Source: an optimization exercise on an open RTL-to-GDS flow (aim: small area). Production flows keep margins and buffers that such runs may drop.
RTL that was checked went through simulation tests only; none was proved equivalent to the original.
Some runs may be left out. An edit can pass the tests and still lose a function that they never use.
The RTL of run 12 was laid out without a check of its function.
The flow treats the clock pin as an ideal source, which a real chip does not have.
No activity file was given, so power comes from the tool's default toggle rates.

==> flow/design.v <==
`timescale 1ns / 1ps
module datapath_32(input clk,rst,
  output [31:0]imem_addr,input [31:0]imem_data,
  output [31:0]dmem_addr,output [31:0]dmem_wdata,output dmem_we,input [31:0]dmem_rdata,
  output halted,
  output retire_valid,output [31:0]retire_pc,output retire_we,output [4:0]retire_rd,output [31:0]retire_data);
localparam [4:0] S_INIT=0, S_A=1, S_B=2, S_C=3, S_MD=4, S_MDQ=5, S_COPY=6, S_SH=7, S_LD=8,
                 S_FIN=9, S_LNA=10, S_HALT=11,
                 S_PCN=16, S_PCB=17, S_PCJ=18, S_PCR=19, S_PCK=20;
reg [4:0] st;
reg [4:0] ph;
reg [4:0] it;             
reg c;                    
reg d;                    
reg e;                    
reg f;                    
reg [31:0] hi, lo, t1, t2, pc;
wire [31:0] ins = imem_data;
wire [5:0] op = ins[31:26];
wire [4:0] rs = ins[25:21];
wire [4:0] rt = ins[20:16];
wire [4:0] rd = ins[15:11];
wire [5:0] fn = ins[5:0];
wire ph0 = (ph == 5'd0);
wire ph31 = (ph == 5'd31);
wire op_r0 = (op == 6'h00);
wire op_r1 = (op == 6'h01);
wire op_r2 = (op == 6'h02);
wire rtype = op_r0 | op_r1 | op_r2;
wire immalu = ((op[5:3] == 3'b000) & (op[2:0] >= 3'd3)) | (op == 6'h2f);
wire op_lw = (op == 6'h08);
wire op_sw = (op == 6'h09);
wire op_li = (op == 6'h0a);
wire op_mov = (op == 6'h0b);
wire op_lna = (op == 6'h0c);
wire op_lui = (op == 6'h19);
wire op_br = (op[5:3] == 3'b010) & (op[2:1] != 2'b11);
wire op_j = (op == 6'h20);
wire op_jr = (op == 6'h21);
wire op_mfhi = (op == 6'h23);
wire op_mflo = (op == 6'h24);
wire op_md = (op == 6'h38);
wire op_hlt = (op == 6'h3f);
wire [5:0] ef = (op == 6'h2f) ? 6'h30 : immalu ? {3'b000, op[2:0] - 3'd2} : fn;
wire is_mul = (rtype & (fn == 6'd9)) | (op_md & (fn == 6'd1));
wire is_div = (rtype & (fn == 6'd10)) | (op_md & (fn == 6'd2));
wire is_md = op_md | is_mul | is_div;
wire is_sll = rtype & (fn == 6'd8);
wire is_srl = rtype & (fn == 6'd11);
wire is_sh = is_sll | is_srl;
wire is_slt = (rtype | immalu) & (ef == 6'h30);
wire is_sub = (ef == 6'd2) | is_slt | op_br;
wire immsrc = immalu | op_r2;                  
wire writes = rtype | immalu | op_lw | op_li | op_lui | op_lna | op_mov | op_mfhi | op_mflo;
wire [4:0] dst = (op_r0 | op_r2) ? rd : (op_r1 | immalu | op_lw) ? rt : rs;
wire [4:0] iadj = op_r2 ? 5'd5 : (op_j | op_br) ? 5'd30 : 5'd0;
wire [4:0] iidx = ph + iadj;
wire [15:0] ilo = ins[15:0];
wire [9:0] ihi = ins[25:16];
wire m16 = ilo[iidx[3:0]];
wire mhi = (iidx[3:0] < 4'd10) & ihi[iidx[3:0]];
reg ivalid;
always @(*) begin
  if (op_r2) ivalid = (ph < 5);
  else if (op_li) ivalid = (ph < 21);
  else if (op_lui) ivalid = ph[4];
  else if (op_j) ivalid = (ph >= 2) && (ph < 28);
  else if (op_br) ivalid = (ph >= 2) && (ph < 18);
  else ivalid = ~ph[4];
end
wire immb = ivalid & ((iidx[4] & ~op_lui) ? mhi : m16);
wire sA = (st == S_A), sB = (st == S_B), sMD = (st == S_MD), sCOPY = (st == S_COPY);
wire sLNA = (st == S_LNA), init = (st == S_INIT), sFIN = (st == S_FIN);
wire sPC = st[4];
wire use_rs = (sA & (op_lw | op_sw | op_jr | is_div)) | (sB & ~op_sw) | (sMD & is_mul);
wire [4:0] raddr = use_rs ? rs : rt;
wire [31:0] taps;
wire rp = taps[raddr];
wire bsrc = immsrc ? immb : rp;                
wire pc0 = pc[0];
wire mbit = ph0 ? t2[0] : f;                   
wire phi = ph31 ? e : t1[1];                   
reg ax, ay, ac0;
always @(*) begin
  ax = rp; ay = t1[0] ^ is_sub; ac0 = is_sub;    
  if (sPC | sLNA) begin
    ax = pc0; ay = (st == S_PCB) & t2[0]; ac0 = 1'b0;
  end else if (sCOPY) begin
    ax = is_div ? t1[0] : phi; ay = is_div & f & rp; ac0 = 1'b0;
  end else if (sMD & is_div) begin
    ax = ph0 ? t2[31] : d; ay = bsrc ^ ~f; ac0 = ~f;
  end else if (sMD) begin
    ax = phi; ay = mbit & rp; ac0 = 1'b0;
  end else if (sA) begin
    ax = rp & ~(immsrc | is_md); ay = immb & (immsrc | op_lw | op_sw) & ~is_md; ac0 = 1'b0;
  end
end
wire cin = (ph0 ? ac0 : c) | ((sPC | sLNA) & (ph == 5'd2));
wire sum = ax ^ ay ^ cin;
wire cout = (ax & ay) | (ax & cin) | (ay & cin);
reg res;
always @(*) begin
  if (op_sw) res = rp;
  else if (op_br) res = immb;
  else if (is_sh) res = ~f & rp;
  else case (ef)
    6'd1, 6'd2: res = sum;
    6'd3: res = rp & t1[0];
    6'd4: res = rp | t1[0];
    6'd5: res = rp ^ t1[0];
    6'd6: res = ~rp;
    default: res = 1'b0;
  endcase
end
wire neq = (~ph0 & f) | (rp ^ t1[0]);
wire ge = cout;
reg tk;
always @(*) begin
  case (op[2:0])
    3'd0: tk = ~neq;
    3'd1: tk = neq;
    3'd2: tk = ge & neq;
    3'd3: tk = ge;
    3'd4: tk = ~ge;
    default: tk = ~ge | ~neq;
  endcase
end
wire t1in = (sA | sMD) ? sum : t1[0];
reg t2in;
always @(*) begin
  t2in = t2[0];
  case (st)
    S_A: begin
      if (op_mfhi) t2in = hi[0];
      else if (op_mflo) t2in = lo[0];
      else if (op_li | op_lui | op_j | op_br) t2in = immb;
      else if (is_md) t2in = (is_mul & bsrc) | (is_div & rp);
      else t2in = rp;
    end
    S_B: t2in = res;
    S_C: t2in = ph0 & f;
    S_MD: t2in = is_div ? (ph0 ? ~f : e) : (ph31 ? t1[1] : t2[1]);
    S_MDQ: t2in = ph0 ? ~f : e;
    S_SH: t2in = is_sll ? (~ph0 & e) : (~ph31 & t2[1]);
    S_LD: t2in = ph0 ? dmem_rdata[it] : e;
    S_LNA: t2in = sum;
    default: ;
  endcase
end
reg kbit;
always @(*) begin
  case (it[2:0])
    3'd0: kbit = (ph == 5'd0);
    3'd1: kbit = (ph == 5'd1);
    3'd2: kbit = 1'b1;
    3'd3: kbit = (ph == 5'd2);
    3'd4: kbit = (ph == 5'd0) | (ph == 5'd2);
    3'd5: kbit = (ph == 5'd1) | (ph == 5'd2);
    3'd6: kbit = (ph <= 5'd2);
    default: kbit = (ph[1:0] == 2'd1);
  endcase
end
wire khi = (ph == 5'd1) | (ph == 5'd4) | (ph == 5'd5);    
wire klo = (ph == 5'd1) | (ph == 5'd2) | (ph == 5'd4);    
wire wen = init | sFIN;
wire [4:0] waddr = init ? {2'b00, it[2:0]} : dst;
wire wbit = init ? kbit : t2[0];
genvar g;
generate
  for (g = 0; g < 32; g = g + 1) begin : R
    reg [31:0] q;
    always @(posedge clk) q <= {(wen && waddr == g) ? wbit : q[0], q[31:1]};
    assign taps[g] = q[0];
  end
endgenerate
always @(posedge clk) begin
  hi <= {init ? khi : sCOPY ? sum : hi[0], hi[31:1]};
  lo <= {init ? klo : sCOPY ? t2[0] : lo[0], lo[31:1]};
  t1 <= {t1in, t1[31:1]};
  t2 <= {t2in, t2[31:1]};
end
reg pcin;
always @(*) begin
  case (st)
    S_PCJ: pcin = (ph < 28) ? t2[0] : sum;
    S_PCR: pcin = t2[0];
    S_PCK, S_LNA: pcin = pc0;
    S_INIT: pcin = 1'b0;
    default: pcin = sum;
  endcase
end
wire pc_en = sPC | init | sLNA;
always @(posedge clk)
  if (pc_en) pc <= {pcin, pc[31:1]};
wire [4:0] it_dec = it - 5'd1;
wire sh_done = (~it_dec == t1[5:1]);
always @(posedge clk) begin
  c <= cout;
  d <= t1[0];
  if ((sMD | sCOPY) & ~is_div) begin
    if (sMD & ph31) e <= cout;
  end else if (sA) e <= 1'b0;
  else e <= t2[0];
  if (sA) f <= is_sh & ((~ph0 & f) | (bsrc & (ph >= 5)));
  else if (sB & op_br) f <= neq;
  else if (sB & is_slt & ph31) f <= ~cout;
  else if (sMD & is_div & ph31) f <= t1[0] ^ ~f ^ cout;
  else if (sMD & is_mul & ph0) f <= t2[0];
  if (rst) begin
    st <= S_INIT;
    ph <= 5'd0;
    it <= 5'd7;
  end else begin
    ph <= ph + 5'd1;
    if (ph31) begin
      case (st)
        S_INIT: begin
          it <= it_dec;
          if (it == 5'd0) st <= S_A;
        end
        S_A: begin
          it <= 5'd31;
          if (is_md) st <= (is_mul | is_div) ? S_MD : S_COPY;
          else if (rtype | immalu | op_sw | op_br) st <= S_B;
          else if (op_lw) st <= S_LD;
          else if (op_li | op_lui | op_mov | op_mfhi | op_mflo) st <= S_FIN;
          else if (op_lna) st <= S_LNA;
          else if (op_j) st <= S_PCJ;
          else if (op_jr) st <= S_PCR;
          else if (op_hlt) st <= S_PCK;
          else st <= S_PCN;
        end
        S_B: begin
          if (is_slt) st <= S_C;
          else if (is_sh) st <= (f | (t1[5:1] == 5'd0)) ? S_FIN : S_SH;
          else if (op_sw) st <= S_PCN;
          else if (op_br) st <= tk ? S_PCB : S_PCN;
          else st <= S_FIN;
        end
        S_C: st <= S_FIN;
        S_MD: begin
          it <= it_dec;
          if (it == 5'd0) st <= is_div ? S_MDQ : op_md ? S_COPY : S_FIN;
        end
        S_MDQ: st <= op_md ? S_COPY : S_FIN;
        S_COPY: st <= S_PCN;
        S_SH: begin
          it <= it_dec;
          if (sh_done) st <= S_FIN;
        end
        S_LD: begin
          it <= it_dec;
          if (it == 5'd0) st <= S_FIN;
        end
        S_FIN: st <= S_PCN;
        S_LNA: st <= S_FIN;
        S_PCK: st <= S_HALT;
        S_HALT: st <= S_HALT;
        default: st <= S_A;    
      endcase
    end
  end
end
assign imem_addr = pc;
assign retire_pc = pc;
assign dmem_addr = t1;
assign dmem_wdata = t2;
assign retire_data = t2;
assign retire_valid = sPC & ph0;
assign dmem_we = (st == S_PCN) & ph0 & op_sw;
assign retire_we = writes;
assign retire_rd = dst;
assign halted = (st == S_HALT);
endmodule
==> flow/flow/run.sh <==
#!/bin/bash
# The standard ORFS layout (standard.sh) with two changes: the port buffers are the
# smallest buffer cell, and the clock tree is built from clkbuf_16 clusters of up to 36 sinks,
# without dummy loads. ORFS's full output goes to orfs_flow.log.
set -euo pipefail
bash standard.sh \
  "BUFFER_PORTS_ARGS=-buffer_cell sky130_fd_sc_hd__buf_1" \
  "CTS_ARGS=-sink_clustering_enable -repair_clock_nets -dont_use_dummy_load -buf_list sky130_fd_sc_hd__clkbuf_16 -sink_clustering_size 36 -sink_clustering_max_diameter 100" \
  finish > orfs_flow.log 2>&1
==> flow/standard.sh <==
#!/bin/bash
# synth_recipe.tcl (not shown) runs the flow's synth.tcl, then flattens the netlist and writes it again
# the make line also repeats each setting of config.mk as NAME=value (left out here)
make -C /OpenROAD-flow-scripts/flow DESIGN_CONFIG=/design/flow/config.mk WORK_HOME=/design/flow/orfs CLKGATE_MAP_FILE= SYNTH_SCRIPT=/design/flow/synth_recipe.tcl "${@:-finish}"
==> flow/config.mk <==
export PLATFORM = sky130hd
export DESIGN_NAME = datapath_32
export DESIGN_NICKNAME = datapath_32
export VERILOG_FILES = /design/flow/design.v
export SDC_FILE = /design/flow/constraint.sdc
export NUM_CORES = 8
export LEC_CHECK = 0
export CAP_MARGIN = 20
export CORE_MARGIN = 2
export CORE_UTILIZATION = 40
export SETUP_SLACK_MARGIN = 3
export SLEW_MARGIN = 20
==> flow/constraint.sdc <==
create_clock -name core_clock -period 135.0 [get_ports {clk}]
set_input_delay 27.0000 -clock core_clock [delete_from_list [all_inputs] [get_ports {clk}]]
set_output_delay 27.0000 -clock core_clock [all_outputs]
set_load 0.01 [all_outputs]
### The metal 1 layer, run 1

Drawn at 2 px/um.
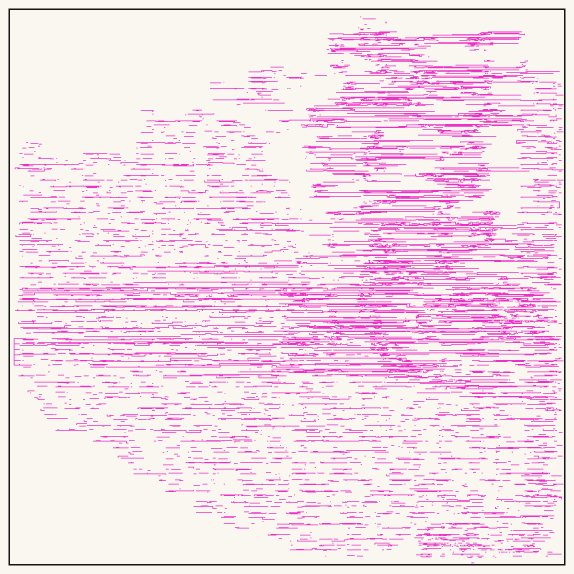
- main direction: horizontal
- share of all routed wire: 48%
met1 Usage GRT: 20.2%
Via Count: 13,900
overall routed net length: 55,600 um

### Congestion heat map, run 1

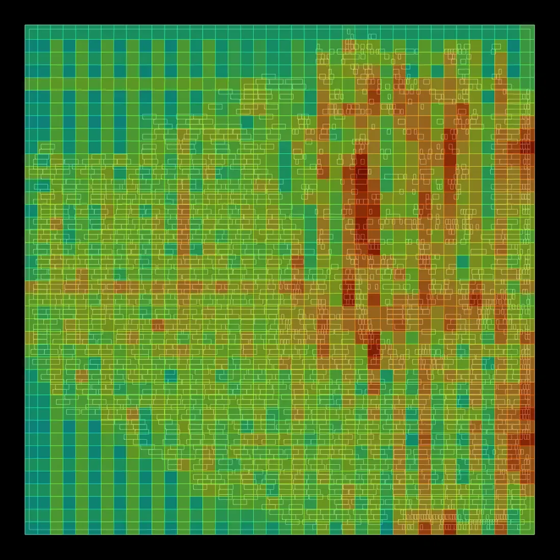
met3 Resource Use GR: 2.67%
GR Util met2: 22.4%
grt peak-use layer: met2
Total GRT Usage: 14.3%

==> run summary, run 1 <==
- Mapped Area: 29,800 um2
- DIE AREA: 76,700 um2
- Vias in the first global route: 13,200
- Critical path startpoint: imem_data[26]
- Post-Syn Nets: around 2,000
- Placed Instances: 3,038
- Clock share of power: around 28%
- Reg-to-reg setup timing slack: ~130 ns
- Mux contribution to synthesized area: 4.63%
- CP Launch Type: primary input
- Cell at the slowest stage of the critical path: buf_1
- M1 WL: around 27,000 um
- Ports: 235
- Placer Congestion: 0.905
- First-pass GRT wire length: about 83,000 um
- FILL cells: around 6,700
- Initial antenna violation count: 5
- CP arrival: ~30 ns
- Min-Delay Path Class: reg2reg
- Post-CTS Setup Inserts: 0
- Fin. max-slew vios: 0
- RSZ-0062 raised after global routing: no
- EDFF count, synth: 34
- R2R Path Start: st[0]
- Final worst path period need: 56.56 ns
- Crit path max fanout: 21
- Sequential share of power: between 60% and 70%
- Max Used Layer: met5
- CP most frequent cell: buf_1
- Worst path cell trace: buf_1 > nand4_1 > or3b_1 > nand3_2 > mux2i_1 > o21ai_2 > buf_1
- Area after DPL: roughly 31,000 um2
- Reg-to-Reg End: t2[31]
- CTS tree: built
- DRT iter0 DRCs: around 830
- Clk root buf: clkbuf_16
- Pre-CTS setup slack: approximately 78 ns
- Crit-path max cell delay: around 0.68 ns
- Status: no timing/DRC/antenna violations
- Starting Density: between 40% and 50%
- Net Sw Frac: 19.5%
- Final WS setup: ~78 ns
### I/O pins on the die edge, run 1

Drawn at 1.5 px/um. Pins as bars across the die edge, other pins in gray.
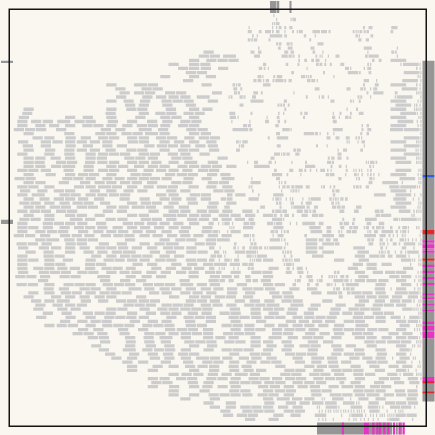
- retire_rd: red (pins 5; direction output; edge right)
- retire_data: magenta (pins 32; direction output; edge 20 right, 12 bottom)
- rst: blue (pins 1; direction input; edge right)
chip width: 277 um
chip height: 277 um
Port-buffer cells: 234

-- run 1: flip-flops by register name (all words and copies together) (netlist names) --
| name | flops |
|---|---|
| hi | 32 |
| it | 5 |
| d | 1 |
| st | 5 |
| ph | 5 |
| t1 | 32 |
| e | 1 |
| R.q | 1024 |
| pc | 32 |
| f | 1 |
| c | 1 |
| t2 | 32 |
| lo | 32 |
-- run 1: power groups by stage --
stage	logic (mW)	registers, mW	clock network, mW
2_1_floorplan	0.00754	0.370	0
3_3_place_gp	0.0119	0.370	0
3_5_place_dp	0.0119	0.370	0
4_1_cts	0.0119	0.362	0.156
5_1_grt	0.0128	0.363	0.168
6_report	0.0119	0.362	0.149
-- run 1: area by class of cell --
| cell class | count | area, um2 | share of cell area (%) |
|---|---|---|---|
| sequential | 1203 | 24400 | 75.7 |
| multi-input combinational | 605 | 4560 | 14.1 |
| antenna | 2 | 5.00 | 0.0155 |
| timing repair buffer | 242 | 938 | 2.91 |
| inverter | 19 | 71.3 | 0.221 |
| tap | 969 | 1210 | 3.76 |
| clock buffer | 42 | 1050 | 3.26 |
-- run 1: kinds of logic (layout without fill, tap and decap cells) --
logic type      after synthesis  after routing
buf+inv                     133            303
simple gates                300            300
fa+ha+maj                    20             20
compound gates              170            170
xor+xnor                     19             19
other cells                   0              2
flops                      1203           1203
mux                          96             96
-- run 1: cell usage after synthesis, drive strengths merged (10+ instances only) --
master     n  area [um2]
ha        18         225
mux2i     31         323
nor3      22         133
nor2b     13        81.3
a21oi     48         240
o21ai     31         166
mux2      36         405
buf       86         647
nand2b    14        87.6
dfxtp   1169       23400
and3      10        62.6
xnor2     13         114
a211oi    10        75.1
nor2      90         338
nand3     24         125
mux4      29         653
edfxtp    34        1020
clkbuf    28         105
inv       19        71.3
nand2     67         254
-- run 1: how the worst min path moves through the flow --
| stage | end | slack [ns] | cells past startpoint |
|---|---|---|---|
| 6_report | hi[20] | 0.25 | 0 |
| 4_1_cts | hi[20] | 0.25 | 0 |
| 2_1_floorplan | R[0].q[0] | 0.31 | 0 |
| 5_1_grt | hi[20] | 0.23 | 0 |
| 3_5_place_dp | R[14].q[30] | 0.31 | 0 |
| 3_3_place_gp | R[10].q[22] | 0.31 | 0 |
-- run 1: metrics by stage --
stage	total power, mW	hold WS (ns)
after floorplan	0.377	0.310
after global placement	0.382	0.310
after detailed placement	0.382	0.312
after CTS	0.530	0.246
after global routing	0.543	0.226
final	0.523	0.246
--- run 2 (diff from run 1) ---
--- a/flow/design.v
+++ b/flow/design.v
@@ -53,22 +53,20 @@
 wire immsrc = immalu | op_r2;                  
 wire writes = rtype | immalu | op_lw | op_li | op_lui | op_lna | op_mov | op_mfhi | op_mflo;
 wire [4:0] dst = (op_r0 | op_r2) ? rd : (op_r1 | immalu | op_lw) ? rt : rs;
-wire [4:0] iadj = op_r2 ? 5'd5 : (op_j | op_br) ? 5'd30 : 5'd0;
-wire [4:0] iidx = ph + iadj;
 wire [15:0] ilo = ins[15:0];
 wire [9:0] ihi = ins[25:16];
-wire m16 = ilo[iidx[3:0]];
-wire mhi = (iidx[3:0] < 4'd10) & ihi[iidx[3:0]];
-reg ivalid;
-always @(*) begin
-  if (op_r2) ivalid = (ph < 5);
-  else if (op_li) ivalid = (ph < 21);
-  else if (op_lui) ivalid = ph[4];
-  else if (op_j) ivalid = (ph >= 2) && (ph < 28);
-  else if (op_br) ivalid = (ph >= 2) && (ph < 18);
-  else ivalid = ~ph[4];
-end
-wire immb = ivalid & ((iidx[4] & ~op_lui) ? mhi : m16);
+wire [4:0] isa = ins[9:5];
+wire m16 = ilo[ph[3:0]];
+wire mhi = (ph[3:0] < 4'd10) & ihi[ph[3:0]];
+wire msh = (ph < 5) & isa[ph[2:0]];
+reg immb;
+always @(*) begin
+  if (op_r2) immb = msh;
+  else if (op_li) immb = (ph < 21) & (ph[4] ? mhi : m16);
+  else if (op_j) immb = (ph < 26) & (ph[4] ? mhi : m16);
+  else if (op_lui) immb = ph[4] & m16;
+  else immb = ~ph[4] & m16;
+end
 wire sA = (st == S_A), sB = (st == S_B), sMD = (st == S_MD), sCOPY = (st == S_COPY);
 wire sLNA = (st == S_LNA), init = (st == S_INIT), sFIN = (st == S_FIN);
 wire sPC = st[4];
@@ -84,7 +82,7 @@
 always @(*) begin
   ax = rp; ay = t1[0] ^ is_sub; ac0 = is_sub;    
   if (sPC | sLNA) begin
-    ax = pc0; ay = (st == S_PCB) & t2[0]; ac0 = 1'b0;
+    ax = pc0; ay = (st == S_PCB) & t2[30]; ac0 = 1'b0;
   end else if (sCOPY) begin
     ax = is_div ? t1[0] : phi; ay = is_div & f & rp; ac0 = 1'b0;
   end else if (sMD & is_div) begin
@@ -142,7 +140,7 @@
     S_MD: t2in = is_div ? (ph0 ? ~f : e) : (ph31 ? t1[1] : t2[1]);
     S_MDQ: t2in = ph0 ? ~f : e;
     S_SH: t2in = is_sll ? (~ph0 & e) : (~ph31 & t2[1]);
-    S_LD: t2in = ph0 ? dmem_rdata[it] : e;
+    S_LD: t2in = ph0 ? dmem_rdata[~it] : e;
     S_LNA: t2in = sum;
     default: ;
   endcase
@@ -182,7 +180,7 @@
 reg pcin;
 always @(*) begin
   case (st)
-    S_PCJ: pcin = (ph < 28) ? t2[0] : sum;
+    S_PCJ: pcin = (ph < 28) ? t2[30] : sum;
     S_PCR: pcin = t2[0];
     S_PCK, S_LNA: pcin = pc0;
     S_INIT: pcin = 1'b0;
@@ -192,8 +190,8 @@
 wire pc_en = sPC | init | sLNA;
 always @(posedge clk)
   if (pc_en) pc <= {pcin, pc[31:1]};
-wire [4:0] it_dec = it - 5'd1;
-wire sh_done = (~it_dec == t1[5:1]);
+wire [4:0] it_inc = it + 5'd1;
+wire it_last = (it == 5'd31);
 always @(posedge clk) begin
   c <= cout;
   d <= t1[0];
@@ -209,17 +207,17 @@
   if (rst) begin
     st <= S_INIT;
     ph <= 5'd0;
-    it <= 5'd7;
+    it <= 5'd0;
   end else begin
     ph <= ph + 5'd1;
     if (ph31) begin
       case (st)
         S_INIT: begin
-          it <= it_dec;
-          if (it == 5'd0) st <= S_A;
+          it <= it_inc;
+          if (it == 5'd7) st <= S_A;
         end
         S_A: begin
-          it <= 5'd31;
+          it <= 5'd0;
           if (is_md) st <= (is_mul | is_div) ? S_MD : S_COPY;
           else if (rtype | immalu | op_sw | op_br) st <= S_B;
           else if (op_lw) st <= S_LD;
@@ -239,18 +237,18 @@
         end
         S_C: st <= S_FIN;
         S_MD: begin
-          it <= it_dec;
-          if (it == 5'd0) st <= is_div ? S_MDQ : op_md ? S_COPY : S_FIN;
+          it <= it_inc;
+          if (it_last) st <= is_div ? S_MDQ : op_md ? S_COPY : S_FIN;
         end
         S_MDQ: st <= op_md ? S_COPY : S_FIN;
         S_COPY: st <= S_PCN;
         S_SH: begin
-          it <= it_dec;
-          if (sh_done) st <= S_FIN;
+          it <= it_inc;
+          if (it_inc == t1[5:1]) st <= S_FIN;
         end
         S_LD: begin
-          it <= it_dec;
-          if (it == 5'd0) st <= S_FIN;
+          it <= it_inc;
+          if (it_last) st <= S_FIN;
         end
         S_FIN: st <= S_PCN;
         S_LNA: st <= S_FIN;
### Congestion heat map, run 2

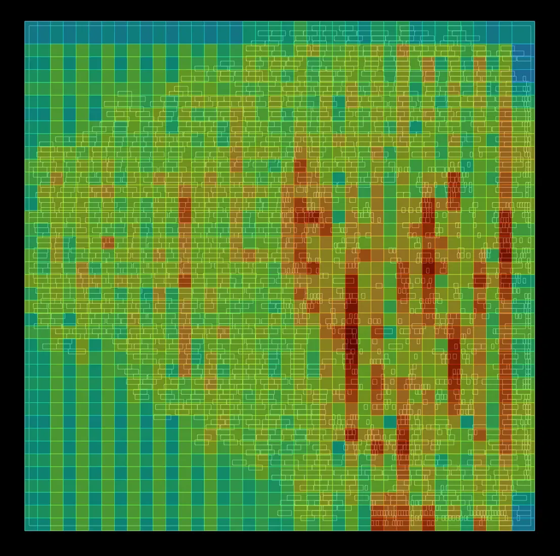
routed wire length per instance: 16.6 um
GR Util met2: 21.4%
met3 Resource Use GR: 2.44%
met1 Usage GRT: 17.9%
Final Core Density: 43.7%

### I/O pins on the die edge, run 2

Drawn at 1.5 px/um. Pins as bars across the die edge, other pins in gray.
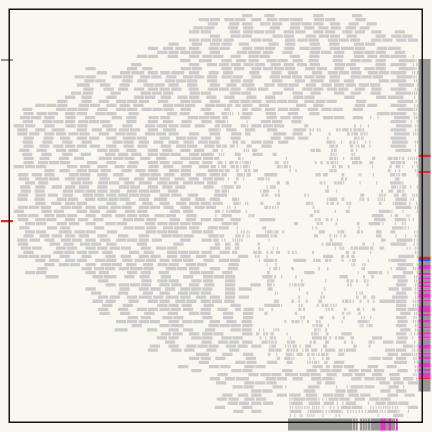
- rst: blue (pins 1; direction input; edge right)
- retire_rd: red (pins 5; direction output; edge 4 right, 1 left)
- retire_data: magenta (pins 32; direction output; edge 27 right, 5 bottom)
chip width: 274 um
chip height: 274 um

==> run 2 against run 1 <==
  * Still clean on timing, DRC and antenna
  * Die area down 1.8%
  * Clock power barely moved
  * Sequential share of layout area up 1.1 points
  * Hold slack worse by 0.0076 ns
  * Cell count shrank 0.81%
  * Sequential power barely moved
  * Total power barely moved
  * Non-clock buffer count increased by 3
  * Utilization is 0.16 points higher
  * Synthesized cell count fell by 1.0%
  * Critical path type unchanged
==> run summary, run 2 <==
- CTS resizes: 0
- Ranking of synthesized cells by area: dfxtp_1 (80%), edfxtp_1 (3.5%), buf_4 (1.7%)
- #FFs+latches synth: 1,203
- Grt total ovfl: 0
- Crit-path max cell delay: 0.64 ns (-0.04 ns)
- Post-Syn Nets: 2,002 (-1.2%)
- Final WS setup: 78.05 ns (-0.391 ns)
- Share of cells above drive strength 1: 5.91%
- Initial antenna violation count: 1 (-4)
- Top-count cell post-synth: dfxtp_1
- Worst path cell trace: buf_1 > nand2_1 > nor3_1 > nor2b_1 > nand2_1 > mux2i_1 > o21a_1 > inv_1 > buf_1
- Mapped Area: 29,200 um2 (-1.9%)
- Area grow syn2layout: 8.68%
- Achievable clock frequency: 17.6 MHz
- Max Cap Viol: 0
- Starting Density: 40.2% (about the same)
- Area after DPL: 30,700 um2 (-1.6%)
- Overall routed net length: 50,800 um (-8.6%)
- Largest reg by FF count: R.q
- Peak VDD IR: approximately 13 uV
- Final worst path period need: 56.95 ns (+0.391 ns)
- First-pass GRT wire length: 76,000 um (-8.7%)
- Synth top area share: 80.0% (+1.5 points)
- Pre-CTS setup slack: 78.07 ns (-0.390 ns)
- Placer Congestion: 0.885 (-2.3%)
- CP Launch Type: primary input
- Core footprint: 72,700 um2
- Fin. max-slew vios: 0 (unchanged)
- Crit path max fanout: 19 (-9.5%)
- Cell at the slowest stage of the critical path: buf_1
- Footprint of the multi-input gates: 4030 um2 (-12%)
- Storage cell area: 24,400 um2 (unchanged)
- Min-Delay Path Class: reg2reg
- Total GRT Usage: 13.2% (-1.1 points)
- RSZ-0062 raised after global routing: no
- Max FFs per register: 1,024 (unchanged)
- DRT iter0 DRCs: 771 (-7.2%)
- Rel. slew slack: 34.0%
- CP arrival: 29.95 ns (+0.39 ns)
- Dominant cell type by area after synthesis: dfxtp_1
- Post-CTS Setup Inserts: 0 (unchanged)
- Pwr dens: roughly 16 nW/um2
- CTS tree: built
- CP Data Required Time: around 110 ns
- Clk root buf: clkbuf_16
- EDFF count, synth: 34 (unchanged)
- Mapped Avg Cell Area: ~15 um2
- Leak: about 12 nW
- Cell family with most CP delay: simple AND/OR/NAND/NOR gates
- DIE AREA: 75,300 um2 (-1.8%)
- Via Count: 13,500 (-3.1%)
- Synth top cells by count: dfxtp_1 (1,169), nor2_1 (90), nand2_1 (83), buf_4 (65), o21ai_0 (46)
- Port-buffer cells: 234 (unchanged)
- Status: no timing/DRC/antenna violations
- Post-DRT Antenna Nets: 0
- Cts hold-fix bufs: 0
- Asr flop ratio synth: 0%
- Vias in the first global route: 12,800 (-3.0%)
- Hold Vio Cnt, Final: 0
- CTS HTree Levels: 2
### Placed standard cells, run 2

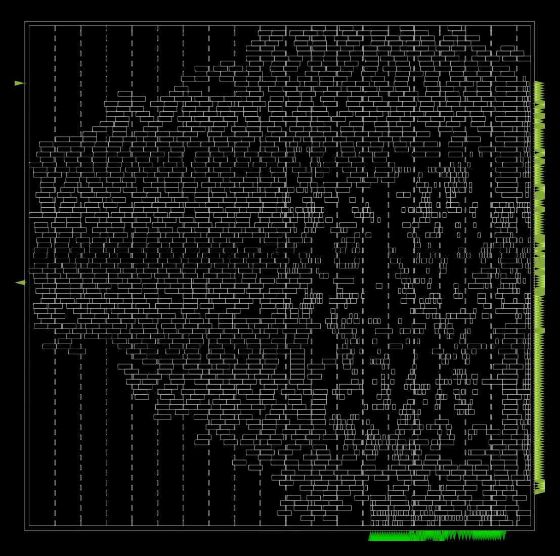
FILL cells: 6,473
row count: 99
fraction of area in registers: 76.8%

### Nets reached from selected ports, run 2

Drawn at 2 px/um.
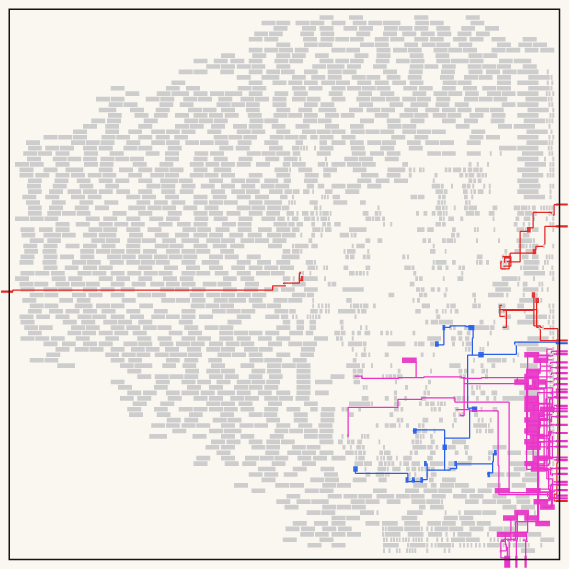
- rst: blue (bits 1; direction input; end cells 15; buffers 1; wire 294 um)
- retire_rd: red (bits 5; direction output; end cells 5; buffers 5; wire 474 um)
- retire_data: magenta (bits 32; direction output; end cells 32; buffers 32; wire 1,460 um)
Ports: 235

==> run 2: cell types whose count changed after synthesis, moves of 5 or more <==
cell / delta
o21ai_0: +21
mux2i_1: +11
o221ai_1: -6
mux2_2: +6
mux4_2: -11
a21oi_1: -11
o22ai_1: +10
inv_1: +6
mux2_1: -5
buf_4: -6
a21o_1: -6
nand2_1: +17
==> run 2: final timing paths <==
path                                    start      endpoint  slack, ns  cells after the start
worst min register to register     R[6].q[18]    R[6].q[17]       0.24                      0
worst max-delay path            imem_data[26]  retire_rd[2]      78.05                      9
worst max register to register          st[1]        t2[31]     128.10                     19
worst min-delay path               R[6].q[18]    R[6].q[17]       0.24                      0
==> run 2: cell type report <==
| cell class | instances | area share, % |
|---|---|---|
| Sequential cell | 1203 | 76.8 |
| Multi-Input combinational cell | 581 | 12.7 |
| Tap cell | 959 | 3.78 |
| Clock buffer | 43 | 3.39 |
| Timing Repair Buffer | 245 | 3.02 |
| Inverter | 25 | 0.295 |
| Antenna cell | 1 | 0.00787 |
==> run 2: cells by family after synthesis <==
| group | count (synthesis) | synth area share, % |
|---|---|---|
| compound gates | 159 | 3.45 |
| xor+xnor | 17 | 0.509 |
| fa+ha+maj | 15 | 0.667 |
| buf+inv | 137 | 2.76 |
| flops | 1203 | 83.5 |
| mux | 98 | 4.34 |
| simple gates | 292 | 4.77 |
==> run 2: worst register-to-register path: cells and delay by family, from the launching register on <==
| kind | cells | cell delay [ns] |
|---|---|---|
| compound gates | 8 | 1.96 |
| mux | 4 | 1.68 |
| simple gates | 5 | 1.65 |
| fa+ha+maj | 1 | 0.71 |
| flops | 1 | 0.55 |
| buf+inv | 1 | 0.18 |
==> run 2: power by group <==
group	switching, mW	internal (mW)	leakage (nW)
combinational	0.00588	0.00320	1.84
sequential	0.00156	0.361	9.86
clock	0.0934	0.0578	0.530
==> run 2: metal layers <==
metal  share of wire, %  vias to the layer above  track usage, %
li1                   -                     6556               -
met1                 48                     6452            17.9
met2                 44                      376            21.4
met3                5.1                       73            2.44
met4                2.6                        0            4.42
met5                  0                        -               0
==> run 2: per-stage QoR <==
step	util (%)	hold WS [ns]	total power, mW	cells
after floorplan	-	0.310	0.376	1921
after global placement	42.2	0.310	0.380	3013
after detailed placement	42.2	0.312	0.380	3013
after CTS	43.7	0.238	0.530	3056
after global routing	43.7	0.234	0.543	3057
final	43.7	0.239	0.523	3057
--- run 3 (diff from run 2) ---
==> flow/flow/run.sh (replaced) <==
#!/bin/bash
set -euo pipefail
bash standard.sh \
  "BUFFER_PORTS_ARGS=-buffer_cell sky130_fd_sc_hd__buf_1" \
  "CTS_ARGS=-sink_clustering_enable -repair_clock_nets -dont_use_dummy_load -buf_list sky130_fd_sc_hd__clkbuf_16 -sink_clustering_size 38 -sink_clustering_max_diameter 90" \
  finish > orfs_flow.log 2>&1
--- a/flow/config.mk
+++ b/flow/config.mk
@@ -8,5 +8,5 @@
 export CAP_MARGIN = 20
 export CORE_MARGIN = 2
 export CORE_UTILIZATION = 40
-export SETUP_SLACK_MARGIN = 3
+export PLACE_DENSITY = 0.6
 export SLEW_MARGIN = 20
### Nets reached from selected ports, run 3

Drawn at 2 px/um.
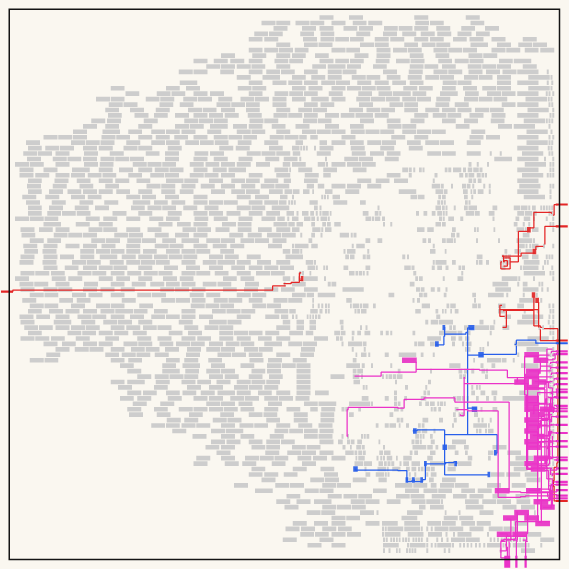
- retire_data: magenta (bits 32; direction output; end cells 32; buffers 32; wire 1,460 um)
- retire_rd: red (bits 5; direction output; end cells 5; buffers 5; wire 471 um)
- rst: blue (bits 1; direction input; end cells 15; buffers 1; wire 308 um)

### Congestion heat map, run 3

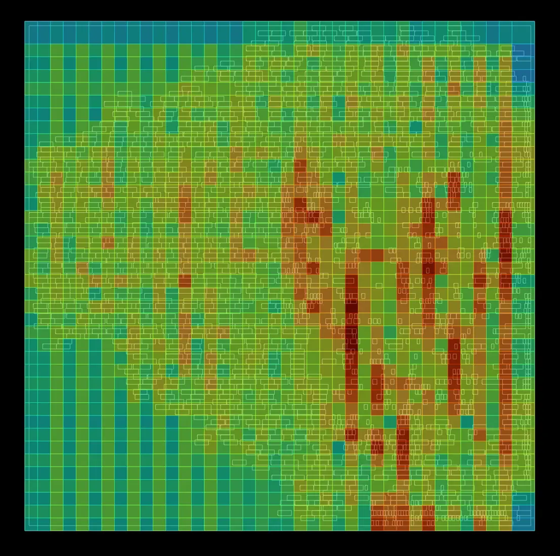
Final Core Density: 43.7%
met1 Usage GRT: 18.0%
routed wire length per instance: 16.6 um

==> run 3 against run 2 <==
  * Sequential power barely moved
  * Still clean on timing, DRC and antenna
  * Final area barely moved
  * Clock skew rose by 0.0024 ns
  * Non-clock buffer count did not move
  * Global-route usage barely moved
  * Flip-flop and latch count did not move
  * Clock power barely moved
==> run summary, run 3 <==
- Chip height: 274 um (unchanged)
- DRT iter0 DRCs: 809 (+4.9%)
- CP Launch Type: primary input
- Peak VDD IR: 11.8 uV (-7.0%)
- R2R Path Start: st[4]
- Asr flop ratio synth: 0% (unchanged)
- Crit path max fanout: 19 (unchanged)
- Status: no timing/DRC/antenna violations
- Combinational share of power: 1.7% (about the same)
- CTS tree: built
- Hold Crit Start: R[18].q[21]
- Rel. slew slack: 34.9% (+0.90 points)
- Initial antenna violation count: 0 (-1)
- Internal power: 421 uW (-0.29%)
- Placer Congestion: 0.885 (unchanged)
- Post-Syn Nets: 2,002 (unchanged)
- Largest reg by FF count: R.q
- Reg-to-reg setup timing slack: 128.07 ns (-0.03 ns)
- CP Data Required Time: 108.00 ns (about the same)
- Ports: 235 (unchanged)
- Max Cap Viol: 0 (unchanged)
- Clock share of power: 28.7% (-0.2 points)
- Min-Delay Path Class: reg2reg
- Achievable clock frequency: 17.5 MHz (about the same)
- Grt total ovfl: 0 (unchanged)
- Top-count cell post-synth: dfxtp_1
- EDFF count, synth: 34 (unchanged)
- Port-buffer cells: 234 (unchanged)
- Hold Vio Cnt, Final: 0 (unchanged)
- Clk root buf: clkbuf_16
- Worst setup endpoint: retire_rd[2]
- DIE AREA: 75,300 um2 (unchanged)
- Leak: 12.2 nW (-0.10%)
- Switching power total: 101 uW (about the same)
- Mapped Area: 29,200 um2 (unchanged)
### The metal 1 layer, run 3

Drawn at 2 px/um.
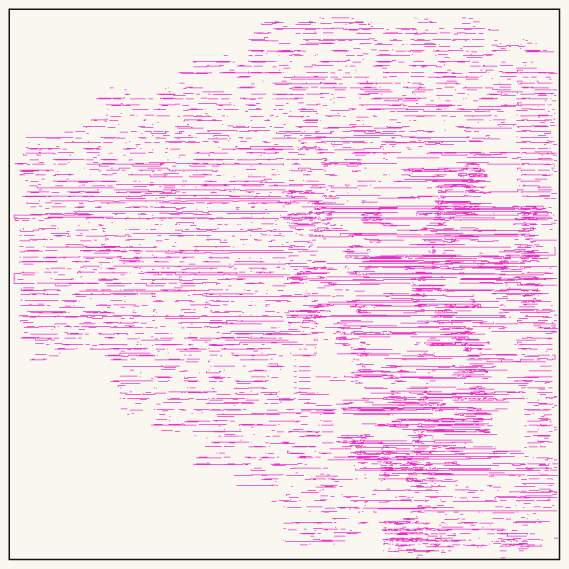
- nets with wire on the layer: 2,014
- wire length on this layer: 24.6 mm
- main direction: horizontal
- share of all routed wire: 48%
- longest straight run: 97.1 um
overall routed net length: 50,800 um
Via Count: 13,400

### Placed standard cells, run 3

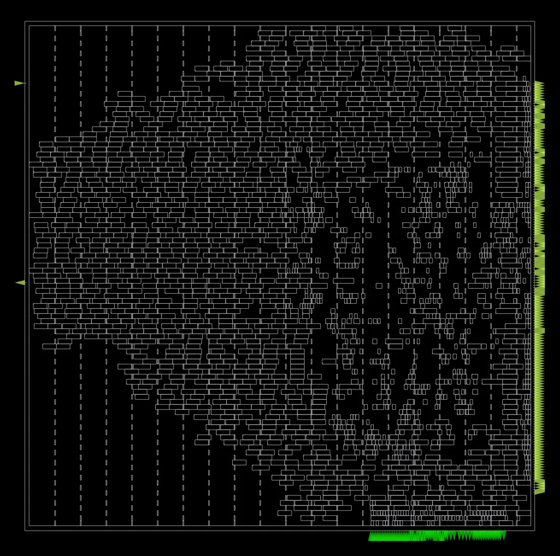
core footprint: 72,700 um2
seq_cells: 1,203
final std cells w/o fill: 3,055

==> run 3: cell counts after synthesis <==
Identical to the previous run, type by type.
==> run 3: through the flow <==
step                      worst slack [ns]  instance area, um2  hold slack (ns)  power [mW]  std cells
after CTS                            78.08               31800            0.235       0.528       3055
after floorplan                      79.10               29200            0.310       0.376       1921
after global routing                 77.68               31800            0.227       0.541       3055
final                                78.01               31800            0.236       0.522       3055
after global placement               78.12               30700            0.310       0.380       3013
after detailed placement             78.07               30700            0.312       0.380       3013
==> run 3: worst max-delay path, cell delays in order <==
cell and delay [ns]:
buf_1 0.65, nand2_1 0.25, nor3_1 0.66, nor2b_1 0.16
nand2_1 0.27, mux2i_1 0.30, o21a_1 0.34, inv_1 0.13
buf_1 0.23
==> run 3: how the worst min path moves through the flow <==
stage	endpoint	slack, ns	cells after the start
6_report	R[18].q[20]	0.24	0
5_1_grt	R[18].q[20]	0.23	0
4_1_cts	R[18].q[20]	0.24	0
3_5_place_dp	R[20].q[0]	0.31	0
3_3_place_gp	R[10].q[4]	0.31	0
2_1_floorplan	R[0].q[0]	0.31	0
==> run 3: cell families after synthesis <==
kind of cell	count (synthesis)	share of synthesized area (%)
DFF	1203	83.5
and+or+nand+nor	292	4.77
AOI/OAI and AO/OA	159	3.45
buffers and inverters	137	2.76
muxes	98	4.34
xor gates and xnor gates	17	0.509
adders and majority gates	15	0.667
==> run 3: area by class of cell <==
class / instances / area (um2)
Fill cell: 6478 / 41000
Multi-Input combinational cell: 581 / 4030
Timing Repair Buffer: 245 / 961
Sequential cell: 1203 / 24400
Inverter: 25 / 93.8
Clock buffer: 42 / 1050
Tap cell: 959 / 1200
==> run 3: metal layers <==
metal	vias to the layer above	routed length, um	part of all wire, %	track usage [%]
met4	0	1450	2.8	4.38
met1	6398	24600	48	18.0
met3	83	2450	4.8	2.36
met2	368	22300	44	21.3
li1	6549	-	-	-
met5	-	0	0	0
==> run 3: power groups by stage <==
stage / Clock [mW] / Sequential, mW / Combinational, mW
after global placement: 0 / 0.371 / 0.00905
final: 0.150 / 0.363 / 0.00910
after floorplan: 0 / 0.370 / 0.00545
after CTS: 0.156 / 0.363 / 0.00908
after global routing: 0.168 / 0.364 / 0.00989
after detailed placement: 0 / 0.371 / 0.00900
--- run 4 (diff from run 3) ---
==> flow/flow/run.sh (replaced) <==
#!/bin/bash
# Own layout flow:
#  1. the standard synthesis (standard.sh synth), unchanged;
#  2. the combinational logic of its netlist is mapped again by ABC with an area script
#     (flow/remap.tcl, flow/remap.abc); every flip-flop keeps its cell and instance name;
#  3. the rest of the standard ORFS flow (standard.sh finish) from that netlist, with the
#     port buffers made of the smallest buffer cell and a clock tree of clkbuf_16 clusters
#     of up to 36 sinks without dummy loads.
# Each tool's full output goes to a log file in this folder.
set -euo pipefail
ARGS=(
  "BUFFER_PORTS_ARGS=-buffer_cell sky130_fd_sc_hd__buf_1"
  "CTS_ARGS=-sink_clustering_enable -repair_clock_nets -dont_use_dummy_load -buf_list sky130_fd_sc_hd__clkbuf_16 -sink_clustering_size 36 -sink_clustering_max_diameter 100"
)
bash standard.sh "${ARGS[@]}" synth > orfs_synth.log 2>&1

PLAT=${FLOW_PLATFORM:-sky130hd}
R=orfs/results/$PLAT/datapath_32/base
PDIR=$FLOW_HOME/platforms/$PLAT
YOSYS=$FLOW_HOME/../tools/install/yosys/bin/yosys
[[ -x $YOSYS ]] || YOSYS=$(command -v yosys)
cp $R/1_2_yosys.v $R/1_2_yosys_standard.v
REMAP_LIB=$PDIR/lib/sky130_fd_sc_hd__tt_025C_1v80.lib \
REMAP_IN=$R/1_2_yosys_standard.v \
REMAP_OUT=$R/1_2_yosys_remap.v \
REMAP_TOP=${FLOW_TOP:-datapath_32} \
REMAP_SCRIPT=$PWD/flow/remap.abc \
REMAP_DONT_USE="$(sed -n '/DONT_USE_CELLS/,/^#/p' $PDIR/config.mk | grep -o 'sky130_fd_sc_hd__[a-z0-9_]*' | sort -u | tr '\n' ' ')" \
  $YOSYS -c flow/remap.tcl > remap.log 2>&1
cp $R/1_2_yosys_remap.v $R/1_2_yosys.v
rm -f $R/1_synth.odb

bash standard.sh "${ARGS[@]}" finish > orfs_flow.log 2>&1
==> flow/flow/remap.abc (new file) <==
strash
dc2
dch -f
map -a
strash
dch -f
map -a
topo
==> flow/flow/remap.tcl (new file) <==
# Re-map the combinational logic of the standard synthesis netlist for area.
# Every cell with a state element (flip-flops, latches) is kept as it is, with its instance
# name, so the registers stay those of the standard synthesis; the rest is turned back into
# gates and mapped again by ABC with an area-oriented script (no buffering or upsizing,
# which a 135 ns clock does not need).
yosys -import
set lib $::env(REMAP_LIB)
read_liberty -ignore_miss_func $lib
read_verilog $::env(REMAP_IN)
hierarchy -top $::env(REMAP_TOP)
setattr -mod -set keep_hierarchy 1 {*_df*} {*_edf*} {*_sdf*} {*_sedf*} {*_dl*}
flatten
opt_clean -purge
set dont_use {}
foreach c $::env(REMAP_DONT_USE) { lappend dont_use -dont_use $c }
abc -liberty $lib {*}$dont_use -script $::env(REMAP_SCRIPT)
opt_clean -purge
hilomap -singleton -hicell sky130_fd_sc_hd__conb_1 HI -locell sky130_fd_sc_hd__conb_1 LO
insbuf -buf sky130_fd_sc_hd__buf_4 A X
splitnets
opt_clean -purge
stat -liberty $lib
select $::env(REMAP_TOP)
write_verilog -selected -noattr -nohex -nodec $::env(REMAP_OUT)
--- a/flow/config.mk
+++ b/flow/config.mk
@@ -8,5 +8,5 @@
 export CAP_MARGIN = 20
 export CORE_MARGIN = 2
 export CORE_UTILIZATION = 40
-export PLACE_DENSITY = 0.6
+export SETUP_SLACK_MARGIN = 3
 export SLEW_MARGIN = 20
### I/O pins on the die edge, run 4

Drawn at 1.5 px/um. Pins as bars across the die edge, other pins in gray.
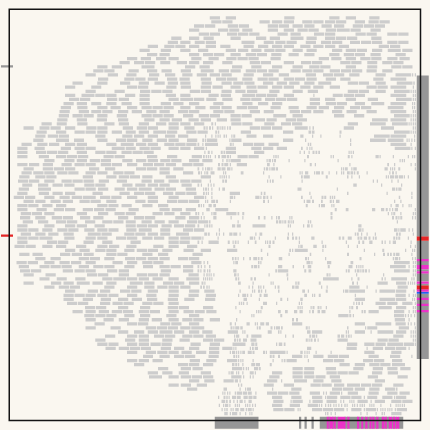
- retire_data: magenta (pins 32; direction output; edge 23 bottom, 9 right)
- rst: blue (pins 1; direction input; edge right)
- retire_rd: red (pins 5; direction output; edge 4 right, 1 left)
chip height: 273 um
chip width: 273 um

### Register map, names as in the netlist, run 4

Drawn at 1.5 px/um. Other sequential cells in the stronger gray, the rest of the logic in the fainter gray.
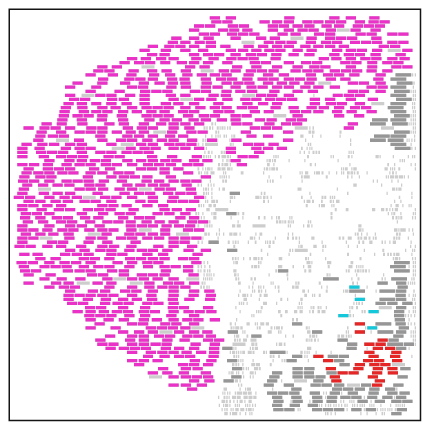
- lo: red (placed flops 32; where bottom right)
- R.q: magenta (placed flops 1,024; where all over the die)
- ph: cyan (placed flops 5; where bottom right)
- not colored: 142
fraction of area in registers: 78.4%
Storage cell area: 24,400 um2
Seq group: 363 uW
Final Core Density: 43.5%

==> run 4 against run 3 <==
  * Register-to-register slack got worse by 0.17 ns
  * Clock power about the same
  * First-iteration DRC count decreased by 0.25%
  * Critical endpoint is now retire_rd[4]
  * Largest power group unchanged
==> run summary, run 4 <==
- Ports: 235 (unchanged)
- CP Data Required Time: 108.00 ns (about the same)
- DRT iter0 DRCs: 807 (-0.25%)
- Crit path max fanout: 10 (-9)
- Initial antenna violation count: 1 (+1)
- R2R Path Start: st[0]
- Rel. slew slack: 30.4% (-4.5 points)
- Max Cap Viol: 0 (unchanged)
- Peak VDD IR: 12.9 uV (+9.3%)
- Mapped Area: 29,000 um2 (-0.92%)
- Hold Crit Start: R[9].q[14]
- Via Count: 13,900 (+3.7%)
- CP Launch Type: primary input
- Hold Vio Cnt, Final: 0 (unchanged)
- FILL cells: 6,527 (+0.76%)
- Worst path cell trace: buf_1 > nor2_1 > clkinv_1 > nor2_1 > clkinv_1 > nor2_1 > o21ai_0 > o21bai_1 > o21ai_0 > nand2_1 > o21ai_0 > clkinv_1 > buf_1
- Crit-path max cell delay: 0.60 ns (-0.06 ns)
- Overall routed net length: 53,200 um (+4.6%)
- Grt total ovfl: 0 (unchanged)
- Status: no timing/DRC/antenna violations
- CTS tree: built
- Post-Syn Nets: 2,138 (+6.8%)
- Switching power total: 102 uW (+0.87%)
- Combinational share of power: 1.8% (about the same)
- Achievable clock frequency: 17.6 MHz (+0.28%)
- Buffers & Inverters on Critical Path: 5 (+2)
### Placed standard cells, run 4

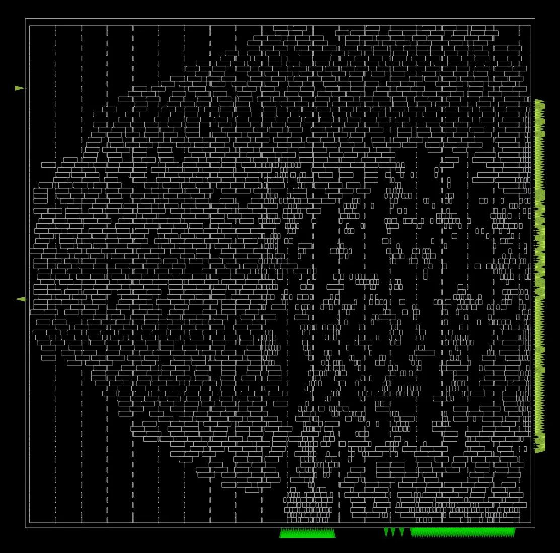
core footprint: 71,600 um2
row count: 98
final std cells w/o fill: 3,172

### Congestion heat map, run 4

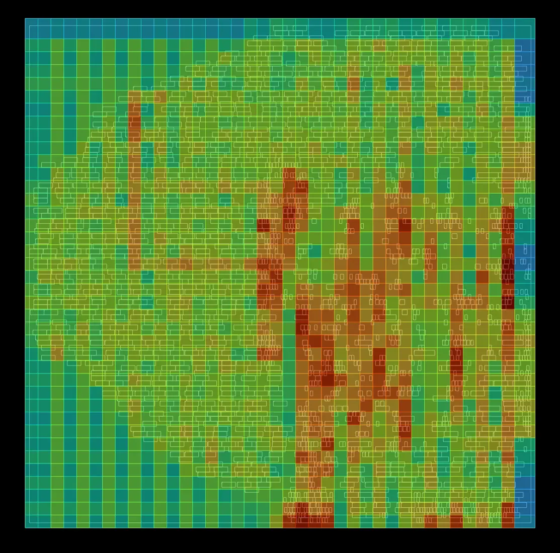
met3 Resource Use GR: 2.37%
GR Util met2: 22.6%
met1 Usage GRT: 19.6%
Total GRT Usage: 14.1%
routed wire length per instance: 16.8 um

==> run 4: cell types whose count changed in the layout (fill, tap and decap cells not counted), sizes merged, moves of 18 or more <==
cell and delta:
clkinv +121, nor2 +91, mux2i -43, a21oi +40
mux2 -36, a22oi +29, inv -25, nand2 +23
mux4 -18
==> run 4: stage by stage <==
step | hold WS (ns) | area (um2) | instances | setup slack (ns) | power, mW
floorplan | 0.310 | 29000 | 2072 | 79.42 | 0.375
finish | 0.290 | 31100 | 3172 | 78.17 | 0.521
CTS | 0.300 | 31100 | 3170 | 78.15 | 0.528
global placement | 0.310 | 30100 | 3129 | 78.17 | 0.380
detailed placement | 0.312 | 30100 | 3129 | 78.17 | 0.380
global route | 0.297 | 31100 | 3170 | 77.78 | 0.541
==> run 4: final timing paths <==
check	end	cells past startpoint	slack (ns)
min	R[9].q[13]	0	0.29
max reg2reg	pc[31]	18	127.90
max	retire_rd[4]	13	78.17
min reg2reg	R[9].q[13]	0	0.29
==> run 4: power groups by stage <==
| stage | sequential, mW | combinational (mW) | clock [mW] |
|---|---|---|---|
| final | 0.363 | 0.00919 | 0.149 |
| after floorplan | 0.370 | 0.00485 | 0 |
| after global placement | 0.371 | 0.00932 | 0 |
| after CTS | 0.363 | 0.00925 | 0.155 |
| after global routing | 0.364 | 0.0100 | 0.167 |
| after detailed placement | 0.371 | 0.00920 | 0 |
==> run 4: area by class of cell <==
| class | instances | area, um2 | share of cell area, % |
|---|---|---|---|
| antenna | 2 | 5.00 | 0.0161 |
| timing repair buffer | 241 | 931 | 2.99 |
| multi-input combinational | 614 | 3110 | 9.97 |
| inverter | 121 | 454 | 1.46 |
| sequential | 1203 | 24400 | 78.4 |
| clock buffer | 41 | 1030 | 3.30 |
| tap | 950 | 1190 | 3.82 |
==> run 4: per-layer routing <==
layer | part of all wire, % | vias to the layer above | wire (um) | track usage [%]
met3 | 4.7 | 79 | 2480 | 2.37
met1 | 49 | 6626 | 25900 | 19.6
met5 | 0 | - | 0 | 0
met2 | 44 | 324 | 23400 | 22.6
met4 | 2.7 | 0 | 1420 | 4.50
li1 | - | 6859 | - | -
==> run 5: a larger rewrite; changed files in full <==
removed: flow/flow/remap.abc
==> flow/design.v <==
`timescale 1ns / 1ps
module datapath_32(input clk,rst,
  output [31:0]imem_addr,input [31:0]imem_data,
  output [31:0]dmem_addr,output [31:0]dmem_wdata,output dmem_we,input [31:0]dmem_rdata,
  output halted,
  output retire_valid,output [31:0]retire_pc,output retire_we,output [4:0]retire_rd,output [31:0]retire_data);
localparam [3:0] S_INIT=0, S_A=1, S_B=2, S_LOOP=3, S_Q=4, S_FIN=5, S_LNA=6, S_HALT=7,
                 S_PCN=8, S_PCB=9, S_PCJ=10, S_PCR=11, S_PCK=12;
reg [3:0] st;
reg [4:0] ph;
reg [4:0] it;             
reg c;                    
reg d;                    
reg e;                    
reg f;                    
reg [31:0] hi, lo, t1, t2, pc;
wire [31:0] ins = imem_data;
wire [5:0] op = ins[31:26];
wire [4:0] rs = ins[25:21];
wire [4:0] rt = ins[20:16];
wire [4:0] rd = ins[15:11];
wire [5:0] fn = ins[5:0];
wire ph0 = (ph == 5'd0);
wire ph31 = (ph == 5'd31);
wire op_r0 = (op == 6'h00);
wire op_r1 = (op == 6'h01);
wire op_r2 = (op == 6'h02);
wire rtype = op_r0 | op_r1 | op_r2;
wire immalu = ((op[5:3] == 3'b000) & (op[2:0] >= 3'd3)) | (op == 6'h2f);
wire op_lw = (op == 6'h08);
wire op_sw = (op == 6'h09);
wire op_li = (op == 6'h0a);
wire op_mov = (op == 6'h0b);
wire op_lna = (op == 6'h0c);
wire op_lui = (op == 6'h19);
wire op_br = (op[5:3] == 3'b010) & (op[2:1] != 2'b11);
wire op_j = (op == 6'h20);
wire op_jr = (op == 6'h21);
wire op_mfhi = (op == 6'h23);
wire op_mflo = (op == 6'h24);
wire op_md = (op == 6'h38);
wire op_hlt = (op == 6'h3f);
wire [5:0] ef = (op == 6'h2f) ? 6'h30 : immalu ? {3'b000, op[2:0] - 3'd2} : fn;
wire is_mul = (rtype & (fn == 6'd9)) | (op_md & (fn == 6'd1));
wire is_div = (rtype & (fn == 6'd10)) | (op_md & (fn == 6'd2));
wire is_md = op_md | is_mul | is_div;
wire is_sll = rtype & (fn == 6'd8);
wire is_srl = rtype & (fn == 6'd11);
wire is_sh = is_sll | is_srl;
wire is_slt = (rtype | immalu) & (ef == 6'h30);
wire is_sub = (ef == 6'd2) | is_slt | op_br;
wire immsrc = immalu | op_r2;                  
wire writes = rtype | immalu | op_lw | op_li | op_lui | op_lna | op_mov | op_mfhi | op_mflo;
wire [4:0] dst = (op_r0 | op_r2) ? rd : (op_r1 | immalu | op_lw) ? rt : rs;
wire [15:0] ilo = ins[15:0];
wire [9:0] ihi = ins[25:16];
wire [4:0] isa = ins[9:5];
wire m16 = ilo[ph[3:0]];
wire mhi = (ph[3:0] < 4'd10) & ihi[ph[3:0]];
wire msh = (ph < 5) & isa[ph[2:0]];
reg immb;
always @(*) begin
  if (op_r2) immb = msh;
  else if (op_li) immb = (ph < 21) & (ph[4] ? mhi : m16);
  else if (op_j) immb = (ph < 26) & (ph[4] ? mhi : m16);
  else if (op_lui) immb = ph[4] & m16;
  else immb = ~ph[4] & m16;
end
wire sA = (st == S_A), sB = (st == S_B), sLOOP = (st == S_LOOP), sQ = (st == S_Q);
wire sLNA = (st == S_LNA), init = (st == S_INIT), sFIN = (st == S_FIN);
wire sPC = st[3];
wire sMD = sLOOP & is_md;
wire use_rs = (sA & (op_lw | op_sw | op_jr | is_div)) | (sB & ~op_sw) | (sMD & is_mul);
wire [4:0] raddr = use_rs ? rs : rt;
wire [31:0] taps;
wire rp = taps[raddr];
wire bsrc = immsrc ? immb : rp;                
wire pc0 = pc[0];
wire mbit = ph0 ? t2[0] : f;                   
wire phi = ph31 ? e : t1[1];                   
reg ax, ay, ac0;
always @(*) begin
  ax = rp; ay = t1[0] ^ is_sub; ac0 = is_sub;    
  if (sPC | sLNA) begin
    ax = pc0; ay = (st == S_PCB) & t2[30]; ac0 = 1'b0;
  end else if (sFIN) begin
    ax = is_div ? t1[0] : phi; ay = is_div & f & rp; ac0 = 1'b0;
  end else if (sMD & is_div) begin
    ax = ph0 ? t2[31] : d; ay = bsrc ^ ~f; ac0 = ~f;
  end else if (sMD) begin
    ax = phi; ay = mbit & rp; ac0 = 1'b0;
  end else if (sA) begin
    ax = rp & ~(immsrc | is_md); ay = immb & (immsrc | op_lw | op_sw) & ~is_md; ac0 = 1'b0;
  end
end
wire cin = (ph0 ? ac0 : c) | ((sPC | sLNA) & (ph == 5'd2));
wire sum = ax ^ ay ^ cin;
wire cout = (ax & ay) | (ax & cin) | (ay & cin);
reg res;
always @(*) begin
  if (op_sw) res = rp;
  else if (op_br) res = immb;
  else if (is_sh) res = ~f & rp;
  else case (ef)
    6'd1, 6'd2: res = sum;
    6'd3: res = rp & t1[0];
    6'd4: res = rp | t1[0];
    6'd5: res = rp ^ t1[0];
    6'd6: res = ~rp;
    default: res = 1'b0;
  endcase
end
wire neq = (~ph0 & f) | (rp ^ t1[0]);
wire ge = cout;
reg tk;
always @(*) begin
  case (op[2:0])
    3'd0: tk = ~neq;
    3'd1: tk = neq;
    3'd2: tk = ge & neq;
    3'd3: tk = ge;
    3'd4: tk = ~ge;
    default: tk = ~ge | ~neq;
  endcase
end
wire t1in = (sA | sMD) ? sum : t1[0];
reg t2in;
always @(*) begin
  t2in = t2[0];
  case (st)
    S_A: begin
      if (op_mfhi) t2in = hi[0];
      else if (op_mflo) t2in = lo[0];
      else if (op_li | op_lui | op_j | op_br) t2in = immb;
      else if (is_md) t2in = (is_mul & bsrc) | (is_div & rp);
      else t2in = rp;
    end
    S_B: t2in = res;
    S_LOOP: begin
      if (is_md) t2in = is_div ? (ph0 ? ~f : e) : (ph31 ? t1[1] : t2[1]);
      else if (op_lw) t2in = ph0 ? dmem_rdata[~it] : e;
      else t2in = is_sll ? (~ph0 & e) : (~ph31 & t2[1]);
    end
    S_Q: t2in = ph0 ? ~f : e;
    S_LNA: t2in = sum;
    default: ;
  endcase
end
reg kbit;
always @(*) begin
  case (it[2:0])
    3'd0: kbit = (ph == 5'd0);
    3'd1: kbit = (ph == 5'd1);
    3'd2: kbit = 1'b1;
    3'd3: kbit = (ph == 5'd2);
    3'd4: kbit = (ph == 5'd0) | (ph == 5'd2);
    3'd5: kbit = (ph == 5'd1) | (ph == 5'd2);
    3'd6: kbit = (ph <= 5'd2);
    default: kbit = (ph[1:0] == 2'd1);
  endcase
end
wire khi = (ph == 5'd1) | (ph == 5'd4) | (ph == 5'd5);    
wire klo = (ph == 5'd1) | (ph == 5'd2) | (ph == 5'd4);    
wire wen = init | (sFIN & writes);
wire [4:0] waddr = init ? {2'b00, it[2:0]} : dst;
wire wbit = init ? kbit : t2[0];
genvar g;
generate
  for (g = 0; g < 32; g = g + 1) begin : R
    reg [31:0] q;
    always @(posedge clk) q <= {(wen && waddr == g) ? wbit : q[0], q[31:1]};
    assign taps[g] = q[0];
  end
endgenerate
always @(posedge clk) begin
  hi <= {init ? khi : (sFIN & op_md) ? sum : hi[0], hi[31:1]};
  lo <= {init ? klo : (sFIN & op_md) ? t2[0] : lo[0], lo[31:1]};
  t1 <= {t1in, t1[31:1]};
  t2 <= {t2in, t2[31:1]};
end
reg pcin;
always @(*) begin
  case (st)
    S_PCJ: pcin = (ph < 28) ? t2[30] : sum;
    S_PCR: pcin = t2[0];
    S_PCK, S_LNA: pcin = pc0;
    S_INIT: pcin = 1'b0;
    default: pcin = sum;
  endcase
end
wire pc_en = sPC | init | sLNA;
always @(posedge clk)
  if (pc_en) pc <= {pcin, pc[31:1]};
wire [4:0] it_inc = it + 5'd1;
wire it_last = (it == 5'd31);
always @(posedge clk) begin
  c <= cout;
  d <= t1[0];
  if ((sMD | sFIN) & ~is_div) begin
    if (sMD & ph31) e <= cout;
  end else if (sA) e <= 1'b0;
  else e <= t2[0];
  if (sA) f <= is_sh & ((~ph0 & f) | (bsrc & (ph >= 5)));
  else if (sB & op_br) f <= neq;
  else if (sB & is_slt) f <= cout;
  else if (sMD & is_div & ph31) f <= t1[0] ^ ~f ^ cout;
  else if (sMD & is_mul & ph0) f <= t2[0];
  if (rst) begin
    st <= S_INIT;
    ph <= 5'd0;
    it <= 5'd0;
  end else begin
    ph <= ph + 5'd1;
    if (ph31) begin
      case (st)
        S_INIT: begin
          it <= it_inc;
          if (it == 5'd7) st <= S_A;
        end
        S_A: begin
          it <= 5'd0;
          if (is_md) st <= (is_mul | is_div) ? S_LOOP : S_FIN;
          else if (rtype | immalu | op_sw | op_br) st <= S_B;
          else if (op_lw) st <= S_LOOP;
          else if (op_li | op_lui | op_mov | op_mfhi | op_mflo) st <= S_FIN;
          else if (op_lna) st <= S_LNA;
          else if (op_j) st <= S_PCJ;
          else if (op_jr) st <= S_PCR;
          else if (op_hlt) st <= S_PCK;
          else st <= S_PCN;
        end
        S_B: begin
          if (is_slt) st <= S_Q;
          else if (is_sh) st <= (f | (t1[5:1] == 5'd0)) ? S_FIN : S_LOOP;
          else if (op_sw) st <= S_PCN;
          else if (op_br) st <= tk ? S_PCB : S_PCN;
          else st <= S_FIN;
        end
        S_LOOP: begin
          it <= it_inc;
          if (is_sh ? (it_inc == t1[5:1]) : it_last) st <= is_div ? S_Q : S_FIN;
        end
        S_Q: st <= S_FIN;
        S_FIN: st <= S_PCN;
        S_LNA: st <= S_FIN;
        S_PCK: st <= S_HALT;
        S_HALT: st <= S_HALT;
        default: st <= S_A;    
      endcase
    end
  end
end
assign imem_addr = pc;
assign retire_pc = pc;
assign dmem_addr = t1;
assign dmem_wdata = t2;
assign retire_data = t2;
assign retire_valid = sPC & ph0;
assign dmem_we = (st == S_PCN) & ph0 & op_sw;
assign retire_we = writes;
assign retire_rd = dst;
assign halted = (st == S_HALT);
endmodule
==> flow/flow/run.sh <==
#!/bin/bash
# Own layout flow:
#  1. the standard synthesis (standard.sh synth), unchanged;
#  2. the combinational logic of its netlist is mapped again by ABC with an area script
#     (flow/remap.tcl, flow/remap.abc); every flip-flop keeps its cell and instance name;
#  3. the rest of the standard ORFS flow (standard.sh finish) from that netlist, with the
#     port buffers made of the smallest buffer cell and a clock tree of clkbuf_16 clusters
#     of up to 36 sinks without dummy loads.
# Each tool's full output goes to a log file in this folder.
set -euo pipefail
ARGS=(
  "BUFFER_PORTS_ARGS=-buffer_cell sky130_fd_sc_hd__buf_1"
  "CTS_ARGS=-sink_clustering_enable -repair_clock_nets -dont_use_dummy_load -buf_list sky130_fd_sc_hd__clkbuf_8 -sink_clustering_size 20 -sink_clustering_max_diameter 80"
)
bash standard.sh "${ARGS[@]}" synth > orfs_synth.log 2>&1

PLAT=${FLOW_PLATFORM:-sky130hd}
R=orfs/results/$PLAT/datapath_32/base
PDIR=$FLOW_HOME/platforms/$PLAT
YOSYS=$FLOW_HOME/../tools/install/yosys/bin/yosys
[[ -x $YOSYS ]] || YOSYS=$(command -v yosys)
cp $R/1_2_yosys.v $R/1_2_yosys_standard.v
REMAP_LIB=$PDIR/lib/sky130_fd_sc_hd__tt_025C_1v80.lib \
REMAP_IN=$R/1_2_yosys_standard.v \
REMAP_OUT=$R/1_2_yosys_remap.v \
REMAP_TOP=${FLOW_TOP:-datapath_32} \
REMAP_SCRIPTS="$(ls $PWD/flow/remap*.abc | tr "\n" " ")" \
REMAP_DONT_USE="$(sed -n '/DONT_USE_CELLS/,/^#/p' $PDIR/config.mk | grep -o 'sky130_fd_sc_hd__[a-z0-9_]*' | sort -u | tr '\n' ' ')" \
  $YOSYS -c flow/remap.tcl > remap.log 2>&1
cp $R/1_2_yosys_remap.v $R/1_2_yosys.v
rm -f $R/1_synth.odb

bash standard.sh "${ARGS[@]}" finish > orfs_flow.log 2>&1
==> flow/flow/remap.tcl <==
# Re-map the combinational logic of the standard synthesis netlist for area.
# Every cell with a state element (flip-flops, latches) is kept as it is, with its instance
# name, so the registers stay those of the standard synthesis; the rest is turned back into
# gates and mapped again by ABC with several area-oriented scripts (no buffering or
# upsizing, which a 135 ns clock does not need); the smallest result is kept.
yosys -import
set lib $::env(REMAP_LIB)
read_liberty -ignore_miss_func $lib
read_verilog $::env(REMAP_IN)
hierarchy -top $::env(REMAP_TOP)
setattr -mod -set keep_hierarchy 1 {*_df*} {*_edf*} {*_sdf*} {*_sedf*} {*_dl*}
flatten
opt_clean -purge
set dont_use {}
foreach c $::env(REMAP_DONT_USE) { lappend dont_use -dont_use $c }
design -save base
set best_area 1e30
set best_script ""
foreach script $::env(REMAP_SCRIPTS) {
  design -load base
  abc -liberty $lib {*}$dont_use -script $script
  opt_clean -purge
  tee -q -o remap_stat.txt stat -liberty $lib
  set fh [open remap_stat.txt r]
  set st [read $fh]
  close $fh
  set area 1e30
  regexp "Chip area for module '.$::env(REMAP_TOP)': (\[0-9.\]+)" $st -> area
  puts "REMAP $script area $area"
  if {$area < $best_area} { set best_area $area; set best_script $script }
}
puts "REMAP best $best_script area $best_area"
design -load base
abc -liberty $lib {*}$dont_use -script $best_script
opt_clean -purge
hilomap -singleton -hicell sky130_fd_sc_hd__conb_1 HI -locell sky130_fd_sc_hd__conb_1 LO
insbuf -buf sky130_fd_sc_hd__buf_4 A X
splitnets
opt_clean -purge
stat -liberty $lib
select $::env(REMAP_TOP)
write_verilog -selected -noattr -nohex -nodec $::env(REMAP_OUT)
==> flow/flow/remap1.abc <==
strash
dc2
dch -f
map -a
strash
dc2
dch -f
map -a
strash
dch -f
map -a
amap
topo
==> flow/flow/remap2.abc <==
strash
dc2
dch -f
map -a
strash
dc2
dch -f
amap
strash
dch -f
amap
topo
==> flow/flow/remap3.abc <==
strash
dc2
dch -f
map -a
strash
dc2
dch -f
map -a
strash
dc2
dch -f
map -a
strash
dc2
dch -f
map -a
strash
dch -f
amap
topo
==> flow/flow/remap4.abc <==
strash
dc2
dch -f
map -a
strash
dch -f
map -a
topo
==> flow/flow/remap5.abc <==
strash
dc2
dch -f
map -a
mfs -a
strash
dc2
dch -f
map -a
topo
==> flow/config.mk <==
export PLATFORM = sky130hd
export DESIGN_NAME = datapath_32
export DESIGN_NICKNAME = datapath_32
export VERILOG_FILES = /design/flow/design.v
export SDC_FILE = /design/flow/constraint.sdc
export NUM_CORES = 8
export LEC_CHECK = 0
export ABC_AREA = 1
export CAP_MARGIN = 20
export CORE_MARGIN = 2
export CORE_UTILIZATION = 40
export SLEW_MARGIN = 20
### The metal 1 layer, run 5

Drawn at 2 px/um.
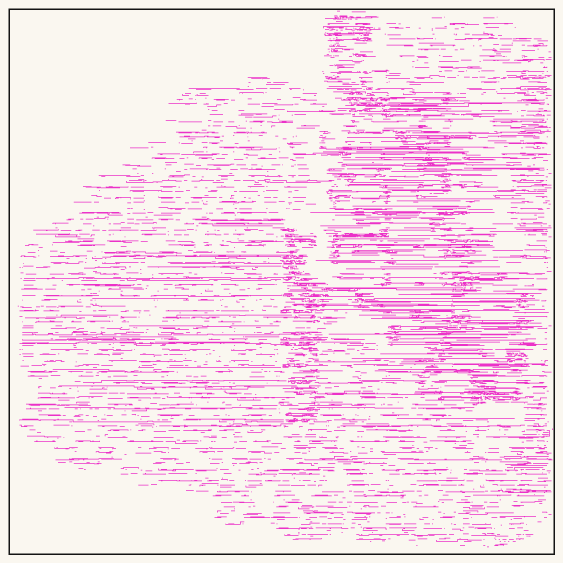
- main direction: horizontal
- share of all routed wire: 46%
- nets with wire on the layer: 2,048
- wire length on this layer: 24.6 mm
- longest straight run: 92.0 um
met1 Usage GRT: 18.8%
overall routed net length: 53,100 um
Via Count: 13,900

### Congestion heat map, run 5

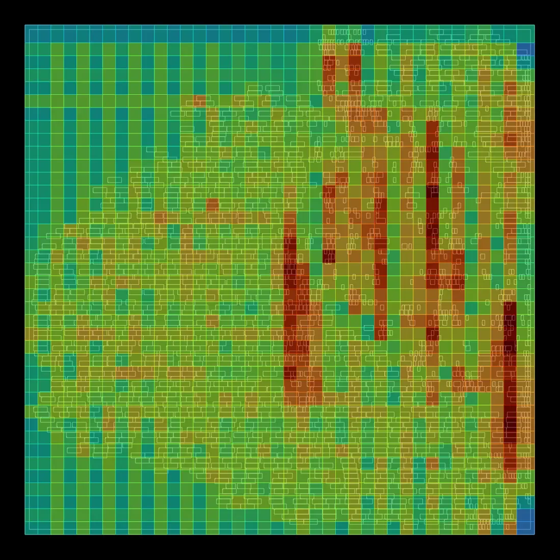
routed wire length per instance: 17.2 um
GR Util met2: 23.0%
Total GRT Usage: 14.3%
Final Core Density: 43.3%
met3 Resource Use GR: 3.11%

==> run 5 against run 4 <==
  * Still clean
  * Total power shrank 1.2%
  * Clock skew grew 0.016 ns
  * Sequential power is essentially flat
  * Die area shrank 1.1%
  * Worst setup slack lost 0.48 ns
  * First-iteration DRC count shrank 3.7%
  * Largest cell class unchanged
==> run summary, run 5 <==
- Most frequent cells in the layout: dfxtp_1 (1,168), buf_1 (234), nor2_1 (157), clkinv_1 (86), clkbuf_8 (73)
- Worst hold slack: 0.280 ns (-0.00984 ns)
- Grt total ovfl: 0 (unchanged)
- Reg2Reg Depth: 31 (+13)
- Sink Count: about 1,200
- Post-Syn Nets: 2,020 (-5.5%)
- CTS resizes: 0
- Placed Instances: 3,012 (-3.7%)
- Achievable clock frequency: 17.4 MHz (-0.83%)
- Max Cap Viol: 0 (unchanged)
- Crit path max fanout: 7 (-3)
- Peak VDD IR: 11.7 uV (-9.5%)
- Post-DRT Antenna Nets: 0
- Status: no timing/DRC/antenna violations
- Hold Vio Cnt, Final: 0 (unchanged)
- Total power: 515 uW (-1.2%)
- R2R Path Start: st[3]
- Footprint of the multi-input gates: 2960 um2 (-4.8%)
- Hold Crit Start: R[7].q[16]
- Row count: 98 (unchanged)
- DRT iter0 DRCs: 777 (-3.7%)
- FILL cells: 6,528 (+0.015%)
- Placer Congestion: between 0.9 and 1
- Setup Skew: 0.0969 ns
- Rel. slew slack: 29.8% (-0.57 points)
- Mapped Area: 28,700 um2 (-1.1%)
- Hold path depth: 0 (unchanged)
- Final instance area: 30,800 um2 (-1.0%)
- Period Utilization, post-route: approximately 42%
- Core footprint: 71,200 um2 (-0.51%)
- Clk root buf: clkbuf_8
- Reg-to-reg setup timing slack: 126.46 ns (-1.44 ns)
- CTS tree: built
- Initial antenna violation count: 2 (+1)
- Area after DPL: 29,800 um2 (-0.97%)
- Pre-CTS setup slack: 77.72 ns (-0.448 ns)
- Reg-to-Reg End: t2[31]
- Vias/cell: 4.50
- Hold Path End: R[7].q[15]
- Grt peak-use layer: met2
- Final WS setup: 77.69 ns (-0.478 ns)
- Ports: 235 (unchanged)
- Chip height: 272 um (-0.53%)
- Chip width: 272 um (-0.53%)
- CP Launch Type: primary input
- CTS max path bufs: 3
- Most common cell after layout, fill and taps aside: dfxtp_1
- CP Data Required Time: 108.00 ns (about the same)
### Placed standard cells, run 5

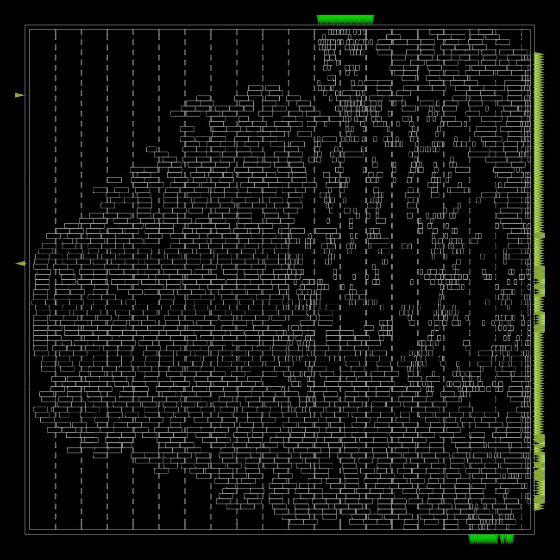
seq_cells: 1,202
final std cells w/o fill: 3,088

### Register map, names as in the netlist, run 5

Drawn at 1.5 px/um. Other sequential cells in the stronger gray, the rest of the logic in the fainter gray.
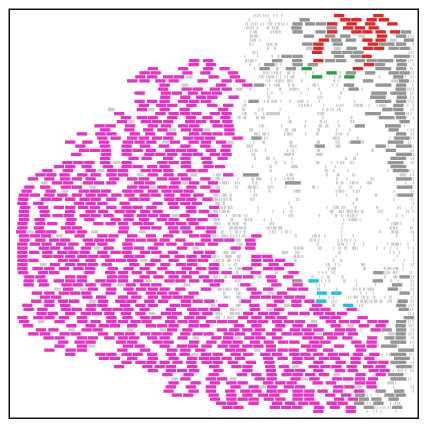
- lo: red (placed flops 32; where top right)
- R.q: magenta (placed flops 1,024)
- st: green (placed flops 4; where top right)
- ph: cyan (placed flops 5)
Seq group: 362 uW
Storage cell area: 24,400 um2

==> run 5: cell types whose count changed in the layout (fill, tap and decap cells not counted), sizes merged, moves of 7 or more <==
| cell | change |
|---|---|
| nand2 | -56 |
| a21oi | -50 |
| o22ai | +44 |
| clkinv | -35 |
| o32a | +35 |
| clkbuf | +32 |
| a22oi | -24 |
| nor2 | -24 |
| nor3 | +16 |
| nand3 | -15 |
| o221ai | +10 |
| o21ai | -9 |
| nand4 | -7 |
| or2 | +7 |
==> run 5: final cells by class <==
| type | instances | share of cell area [%] |
|---|---|---|
| diodes | 3 | 0.0244 |
| flip-flops and latches | 1202 | 79.2 |
| inverters | 86 | 1.05 |
| repair buffers | 242 | 3.04 |
| multi-input cells | 532 | 9.59 |
| clock buffers | 73 | 3.26 |
| well taps | 950 | 3.86 |
==> run 5: power breakdown <==
group	internal, mW	switching [mW]	total, mW
sequential	0.361	0.00136	0.362
clock	0.0490	0.0940	0.143
combinational	0.00273	0.00718	0.00991
total	0.412	0.103	0.515
==> run 5: how the worst max path moves through the flow <==
stage,start,end,slack [ns],cells past startpoint
6_report,imem_data[26],retire_rd[2],77.69,11
2_1_floorplan,imem_data[27],retire_rd[2],79.20,10
5_1_grt,imem_data[26],retire_rd[2],77.38,11
3_5_place_dp,imem_data[26],retire_rd[2],77.72,11
3_3_place_gp,imem_data[26],retire_rd[2],77.74,11
4_1_cts,imem_data[26],retire_rd[2],77.71,11
==> run 5: worst max-delay path: stages <==
cell and delay [ns]:
buf_1 0.35, clkinv_1 0.25, nor2_1 0.31, nand3_1 0.14
nor3_1 0.60, nor2_1 0.23, nand2_1 0.28, o22ai_1 0.10
a21oi_1 0.52, clkinv_1 0.24, buf_1 0.26
==> run 5: routing by layer <==
layer / wire length (um) / part of all wire [%] / vias to the layer above
li1: - / - / 6647
met1: 24600 / 46 / 6721
met2: 24300 / 46 / 430
met5: 0 / 0 / -
met4: 1600 / 3.0 / 0
met3: 2600 / 4.9 / 100
--- run 6 (diff from run 5) ---
--- a/flow/flow/run.sh
+++ b/flow/flow/run.sh
@@ -10,7 +10,7 @@
 set -euo pipefail
 ARGS=(
   "BUFFER_PORTS_ARGS=-buffer_cell sky130_fd_sc_hd__buf_1"
-  "CTS_ARGS=-sink_clustering_enable -repair_clock_nets -dont_use_dummy_load -buf_list sky130_fd_sc_hd__clkbuf_8 -sink_clustering_size 20 -sink_clustering_max_diameter 80"
+  "CTS_ARGS=-sink_clustering_enable -repair_clock_nets -dont_use_dummy_load -buf_list sky130_fd_sc_hd__clkbuf_16 -sink_clustering_size 36 -sink_clustering_max_diameter 100"
 )
 bash standard.sh "${ARGS[@]}" synth > orfs_synth.log 2>&1
 
### The metal 1 layer, run 6

Drawn at 2 px/um.
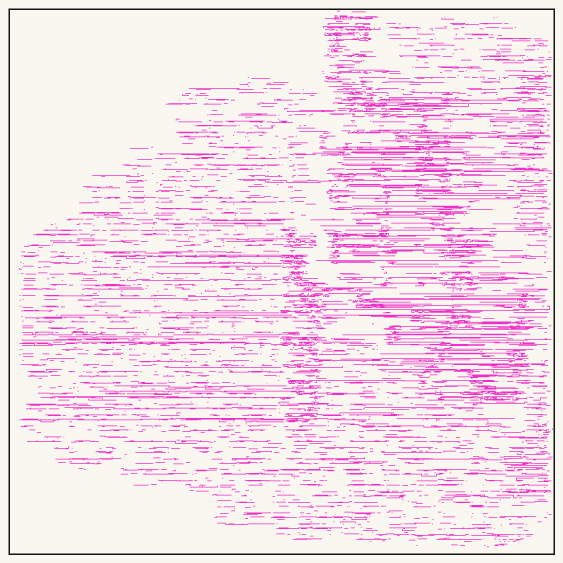
- main direction: horizontal
- wire length on this layer: 24.4 mm
- share of all routed wire: 46%
Via Count: 13,700
met1 Usage GRT: 18.8%
overall routed net length: 52,600 um

### Nets reached from selected ports, run 6

Drawn at 2 px/um.
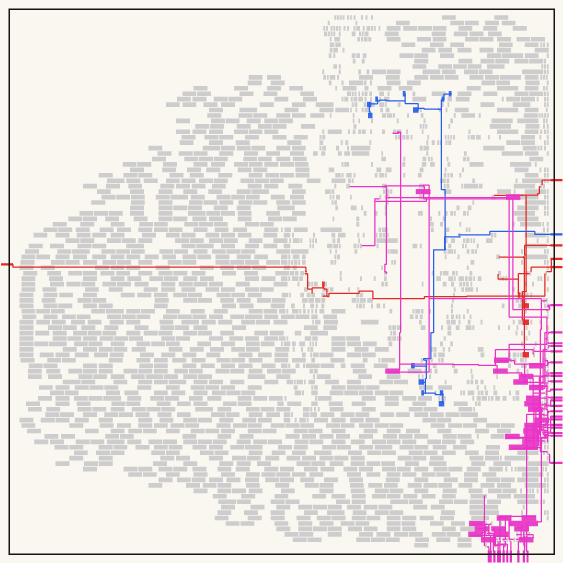
- retire_rd: red (bits 5; direction output; end cells 5; buffers 5; wire 546 um)
- retire_data: magenta (bits 32; direction output; end cells 32; buffers 32; wire 1,810 um)
- rst: blue (bits 1; direction input; end cells 12; buffers 1; wire 311 um)

==> run 6 against run 5 <==
  * Hold slack got worse by 0.022 ns
  * Flip-flop and latch count unchanged
  * Critical path depth did not move
  * Final area is essentially flat
  * Synthesized area stayed put
  * Total power is 0.93% higher
  * Highest routed layer unchanged
  * Via count down 1.8%
  * Utilization about the same
==> run summary, run 6 <==
- Storage cell area: 24,400 um2 (unchanged)
- Setup_tns: 0 ns
- Reg-to-reg setup timing slack: 126.64 ns (+0.18 ns)
- Row count: 98 (unchanged)
- Chip width: 272 um (unchanged)
- CP Data Required Time: 108.00 ns (about the same)
- Combinational share of power: 1.9% (about the same)
- Sink Count: 1,202 (unchanged)
- Max FFs per register: 1,024
- DIE AREA: about 74,000 um2
- Period Utilization, post-route: 42.5% (about the same)
- Hold Crit Start: R[5].q[12]
- R2R Path Start: st[3]
- CP Launch Type: primary input
- Port-buffer cells: about 230
- CTS tree: built
- Hold Vio Cnt, Final: 0 (unchanged)
- CTS resizes: 0 (unchanged)
- DRT iter0 DRCs: 819 (+5.4%)
- Worst hold slack: 0.259 ns (-0.0219 ns)
- Ports: 235 (unchanged)
- Core footprint: 71,200 um2 (unchanged)
- Status: no timing/DRC/antenna violations
- Starting Density: 40.2%
- Crit path max fanout: 7 (unchanged)
- Mapped Area: 28,700 um2 (unchanged)
- Most common cell after layout, fill and taps aside: dfxtp_1
- Internal power: 419 uW (+1.6%)
- Achievable clock frequency: 17.4 MHz (about the same)
- Max Cap Viol: 0 (unchanged)
- Post-DRT Antenna Nets: 0 (unchanged)
- Total power: 520 uW (+0.93%)
- Critical path startpoint: imem_data[26]
- Post-Syn Nets: 2,020 (unchanged)
- Placer Congestion: 0.972 (unchanged)
- Clock transition at the registers of the reported paths: 0.11 ns
- Switching power total: 101 uW (-1.6%)
- Net Sw Frac: 19.4% (-0.50 points)
- Clk root buf: clkbuf_16
- Clock share of power: 28.4% (+0.6 points)
- Grt total ovfl: 0 (unchanged)
- Setup Skew: 0.103 ns (+0.00576 ns)
- Rel. slew slack: 28.0% (-1.8 points)
- Final std cells w/o fill: 3,055 (-1.1%)
- FILL cells: 6,492 (-0.55%)
- Vias/cell: 4.47 (-0.72%)
- Most frequent cells in the layout: dfxtp_1 (1,168), buf_1 (234), nor2_1 (157), clkinv_1 (86), o22ai_1 (51)
- Chip height: 272 um (unchanged)
- Initial antenna violation count: 2 (unchanged)
- RSZ-0062 raised after global routing: no
- Number of buffers created by CTS: 41
- Footprint of the multi-input gates: 2960 um2 (unchanged)
- Sequential share of power: 69.7% (-0.6 points)
- Peak VDD IR: 10.5 uV (-10%)
- Placed Instances: 3,012 (unchanged)
- CTS max path bufs: 3 (unchanged)
### Register map, names as in the netlist, run 6

Drawn at 1.5 px/um. Other sequential cells in the stronger gray, the rest of the logic in the fainter gray.
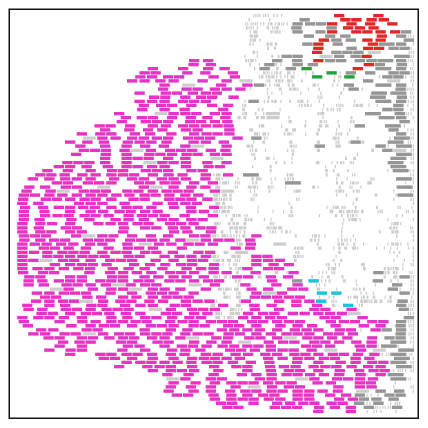
- st: green (placed flops 4; where top right)
- lo: red (placed flops 32; where top right)
- ph: cyan (placed flops 5)
- R.q: magenta (placed flops 1,024)
fraction of area in registers: 79.1%
Final Core Density: 43.3%

### Congestion heat map, run 6

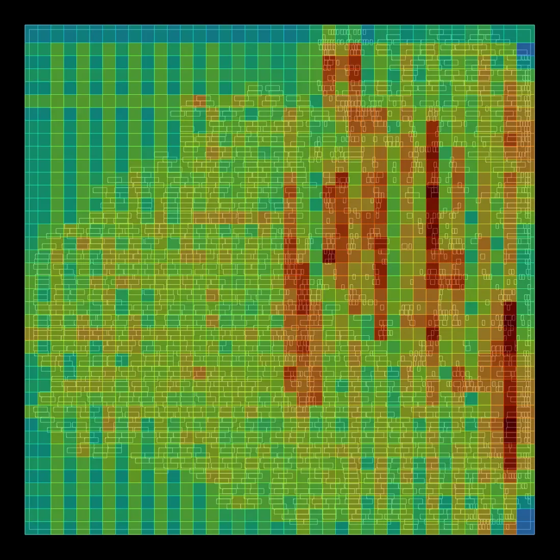
met3 Resource Use GR: 2.77%
routed wire length per instance: 17.2 um
GR Util met2: 22.9%
Total GRT Usage: 14.1%

run 6: worst max-delay path: stages:
cell	delay, ns
buf_1	0.37
clkinv_1	0.26
nor2_1	0.31
nand3_1	0.14
nor3_1	0.60
nor2_1	0.24
nand2_1	0.26
o22ai_1	0.10
a21oi_1	0.54
clkinv_1	0.25
buf_1	0.26
run 6: metal layers:
metal	part of all wire [%]	vias up	track usage (%)
li1	-	6590	-
met3	5.1	100	2.77
met2	46	385	22.9
met5	0	-	0
met1	46	6576	18.8
met4	2.9	0	4.53
run 6: cell type report:
class	instances	area share (%)
multi-input cells	532	9.59
well taps	950	3.85
diodes	2	0.0162
flip-flops and latches	1202	79.1
clock buffers	41	3.33
repair buffers	242	3.04
inverters	86	1.05
run 6: per-stage QoR:
| stage | setup WS (ns) | instance area (um2) |
|---|---|---|
| floorplan | 79.20 | 28700 |
| global placement | 77.74 | 29800 |
| detailed placement | 77.72 | 29800 |
| CTS | 77.71 | 30800 |
| global route | 77.35 | 30800 |
| finish | 77.66 | 30800 |
run 6: worst paths after layout:
check / endpoint / cells after the start
setup / recovery: retire_rd[2] / 11
hold / removal: R[5].q[11] / 0
setup reg to reg: t2[31] / 31
hold reg to reg: R[5].q[11] / 0
run 6: power by group through the flow:
stage | Clock, mW | Sequential (mW) | Combinational, mW
finish | 0.148 | 0.362 | 0.00990
floorplan | 0 | 0.370 | 0.00508
CTS | 0.154 | 0.362 | 0.00989
detailed placement | 0 | 0.370 | 0.00984
global route | 0.166 | 0.363 | 0.0106
global placement | 0 | 0.370 | 0.0100
--- run 7 (diff from run 6) ---
--- a/flow/flow/remap.tcl
+++ b/flow/flow/remap.tcl
@@ -13,25 +13,44 @@
 opt_clean -purge
 set dont_use {}
 foreach c $::env(REMAP_DONT_USE) { lappend dont_use -dont_use $c }
-design -save base
-set best_area 1e30
-set best_script ""
-foreach script $::env(REMAP_SCRIPTS) {
-  design -load base
-  abc -liberty $lib {*}$dont_use -script $script
+design -save cur
+set cur_area 1e30
+for {set round 0} {$round < 4} {incr round} {
+  set best_area 1e30
+  foreach script $::env(REMAP_SCRIPTS) {
+    design -load cur
+    abc -liberty $lib {*}$dont_use -script $script
+    opt_clean -purge
+    tee -q -o remap_stat.txt stat -liberty $lib
+    set fh [open remap_stat.txt r]
+    set st [read $fh]
+    close $fh
+    set area 1e30
+    foreach {m a} [regexp -all -inline {Chip area for module '[^']*': ([0-9.]+)} $st] {
+      if {$area == 1e30 || $a > $area} { set area $a }
+    }
+    puts "REMAP round $round $script area $area"
+    if {$area < $best_area} { set best_area $area; design -save best }
+  }
+  puts "REMAP round $round best area $best_area"
+  if {$best_area >= $cur_area - 1.0} { break }
+  set cur_area $best_area
+  # start the next round from the best netlist, read again as gates
+  design -load best
+  design -save final
+  select $::env(REMAP_TOP)
+  write_verilog -selected -noattr remap_round.v
+  select -clear
+  design -reset
+  read_liberty -ignore_miss_func $lib
+  read_verilog remap_round.v
+  hierarchy -top $::env(REMAP_TOP)
+  setattr -mod -set keep_hierarchy 1 {*_df*} {*_edf*} {*_sdf*} {*_sedf*} {*_dl*}
+  flatten
   opt_clean -purge
-  tee -q -o remap_stat.txt stat -liberty $lib
-  set fh [open remap_stat.txt r]
-  set st [read $fh]
-  close $fh
-  set area 1e30
-  regexp "Chip area for module '.$::env(REMAP_TOP)': (\[0-9.\]+)" $st -> area
-  puts "REMAP $script area $area"
-  if {$area < $best_area} { set best_area $area; set best_script $script }
+  design -save cur
 }
-puts "REMAP best $best_script area $best_area"
-design -load base
-abc -liberty $lib {*}$dont_use -script $best_script
+design -load final
 opt_clean -purge
 hilomap -singleton -hicell sky130_fd_sc_hd__conb_1 HI -locell sky130_fd_sc_hd__conb_1 LO
 insbuf -buf sky130_fd_sc_hd__buf_4 A X
==> flow/flow/remap6.abc (new file) <==
strash
&get -n
&deepsyn -T 60 -S 1
&put
dch -f
map -a
strash
dch -f
map -a
amap
topo
--- a/flow/config.mk
+++ b/flow/config.mk
@@ -5,7 +5,6 @@
 export SDC_FILE = /design/flow/constraint.sdc
 export NUM_CORES = 8
 export LEC_CHECK = 0
-export ABC_AREA = 1
 export CAP_MARGIN = 20
 export CORE_MARGIN = 2
 export CORE_UTILIZATION = 40
### The metal 1 layer, run 7

Drawn at 2 px/um.
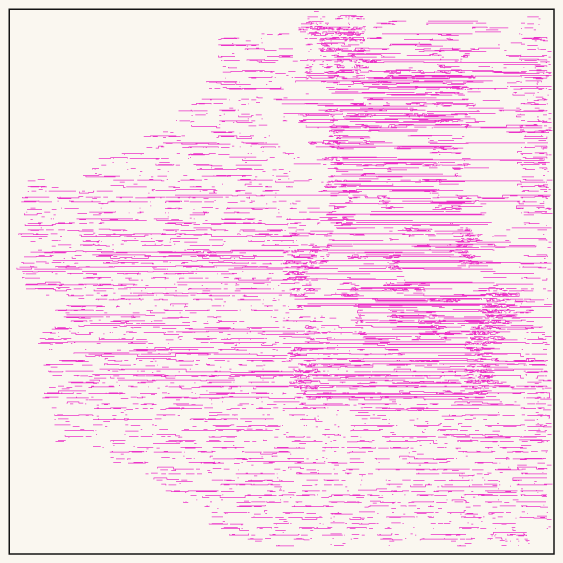
- main direction: horizontal
- nets with wire on the layer: 2,064
overall routed net length: 54,100 um
Via Count: 13,700
met1 Usage GRT: 19.9%

### I/O pins on the die edge, run 7

Drawn at 1.5 px/um. Pins as bars across the die edge, other pins in gray.
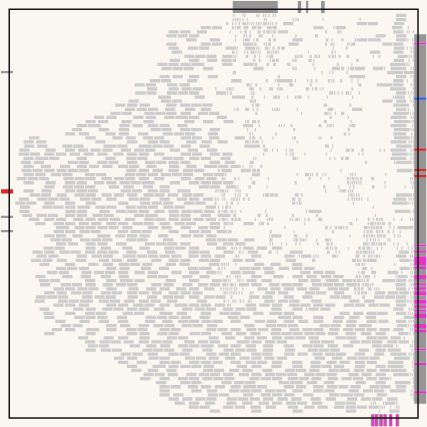
- retire_rd: red (pins 5; direction output; edge 3 right, 2 left)
- rst: blue (pins 1; direction input; edge right)
- retire_data: magenta (pins 32; direction output; edge 26 right, 6 bottom)
- all pins by edge: 181 right, 37 top, 12 bottom, 5 left
chip width: 272 um
chip height: 272 um

==> run 7 against run 6 <==
  * Still clean
  * Utilization hardly changed
  * Synthesized cell count grew 0.97%
  * Clock power hardly changed
  * Critical path type unchanged
  * Largest power group unchanged
==> run summary, run 7 <==
- Cell at the slowest stage of the critical path: a21oi_1
- Vias/cell: 4.45 (-0.35%)
- Starting Density: 40.2% (about the same)
- Clk root buf: clkbuf_16
- Hold Vio Cnt, Final: 0 (unchanged)
- DRT iter0 DRCs: 1,105 (+35%)
- Max Cap Viol: 0 (unchanged)
- Total power: 527 uW (+1.5%)
- Worst path cell trace: buf_1 > clkinv_1 > nor2_1 > nand3_1 > nor2_1 > nor2_1 > o21ai_0 > nand2_1 > a21oi_1 > buf_1
- Most common cell after layout, fill and taps aside: dfxtp_1
- Crit-path max cell delay: 0.69 ns (+0.09 ns)
- RSZ-0062 raised after global routing: no
- CTS resizes: 0 (unchanged)
- Storage cell area: 24,400 um2 (unchanged)
- Core footprint: 71,200 um2 (unchanged)
- Setup Skew: 0.0673 ns (-0.0354 ns)
- Max FFs per register: 1,024 (unchanged)
- Crit path max fanout: 8 (+1)
- Setup_tns: 0 ns (unchanged)
- Final instance area: 30,800 um2 (about the same)
- CTS tree: built
- Final WS setup: 77.81 ns (+0.150 ns)
- Post-Syn Nets: 2,039 (+0.94%)
- Pre-CTS setup slack: 77.85 ns (+0.131 ns)
- Clock transition at the registers of the reported paths: 0.12 ns (about the same)
- FILL cells: 6,426 (-1.0%)
- CP Launch Type: primary input
- Status: no timing/DRC/antenna violations
- CP Data Required Time: 108.00 ns (about the same)
- Rel. slew slack: 35.9% (+7.9 points)
- Buffers & Inverters on Critical Path: 3 (-1)
- CP most frequent cell: nor2_1
- Post-DRT Antenna Nets: 0 (unchanged)
- Cell family with most CP delay: simple AND/OR/NAND/NOR gates
- Area after DPL: 29,800 um2 (-0.10%)
- Final Core Density: 43.3% (about the same)
- Sink Count: 1,202 (unchanged)
- DIE AREA: 73,700 um2 (about the same)
- Placer Congestion: 0.890 (-8.4%)
- Mapped Area: 28,600 um2 (about the same)
- Achievable clock frequency: 17.5 MHz (+0.26%)
- Ports: 235 (unchanged)
- Worst hold slack: 0.272 ns (+0.0134 ns)
- Most frequent cells in the layout: dfxtp_1 (1,168), buf_1 (234), nor2_1 (183), clkinv_1 (83), a21oi_1 (65)
- Routed wire length per instance: 17.6 um (+2.2%)
### Nets reached from selected ports, run 7

Drawn at 2 px/um.
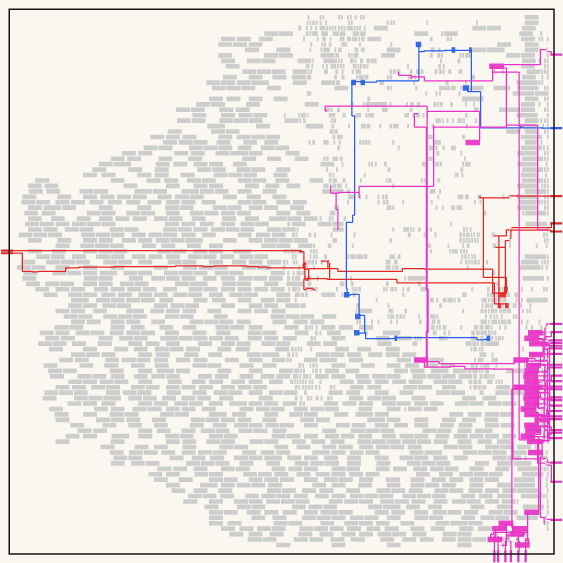
- rst: blue (bits 1; direction input; end cells 11; buffers 1; wire 377 um)
- retire_rd: red (bits 5; direction output; end cells 5; buffers 5; wire 812 um)
- retire_data: magenta (bits 32; direction output; end cells 32; buffers 32; wire 1,980 um)

### Congestion heat map, run 7

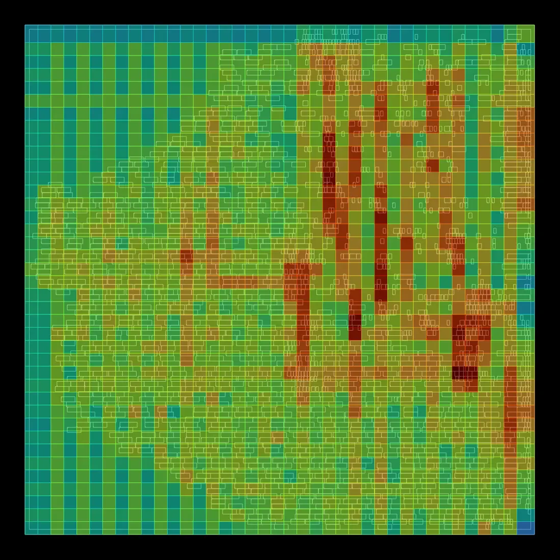
met3 Resource Use GR: 3.61%
GR Util met2: 22.3%
Total GRT Usage: 14.4%

-- run 7: layer usage --
layer  vias to the layer above  GRT usage [%]  share of wire [%]
met1                      6438           19.9                 48
met3                       115           3.61                7.0
met4                         4           4.05                2.6
met2                       492           22.3                 43
li1                       6639              -                  -
met5                         -              0              0.039
-- run 7: final cells by class --
cell class | count | share of cell area, %
antenna | 1 | 0.00812
multi-input combinational | 554 | 9.53
tap | 950 | 3.86
sequential | 1202 | 79.1
clock buffer | 42 | 3.41
inverter | 83 | 1.01
timing repair buffer | 242 | 3.04
-- run 7: worst paths after layout --
kind                 startpoint  slack (ns)           end  depth (start not counted)
setup / recovery  imem_data[27]       77.81  retire_rd[3]                         10
hold / removal       R[10].q[6]        0.27    R[10].q[5]                          0
setup reg to reg          st[0]      127.29        t2[31]                         27
hold reg to reg      R[10].q[6]        0.27    R[10].q[5]                          0
-- run 7: report_power, final --
part           switching [mW]  total [mW]  internal (mW)
clock network          0.0937       0.150         0.0565
registers             0.00217       0.365          0.363
logic                 0.00856      0.0119        0.00334
--- run 8 (diff from run 7) ---
--- a/flow/config.mk
+++ b/flow/config.mk
@@ -5,6 +5,7 @@
 export SDC_FILE = /design/flow/constraint.sdc
 export NUM_CORES = 8
 export LEC_CHECK = 0
+export ABC_AREA = 1
 export CAP_MARGIN = 20
 export CORE_MARGIN = 2
 export CORE_UTILIZATION = 40
### I/O pins on the die edge, run 8

Drawn at 1.5 px/um. Pins as bars across the die edge, other pins in gray.
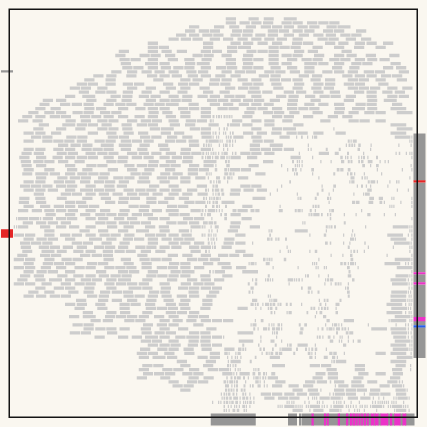
- rst: blue (pins 1; direction input; edge right)
- retire_data: magenta (pins 32; direction output; edge 28 bottom, 4 right)
- retire_rd: red (pins 5; direction output; edge 4 left, 1 right)
- all pins by edge: 120 bottom, 110 right, 5 left
chip height: 271 um
chip width: 271 um

### Placed standard cells, run 8

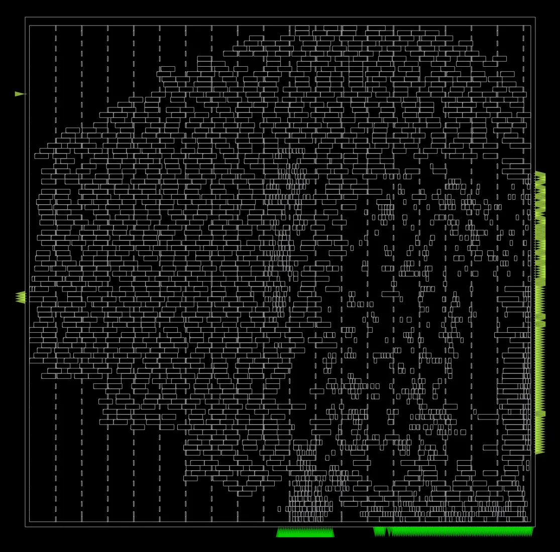
FILL cells: 6,387
# Taps: 940
row count: 97

==> run 8 against run 7 <==
  * Maximum frequency down 0.87%
  * Clock skew up 0.0037 ns
  * Largest cell class unchanged
  * First-iteration DRC count down 30%
  * Utilization up 0.42 points
  * Sequential share of layout area up 0.32 points
  * Critical endpoint is now retire_rd[2]
  * Synthesized area down 0.38%
  * Still clean
  * Critical path depth up 1
==> run summary, run 8 <==
- GR Util met2: 21.2% (-1.0 points)
- Storage cell area: 24,400 um2 (unchanged)
- Via Count: 13,400 (-2.4%)
- Most common cell after layout, fill and taps aside: dfxtp_1
- Crit path max fanout: 10 (+2)
- Setup_tns: 0 ns (unchanged)
- Initial antenna violation count: 1
- Core footprint: 70,300 um2 (-1.4%)
- DRT iter0 DRCs: 776 (-30%)
- Reg-to-Reg End: t2[31]
- CTS HTree Levels: 2
- Fin. max-slew vios: 0
- CTS tree: built
- Hold Path End: lo[24]
- Hold Vio Cnt, Final: 0 (unchanged)
- Footprint of the multi-input gates: between 2000 and 3000 um2
- Post-DRT Antenna Nets: 0 (unchanged)
- Rel. slew slack: 27.1% (-8.9 points)
- CP Data Required Time: 108.00 ns (about the same)
- Reg2Reg Depth: 26 (-3.7%)
- Drt pass-1 iters: 5
- Placer Congestion: 0.899 (+1.0%)
- Grt peak-use layer: met2
- Mapped Avg Cell Area: 14.5 um2
- Critical path startpoint: imem_data[27]
- Max Cap Viol: 0 (unchanged)
- Starting Density: 40.6% (+0.40 points)
- Status: no timing/DRC/antenna violations
- Vias/cell: 4.36 (-2.0%)
- Ports: 235 (unchanged)
- R2R Path Start: st[0]
- Mapped Area: 28,500 um2 (-0.38%)
- Routed wire length per instance: 16.2 um (-7.8%)
- Hold Crit Start: lo[25]
- RSZ-0062 raised after global routing: no
- Reg-to-reg setup timing slack: 126.62 ns (-0.67 ns)
- Setup Skew: 0.0711 ns (+0.00374 ns)
- Sink Count: 1,202 (unchanged)
- DIE AREA: 73,500 um2 (-0.38%)
- Clk root buf: clkbuf_16
- Post-Syn Nets: 2,033 (-0.29%)
- Most frequent cells in the layout: dfxtp_1 (1,168), buf_1 (234), nor2_1 (185), clkinv_1 (92), a21oi_1 (59)
- CTS resizes: 0 (unchanged)
### Congestion heat map, run 8

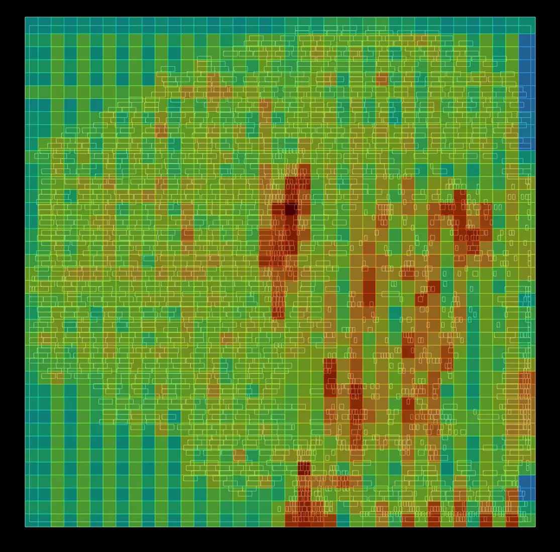
met1 Usage GRT: 18.6%
Total GRT Usage: 13.4%
Final Core Density: 43.7%
met3 Resource Use GR: 2.29%

### Register map, names as in the netlist, run 8

Drawn at 1.5 px/um. Other sequential cells in the stronger gray, the rest of the logic in the fainter gray.
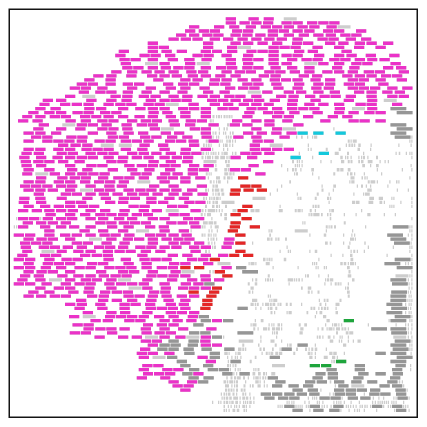
- st: green (placed flops 4; where bottom right)
- ph: cyan (placed flops 5)
- R.q: magenta (placed flops 1,024)
- lo: red (placed flops 32; where middle)
fraction of area in registers: 79.5%

[run 8: metal layers]
| metal | vias to the layer above | wire (um) |
|---|---|---|
| li1 | 6558 | - |
| met1 | 6393 | 24400 |
| met2 | 326 | 21900 |
| met4 | 0 | 1310 |
| met3 | 79 | 2090 |
| met5 | - | 0 |
[run 8: how the worst max path moves through the flow]
stage	depth (start not counted)	endpoint	slack, ns
after floorplan	6	retire_rd[2]	79.33
after global placement	11	retire_rd[2]	77.43
after detailed placement	11	retire_rd[2]	77.33
after CTS	11	retire_rd[2]	77.33
after global routing	11	retire_rd[2]	76.94
final	11	retire_rd[2]	77.31
[run 8: final cells by class]
type | instances | share of cell area (%)
well taps | 940 | 3.83
clock buffers | 41 | 3.34
multi-input cells | 539 | 9.11
diodes | 4 | 0.0326
inverters | 92 | 1.12
flip-flops and latches | 1202 | 79.5
repair buffers | 243 | 3.10
[run 8: stage by stage]
step                      power (mW)  setup slack [ns]  cells  instance area, um2  hold slack, ns
final                          0.520             77.31   3061               30700           0.269
after floorplan                0.375             79.33   1967               28500           0.310
after CTS                      0.527             77.33   3057               30700           0.272
after detailed placement       0.380             77.33   3016               29700           0.312
after global placement         0.381             77.43   3015               29700           0.310
after global routing           0.540             76.94   3057               30700           0.269
[run 8: report_power, final]
part / internal (mW) / switching, mW / total (mW)
Clock: 0.0553 / 0.0921 / 0.147
Combinational: 0.00284 / 0.00706 / 0.00991
Sequential: 0.361 / 0.00150 / 0.362
Total: 0.419 / 0.101 / 0.520
[run 8: worst max-delay path, cell delays in order]
cell and delay [ns]:
buf_1 0.50, clkinv_1 0.31, nor2_1 0.31, nand3_1 0.15
nor3_1 0.38, nor2_1 0.18, nand2_1 0.21, clkinv_1 0.18
a222oi_1 0.90, clkinv_1 0.30, buf_1 0.27
--- run 9 (diff from run 8) ---
==> flow/flow/remap7.abc (new file) <==
strash
&get -n
&deepsyn -T 60 -S 7
&put
dch -f
map -a
strash
dch -f
map -a
amap
topo
==> flow/flow/remap8.abc (new file) <==
strash
&get -n
&deepsyn -T 120 -S 3
&put
dch -f
map -a
strash
dch -f
map -a
amap
topo
### Register map, names as in the netlist, run 9

Drawn at 1.5 px/um. Other sequential cells in the stronger gray, the rest of the logic in the fainter gray.
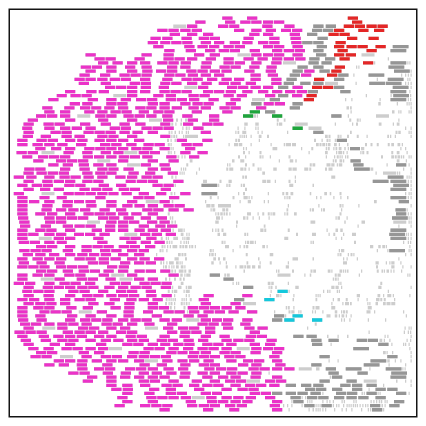
- ph: cyan (placed flops 5)
- R.q: magenta (placed flops 1,024)
- st: green (placed flops 4)
- lo: red (placed flops 32; where top right)
fraction of area in registers: 79.6%
Final Core Density: 43.7%
Seq group: 364 uW

### Placed standard cells, run 9

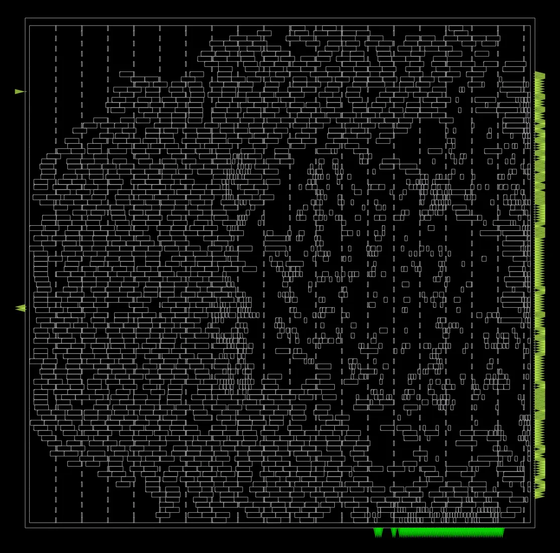
final std cells w/o fill: 3,042
core footprint: 70,100 um2
FILL cells: 6,376

==> run 9 against run 8 <==
  * Flip-flop and latch count unchanged
  * Die area down 0.34%
  * Synthesized area down 0.35%
  * Largest cell class unchanged
  * Cell count down 0.62%
  * First-iteration DRC count down 3.7%
==> run summary, run 9 <==
- Combinational share of power: 2.0% (about the same)
- DRT iter0 DRCs: 747 (-3.7%)
- Largest reg by FF count: R.q
- Status: no timing/DRC/antenna violations
- Most frequent cells in the layout: dfxtp_1 (1,168), buf_1 (234), nor2_1 (177), clkinv_1 (79), a21oi_1 (54)
- Cell count after synthesis: ~1,900
- Clk root buf: clkbuf_16
- RSZ-0062 raised after global routing: no
- Area after DPL: 29,600 um2 (-0.32%)
- Drt pass-1 iters: 6 (+1)
- Most common cell after layout, fill and taps aside: dfxtp_1
- Placed Instances: 2,996 (-0.66%)
- Mapped Avg Cell Area: 14.6 um2 (+0.83%)
- Share of cells above drive strength 1: under 10%
- Vias in the first global route: between 10,000 and 15,000
- Max Cap Viol: 0 (unchanged)
- Crit path max fanout: 7 (-3)
- Vias/cell: 4.38 (+0.29%)
- Post-Syn Nets: 2,010 (-1.1%)
- Setup Skew: 0.118 ns (+0.0470 ns)
- Overall routed net length: roughly 56,000 um
- DRC Markers: 0
- CP Data Required Time: 108.00 ns (about the same)
- Ports: 235 (unchanged)
- Pwr dens: 17.2 nW/um2
- Clock share of power: 28.8% (+0.4 points)
- Yosys warns: 1
- Starting Density: 40.5% (-0.071 points)
- DIE AREA: 73,200 um2 (-0.34%)
- Chip width: 271 um (-0.17%)
- Chip height: 271 um (-0.17%)
- Clock transition at the registers of the reported paths: 0.12 ns
- Sink Count: 1,202 (unchanged)
- Row count: 97 (unchanged)
- Largest net degree at the start of global routing: 37
- Final setup vio count: 0
- Switching power total: 104 uW (+2.8%)
- Max FFs per register: just over 1,000
- Total GRT Usage: 15.4% (+2.0 points)
- CP arrival: about 30 ns
- Final instance area: 30,700 um2 (-0.18%)
- Via Count: 13,300 (-0.34%)
- Initial antenna violation count: 4 (+3)
- Total power: 526 uW (+1.3%)
- Rel. slew slack: 35.9% (+8.8 points)
- Hold Vio Cnt, Final: 0 (unchanged)
- Fin. max-slew vios: 0 (unchanged)
- Placer Congestion: 0.987 (+9.7%)
- CTS max path bufs: 3
- Setup_tns: 0 ns (unchanged)
- Mapped Area: 28,400 um2 (-0.35%)
- Post-DRT Antenna Nets: 0 (unchanged)
- Net Sw Frac: 19.7% (+0.30 points)
- Sequential share of power: 69.2% (-0.5 points)
- CTS HTree Levels: 2 (unchanged)
- Post-CTS Setup Inserts: 0
- Routed wire length per instance: 18.6 um (+14%)
- CTS resizes: 0 (unchanged)
- Internal power: 423 uW (+0.88%)
- CTS tree: built
### Congestion heat map, run 9

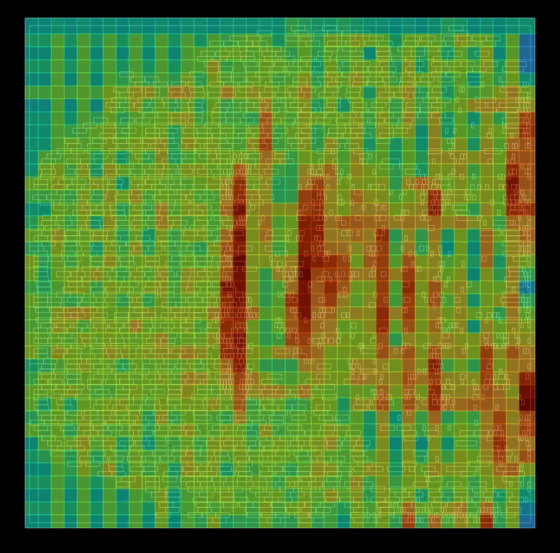
GR Util met2: 23.2%
met3 Resource Use GR: 4.69%

### Nets reached from selected ports, run 9

Drawn at 2 px/um.
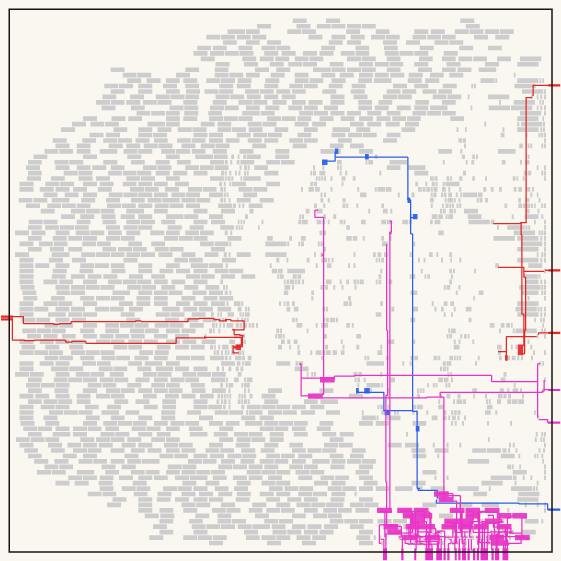
- retire_data: magenta (bits 32; direction output; end cells 32; buffers 32; wire 1,680 um)
- retire_rd: red (bits 5; direction output; end cells 5; buffers 5; wire 569 um)
- rst: blue (bits 1; direction input; end cells 9; buffers 2; wire 335 um)

==> run 9: path summary, 6_finish.rpt <==
check                      from           end  slack, ns  cells past startpoint
setup reg to reg          st[1]             f     127.11                     25
hold reg to reg     R[21].q[25]   R[21].q[24]       0.28                      0
setup / recovery  imem_data[26]  retire_rd[4]      77.78                     11
hold / removal      R[21].q[25]   R[21].q[24]       0.28                      0
==> run 9: stage by stage <==
step / hold WS, ns / setup WS, ns
floorplan: 0.310 / 79.38
global placement: 0.310 / 77.68
global route: 0.276 / 77.37
detailed placement: 0.312 / 77.72
CTS: 0.281 / 77.72
finish: 0.284 / 77.78
==> run 9: per-layer routing <==
metal / wire length, um / part of all wire (%) / up-vias / track usage [%]
li1: - / - / 6516 / -
met1: 26600 / 47 / 6316 / 20.9
met2: 23800 / 42 / 365 / 23.2
met3: 3870 / 6.8 / 110 / 4.69
met4: 2160 / 3.8 / 4 / 5.71
met5: 17 / 0.030 / - / 0
==> run 9: critical path, stage by stage <==
cell,delay (ns)
buf_1,0.42
clkinv_1,0.34
nor4_1,0.56
o211ai_1,0.28
o21ai_0,0.38
nand2_1,0.25
o22a_1,0.26
o21ai_0,0.10
buf_4,0.22
clkinv_1,0.16
buf_1,0.24
==> run 9: final cells by class <==
cell class | instances | area [um2]
multi-input combinational | 529 | 2730
fill | 6376 | 39500
clock buffer | 43 | 1080
sequential | 1202 | 24400
timing repair buffer | 246 | 968
antenna | 3 | 7.51
inverter | 79 | 297
tap | 940 | 1180
==> run 9: power by group through the flow <==
stage / clock network, mW / registers (mW) / logic, mW
after detailed placement: 0 / 0.372 / 0.0105
after floorplan: 0 / 0.371 / 0.00523
after global routing: 0.170 / 0.365 / 0.0115
after CTS: 0.158 / 0.364 / 0.0106
final: 0.152 / 0.364 / 0.0105
after global placement: 0 / 0.372 / 0.0108
--- run 10 (diff from run 9) ---
--- a/flow/flow/run.sh
+++ b/flow/flow/run.sh
@@ -10,7 +10,7 @@
 set -euo pipefail
 ARGS=(
   "BUFFER_PORTS_ARGS=-buffer_cell sky130_fd_sc_hd__buf_1"
-  "CTS_ARGS=-sink_clustering_enable -repair_clock_nets -dont_use_dummy_load -buf_list sky130_fd_sc_hd__clkbuf_16 -sink_clustering_size 36 -sink_clustering_max_diameter 100"
+  "CTS_ARGS=-sink_clustering_enable -repair_clock_nets -dont_use_dummy_load -buf_list {sky130_fd_sc_hd__clkbuf_8 sky130_fd_sc_hd__clkbuf_16} -sink_clustering_size 36 -sink_clustering_max_diameter 100"
 )
 bash standard.sh "${ARGS[@]}" synth > orfs_synth.log 2>&1
 
removed: flow/flow/remap7.abc
removed: flow/flow/remap8.abc
### The metal 1 layer, run 10

Drawn at 2 px/um.
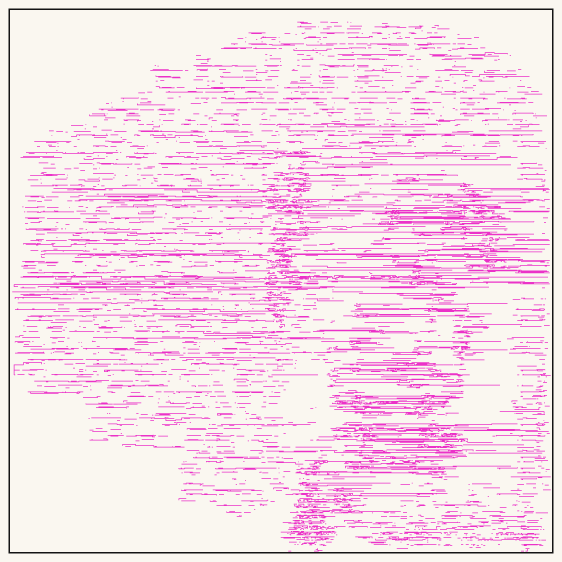
- nets with wire on the layer: 2,073
- longest straight run: 98.9 um
overall routed net length: 49,700 um
Via Count: 13,400

==> run 10 against run 9 <==
  * Largest power group unchanged
  * Die area increased by 0.34%
  * Count of clock-buffer cells in the layout decreased by 2
  * Combinational power decreased by 6%
  * Still clean
  * Sequential share of layout area decreased by 0.14 points
  * Critical path type unchanged
  * Maximum frequency decreased by 0.81%
  * Worst setup slack got worse by 0.47 ns
==> run summary, run 10 <==
- R2R Path Start: st[0]
- Cell count after synthesis: 1,967 (+1.2%)
- Switching power total: 101 uW (-2.7%)
- Most common cell after layout, fill and taps aside: dfxtp_1
- Status: no timing/DRC/antenna violations
- Mapped Avg Cell Area: 14.5 um2 (-0.83%)
- DRC Markers: 0 (unchanged)
- Internal power: 419 uW (-0.87%)
- DIE AREA: 73,500 um2 (+0.34%)
- CTS resizes: 0 (unchanged)
- Sink Count: 1,202 (unchanged)
- Crit path max fanout: 10 (+3)
- Starting Density: 40.6% (+0.071 points)
- Vias in the first global route: 13,100 (-0.046%)
- Most frequent cells in the layout: dfxtp_1 (1,168), buf_1 (234), nor2_1 (185), clkinv_1 (92), a21oi_1 (59)
- Placed Instances: 3,016 (+0.67%)
- Fin. max-slew vios: 0 (unchanged)
- Pwr dens: 16.9 nW/um2 (-1.4%)
- Core footprint: 70,300 um2 (+0.17%)
- CTS max path bufs: 3 (unchanged)
- CTS HTree Levels: 2 (unchanged)
- Placer Congestion: 0.899 (-8.9%)
- Max Cap Viol: 0 (unchanged)
- Clock transition at the registers of the reported paths: 0.11 ns (about the same)
- CP Data Required Time: 108.00 ns (about the same)
- Routed wire length per instance: 16.2 um (-13%)
- Hold Crit Start: lo[25]
- Clk root buf: clkbuf_16
- Mapped Area: 28,500 um2 (+0.35%)
- Chip width: 271 um (+0.17%)
- Post-DRT Antenna Nets: 0 (unchanged)
- Setup Skew: 0.0711 ns (-0.0470 ns)
- Share of cells above drive strength 1: 2.46% (-0.26 points)
- CP arrival: 30.69 ns (+0.47 ns)
- DRT iter0 DRCs: 776 (+3.9%)
- Row count: 97 (unchanged)
- RSZ-0062 raised after global routing: no
- Reg-to-reg setup timing slack: 126.62 ns (-0.49 ns)
- Final setup vio count: 0 (unchanged)
- Final std cells w/o fill: 3,061 (+0.62%)
- Initial antenna violation count: 1 (-3)
- Combinational share of power: 1.9% (about the same)
- Vias/cell: 4.36 (-0.28%)
- Total GRT Usage: 13.4% (-2.0 points)
- Largest net degree at the start of global routing: 37 (unchanged)
- Hold Vio Cnt, Final: 0 (unchanged)
- CTS tree: built
- Yosys warns: 1 (unchanged)
- Post-Syn Nets: 2,033 (+1.1%)
- Chip height: 271 um (+0.17%)
- Clock share of power: 28.4% (-0.4 points)
- FILL cells: 6,387 (+0.17%)
- Net Sw Frac: 19.4% (-0.30 points)
### Nets reached from selected ports, run 10

Drawn at 2 px/um.
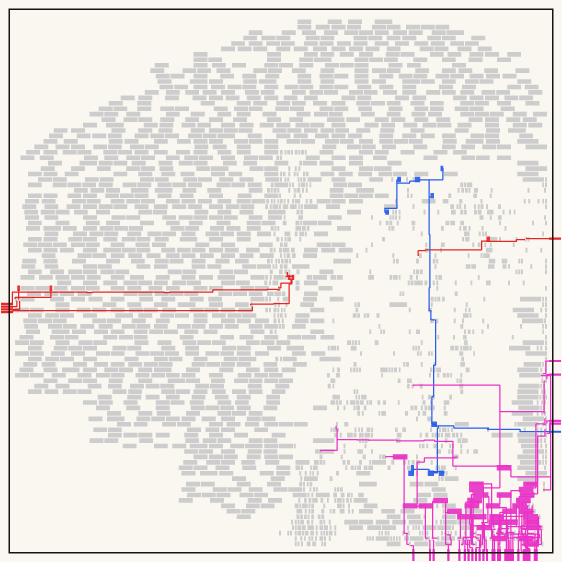
- retire_rd: red (bits 5; direction output; end cells 5; buffers 5; wire 435 um)
- rst: blue (bits 1; direction input; end cells 10; buffers 1; wire 296 um)
- retire_data: magenta (bits 32; direction output; end cells 32; buffers 32; wire 1,550 um)

[run 10: per-layer routing]
metal / part of all wire (%) / global-route usage [%] / up-vias
li1: - / - / 6558
met3: 4.2 / 2.29 / 79
met4: 2.6 / 4.22 / 0
met1: 49 / 18.6 / 6393
met5: 0 / 0 / -
met2: 44 / 21.2 / 326
[run 10: final timing paths]
path / endpoint / depth (start not counted)
min reg2reg: lo[24] / 0
max reg2reg: t2[31] / 26
max: retire_rd[2] / 11
min: lo[24] / 0
[run 10: power by group through the flow]
stage	logic, mW	registers, mW	clock network [mW]
2_1_floorplan	0.00527	0.370	0
3_3_place_gp	0.0100	0.370	0
3_5_place_dp	0.00989	0.370	0
4_1_cts	0.00994	0.363	0.154
5_1_grt	0.0108	0.363	0.166
6_report	0.00991	0.362	0.147
[run 10: worst max-delay path, stage by stage]
cell and delay [ns]:
buf_1 0.50, clkinv_1 0.31, nor2_1 0.31, nand3_1 0.15, nor3_1 0.38, nor2_1 0.18, nand2_1 0.21, clkinv_1 0.18
a222oi_1 0.90, clkinv_1 0.30, buf_1 0.27
[run 10: stage by stage]
step,hold WS [ns],area (um2),setup WS (ns),total power [mW],utilization (%)
6_report,0.269,30700,77.31,0.520,43.7
5_1_grt,0.269,30700,76.94,0.540,43.7
4_1_cts,0.272,30700,77.33,0.527,43.7
3_5_place_dp,0.312,29700,77.33,0.380,42.2
3_3_place_gp,0.310,29700,77.43,0.381,42.2
2_1_floorplan,0.310,28500,79.33,0.375,-
[run 10: area by class of cell]
| type | count | area (um2) | area share [%] |
|---|---|---|---|
| Sequential cell | 1202 | 24400 | 79.5 |
| Multi-Input combinational cell | 539 | 2800 | 9.11 |
| Tap cell | 940 | 1180 | 3.83 |
| Clock buffer | 41 | 1030 | 3.34 |
| Timing Repair Buffer | 243 | 953 | 3.10 |
| Inverter | 92 | 345 | 1.12 |
| Antenna cell | 4 | 10.0 | 0.0326 |
--- run 11 (diff from run 10) ---
--- a/flow/flow/run.sh
+++ b/flow/flow/run.sh
@@ -10,7 +10,8 @@
 set -euo pipefail
 ARGS=(
   "BUFFER_PORTS_ARGS=-buffer_cell sky130_fd_sc_hd__buf_1"
-  "CTS_ARGS=-sink_clustering_enable -repair_clock_nets -dont_use_dummy_load -buf_list {sky130_fd_sc_hd__clkbuf_8 sky130_fd_sc_hd__clkbuf_16} -sink_clustering_size 36 -sink_clustering_max_diameter 100"
+  "POST_CTS_TCL=$PWD/flow/post_cts.tcl"
+  "CTS_ARGS=-sink_clustering_enable -repair_clock_nets -dont_use_dummy_load -buf_list sky130_fd_sc_hd__clkbuf_16 -sink_clustering_size 36 -sink_clustering_max_diameter 100"
 )
 bash standard.sh "${ARGS[@]}" synth > orfs_synth.log 2>&1
 
==> flow/flow/post_cts.tcl (new file) <==
# After CTS: clock-tree leaf buffers that drive few flip-flops are swapped for smaller
# clock buffers (clkbuf_8 up to 16 sinks, clkbuf_4 up to 7), then placement is legalised.
set n_small 0
foreach inst [get_cells *] {
  set ref [get_property $inst ref_name]
  if {$ref ne "sky130_fd_sc_hd__clkbuf_16"} { continue }
  set out [get_pins -of_objects $inst -filter "direction == output"]
  set net [get_nets -of_objects $out]
  set loads 0
  set to_flops 1
  foreach p [get_pins -of_objects $net -filter "direction == input"] {
    incr loads
    set lc [get_property [get_property $p cell] ref_name]
    if {![string match "*df*" $lc]} { set to_flops 0 }
  }
  if {!$to_flops} { continue }
  if {$loads <= 7} {
    replace_cell $inst sky130_fd_sc_hd__clkbuf_4
    incr n_small
  } elseif {$loads <= 16} {
    replace_cell $inst sky130_fd_sc_hd__clkbuf_8
    incr n_small
  }
}
puts "post_cts: resized $n_small clock buffers"
detailed_placement
check_placement -verbose
==> run 11 against run 10 <==
  * The flow now stops in clock tree synthesis
  * Synthesized cell count is the same
  * Synthesized area is the same
==> run summary, run 11 <==
- Status: aborted with a tool error
- Fail Step: clock tree synthesis
- First Err: Error: cts.tcl, 90 pin objects do not have a cell property.
- Pre-CTS setup slack: 77.33 ns (unchanged)
- Placer Congestion: 0.899 (unchanged)
- Port-buffer cells: 234
- Starting Density: 40.6% (unchanged)
- Mapped Area: 28,500 um2 (unchanged)
- Mapped Avg Cell Area: 14.5 um2 (unchanged)
- Ports: about 240
- Chip width: 271 um (unchanged)
- Hpwl dp: between 30,000 and 40,000 um
- Row count: 97 (unchanged)
- Chip height: 271 um (unchanged)
- Yosys warns: 1 (unchanged)
- Cell count after synthesis: 1,967 (unchanged)
- Post-Syn Nets: 2,033 (unchanged)
[run 11: worst min-delay path by stage]
stage / slack (ns) / cells past startpoint / end / startpoint
after floorplan: 0.31 / 0 / R[0].q[0] / R[0].q[1]
after global placement: 0.31 / 0 / R[24].q[2] / R[24].q[3]
after detailed placement: 0.31 / 0 / R[4].q[24] / R[4].q[25]
[run 11: power by group through the flow]
| stage | Clock (mW) | Sequential [mW] | Combinational, mW |
|---|---|---|---|
| 3_3_place_gp | 0 | 0.370 | 0.0100 |
| 2_1_floorplan | 0 | 0.370 | 0.00527 |
| 3_5_place_dp | 0 | 0.370 | 0.00989 |
[run 11: per-stage QoR]
step	power (mW)	cells	area, um2
2_1_floorplan	0.375	1967	28500
3_5_place_dp	0.380	3016	29700
3_3_place_gp	0.381	3015	29700
==> run 12: too many edits to list; what changed since run 11 <==
flow/design.v: 263 -> 296 lines; modules unchanged: 0
  datapath_32: edited, 262 -> 295 lines
==> flow/run.sh (new file) <==
#!/bin/bash
# synth_recipe.tcl (not shown) runs the flow's synth.tcl, then flattens the netlist and writes it again
# the make line also repeats each setting of config.mk as NAME=value (left out here)
make -C /OpenROAD-flow-scripts/flow DESIGN_CONFIG=/design/flow/config.mk WORK_HOME=/design/flow/orfs CLKGATE_MAP_FILE= SYNTH_SCRIPT=/design/flow/synth_recipe.tcl finish
--- a/flow/config.mk
+++ b/flow/config.mk
@@ -6,7 +6,7 @@
 export NUM_CORES = 8
 export LEC_CHECK = 0
-export ABC_AREA = 1
 export CAP_MARGIN = 20
 export CORE_MARGIN = 2
 export CORE_UTILIZATION = 40
+export SETUP_SLACK_MARGIN = 3
 export SLEW_MARGIN = 20
removed: flow/flow/run.sh
removed: flow/flow/post_cts.tcl
removed: flow/flow/remap.tcl
removed: flow/flow/remap1.abc
removed: flow/flow/remap2.abc
removed: flow/flow/remap3.abc
removed: flow/flow/remap4.abc
removed: flow/flow/remap5.abc
removed: flow/flow/remap6.abc
removed: flow/standard.sh
### Nets reached from selected ports, run 12

Drawn at 2 px/um.
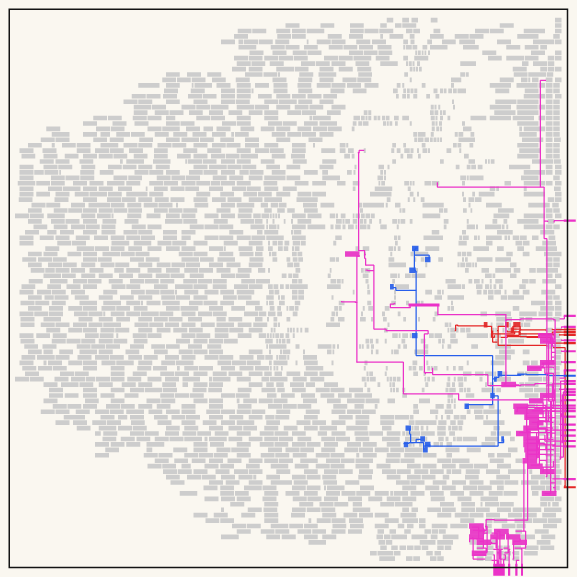
- retire_data: magenta (bits 32; direction output; end cells 32; buffers 33; wire 1,960 um)
- rst: blue (bits 1; direction input; end cells 15; buffers 1; wire 297 um)
- retire_rd: red (bits 5; direction output; end cells 5; buffers 5; wire 294 um)

### I/O pins on the die edge, run 12

Drawn at 1.5 px/um. Pins as bars across the die edge, other pins in gray.
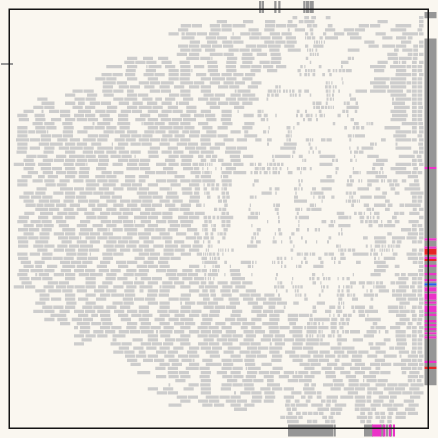
- retire_data: magenta (pins 32; direction output; edge 23 right, 9 bottom)
- rst: blue (pins 1; direction input; edge right)
- retire_rd: red (pins 5; direction output; edge right)
- all pins by edge: 173 right, 52 bottom, 9 top, 1 left
chip height: 278 um
chip width: 278 um

==> run 12 against run 11 <==
  * Now clean on timing, DRC and antenna
  * Synthesized area increased by 5.6%
  * Synthesized cell count increased by 2.6%
==> run summary, run 12 <==
- Status: no timing/DRC/antenna violations
- Total GRT Usage: between 10% and 20%
- Number of buffers created by CTS: roughly 110
- Hpwl dp: 40,500 um (+14%)
- DIE AREA: between 70,000 and 80,000 um2
- Vias in the first global route: 15,000
- R2R Path Start: st[4]
- Cell at the slowest stage of the critical path: clkdlybuf4s50_1
- Reg-to-reg setup timing slack: between 100 and 150 ns
- Starting Density: 40.5% (-0.14 points)
- Cell count after synthesis: 2,018 (+2.6%)
- Ports: 235 (unchanged)
- Crit path kind: in2out
- Placer Congestion: 0.872 (-3.0%)
- Most common cell after layout, fill and taps aside: dfxtp_1
- Yosys warns: 1 (unchanged)
- RSZ-0062 raised after global routing: no
- Mapped Area: 30,100 um2 (+5.6%)
- CP Data Required Time: 108.00 ns
- Row count: 100 (+3.1%)
- Clock transition at the registers of the reported paths: ~0.06 ns
- Most frequent cells in the layout: dfxtp_1 (1,169), clkdlybuf4s50_1 (234), clkbuf_16 (106), nor2_1 (85), nand2_1 (85)
- Post-Syn Nets: 2,100 (+3.3%)
- Post-Synth XOR/XNOR Area: less than 1%
- GR Util met2: roughly a quarter
- First-pass GRT wire length: 89,900 um
- Post-synth cell types: 84
- Post-DRT Antenna Nets: 0
- Commonest register cell after synthesis: dfxtp_1
- CTS HTree Levels: 3
- #FFs+latches synth: 1,202
- Largest family of logic cells by synthesized area: simple AND/OR/NAND/NOR gates
- Port-buffer cells: 234 (unchanged)
- Largest net degree at the start of global routing: 33
- Leak: 14.3 nW
- Share of cells above drive strength 1: a little under an eighth
- Mapped Avg Cell Area: 14.9 um2 (+2.9%)
- Initial antenna violation count: 2
- Mux contribution to synthesized area: 4.24%
- Setup_tns: 0 ns
### The metal 1 layer, run 12

Drawn at 2 px/um.
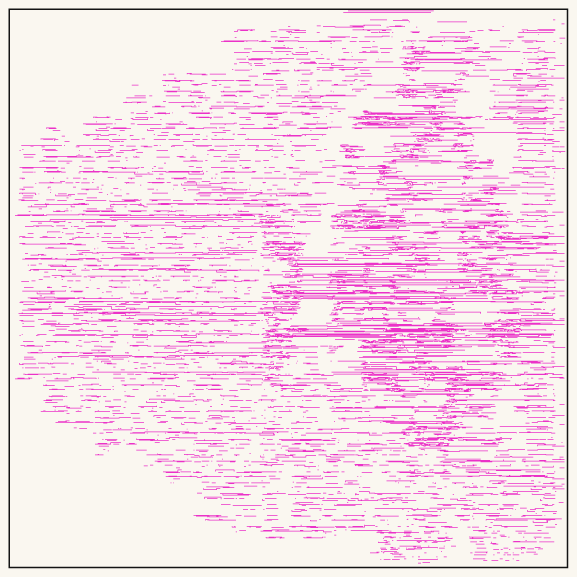
- main direction: horizontal
- share of all routed wire: 46%
Via Count: 15,000
overall routed net length: 58,700 um
met1 Usage GRT: 19.7%

### Placed standard cells, run 12

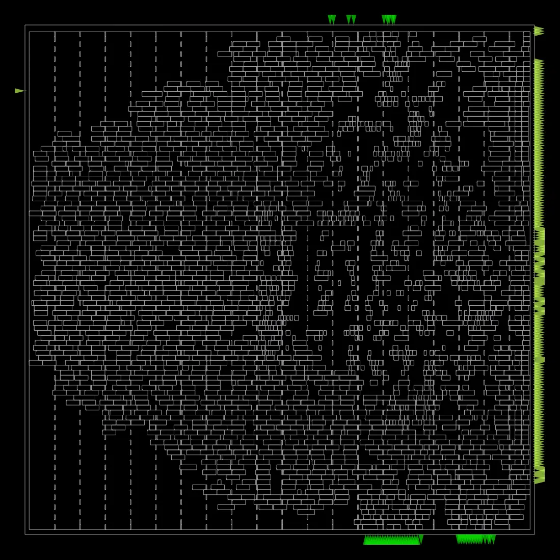
core footprint: 74,400 um2
Final Core Density: 49.3%

==> run 12: worst max-delay path: cells and delay by family <==
family          cells  cell delay [ns]
simple gates        2             0.43
buf+inv             2             1.78
mux                 1             0.21
compound gates      3             1.23
==> run 12: where the power goes <==
group / internal (mW) / total (mW) / leakage [nW] / switching (mW)
Sequential: 0.360 / 0.362 / 9.85 / 0.00157
Clock: 0.174 / 0.301 / 1.79 / 0.127
Combinational: 0.00739 / 0.0164 / 2.66 / 0.00900
==> run 12: area by class of cell <==
cell class | instances | area [um2]
clock buffers | 151 | 3080
inverters | 20 | 75.1
well taps | 969 | 1210
multi-input cells | 676 | 4920
clock inverters | 43 | 564
fillers | 6274 | 37800
repair buffers | 244 | 2420
diodes | 3 | 7.51
flip-flops and latches | 1202 | 24400
==> run 12: worst paths after layout <==
check / endpoint / cells past startpoint
max: retire_rd[4] / 8
min: R[2].q[18] / 0
max reg2reg: t2[31] / 18
min reg2reg: R[2].q[18] / 0
==> run 12: cell families (layout without fill, tap and decap cells) <==
family | count (synthesis) | after routing
flip-flops | 1202 | 1202
multiplexers | 83 | 83
buffers and inverters | 140 | 458
AND/OR/NAND/NOR | 336 | 336
adder cells (fa/ha/maj) | 16 | 16
other | 0 | 3
XOR/XNOR | 23 | 23
AO/OA/AOI/OAI | 218 | 218
==> run 12: stage by stage <==
stage / cells / setup WS, ns / area, um2
2_1_floorplan: 2018 / 79.44 / 30100
3_3_place_gp: 3111 / 77.37 / 33000
3_5_place_dp: 3111 / 77.27 / 33000
4_1_cts: 3305 / 77.27 / 36700
5_1_grt: 3305 / 77.05 / 36700
6_report: 3308 / 77.34 / 36700

Re-timed with assumed drivers on the ports (clkbuf_16 on the clock, buf_2 on other inputs), run 12 has 77.315 ns of setup slack against 77.342 ns with ideal ports, and 77.315 ns once port delays also move by the mid clock arrival of 0.712 ns.
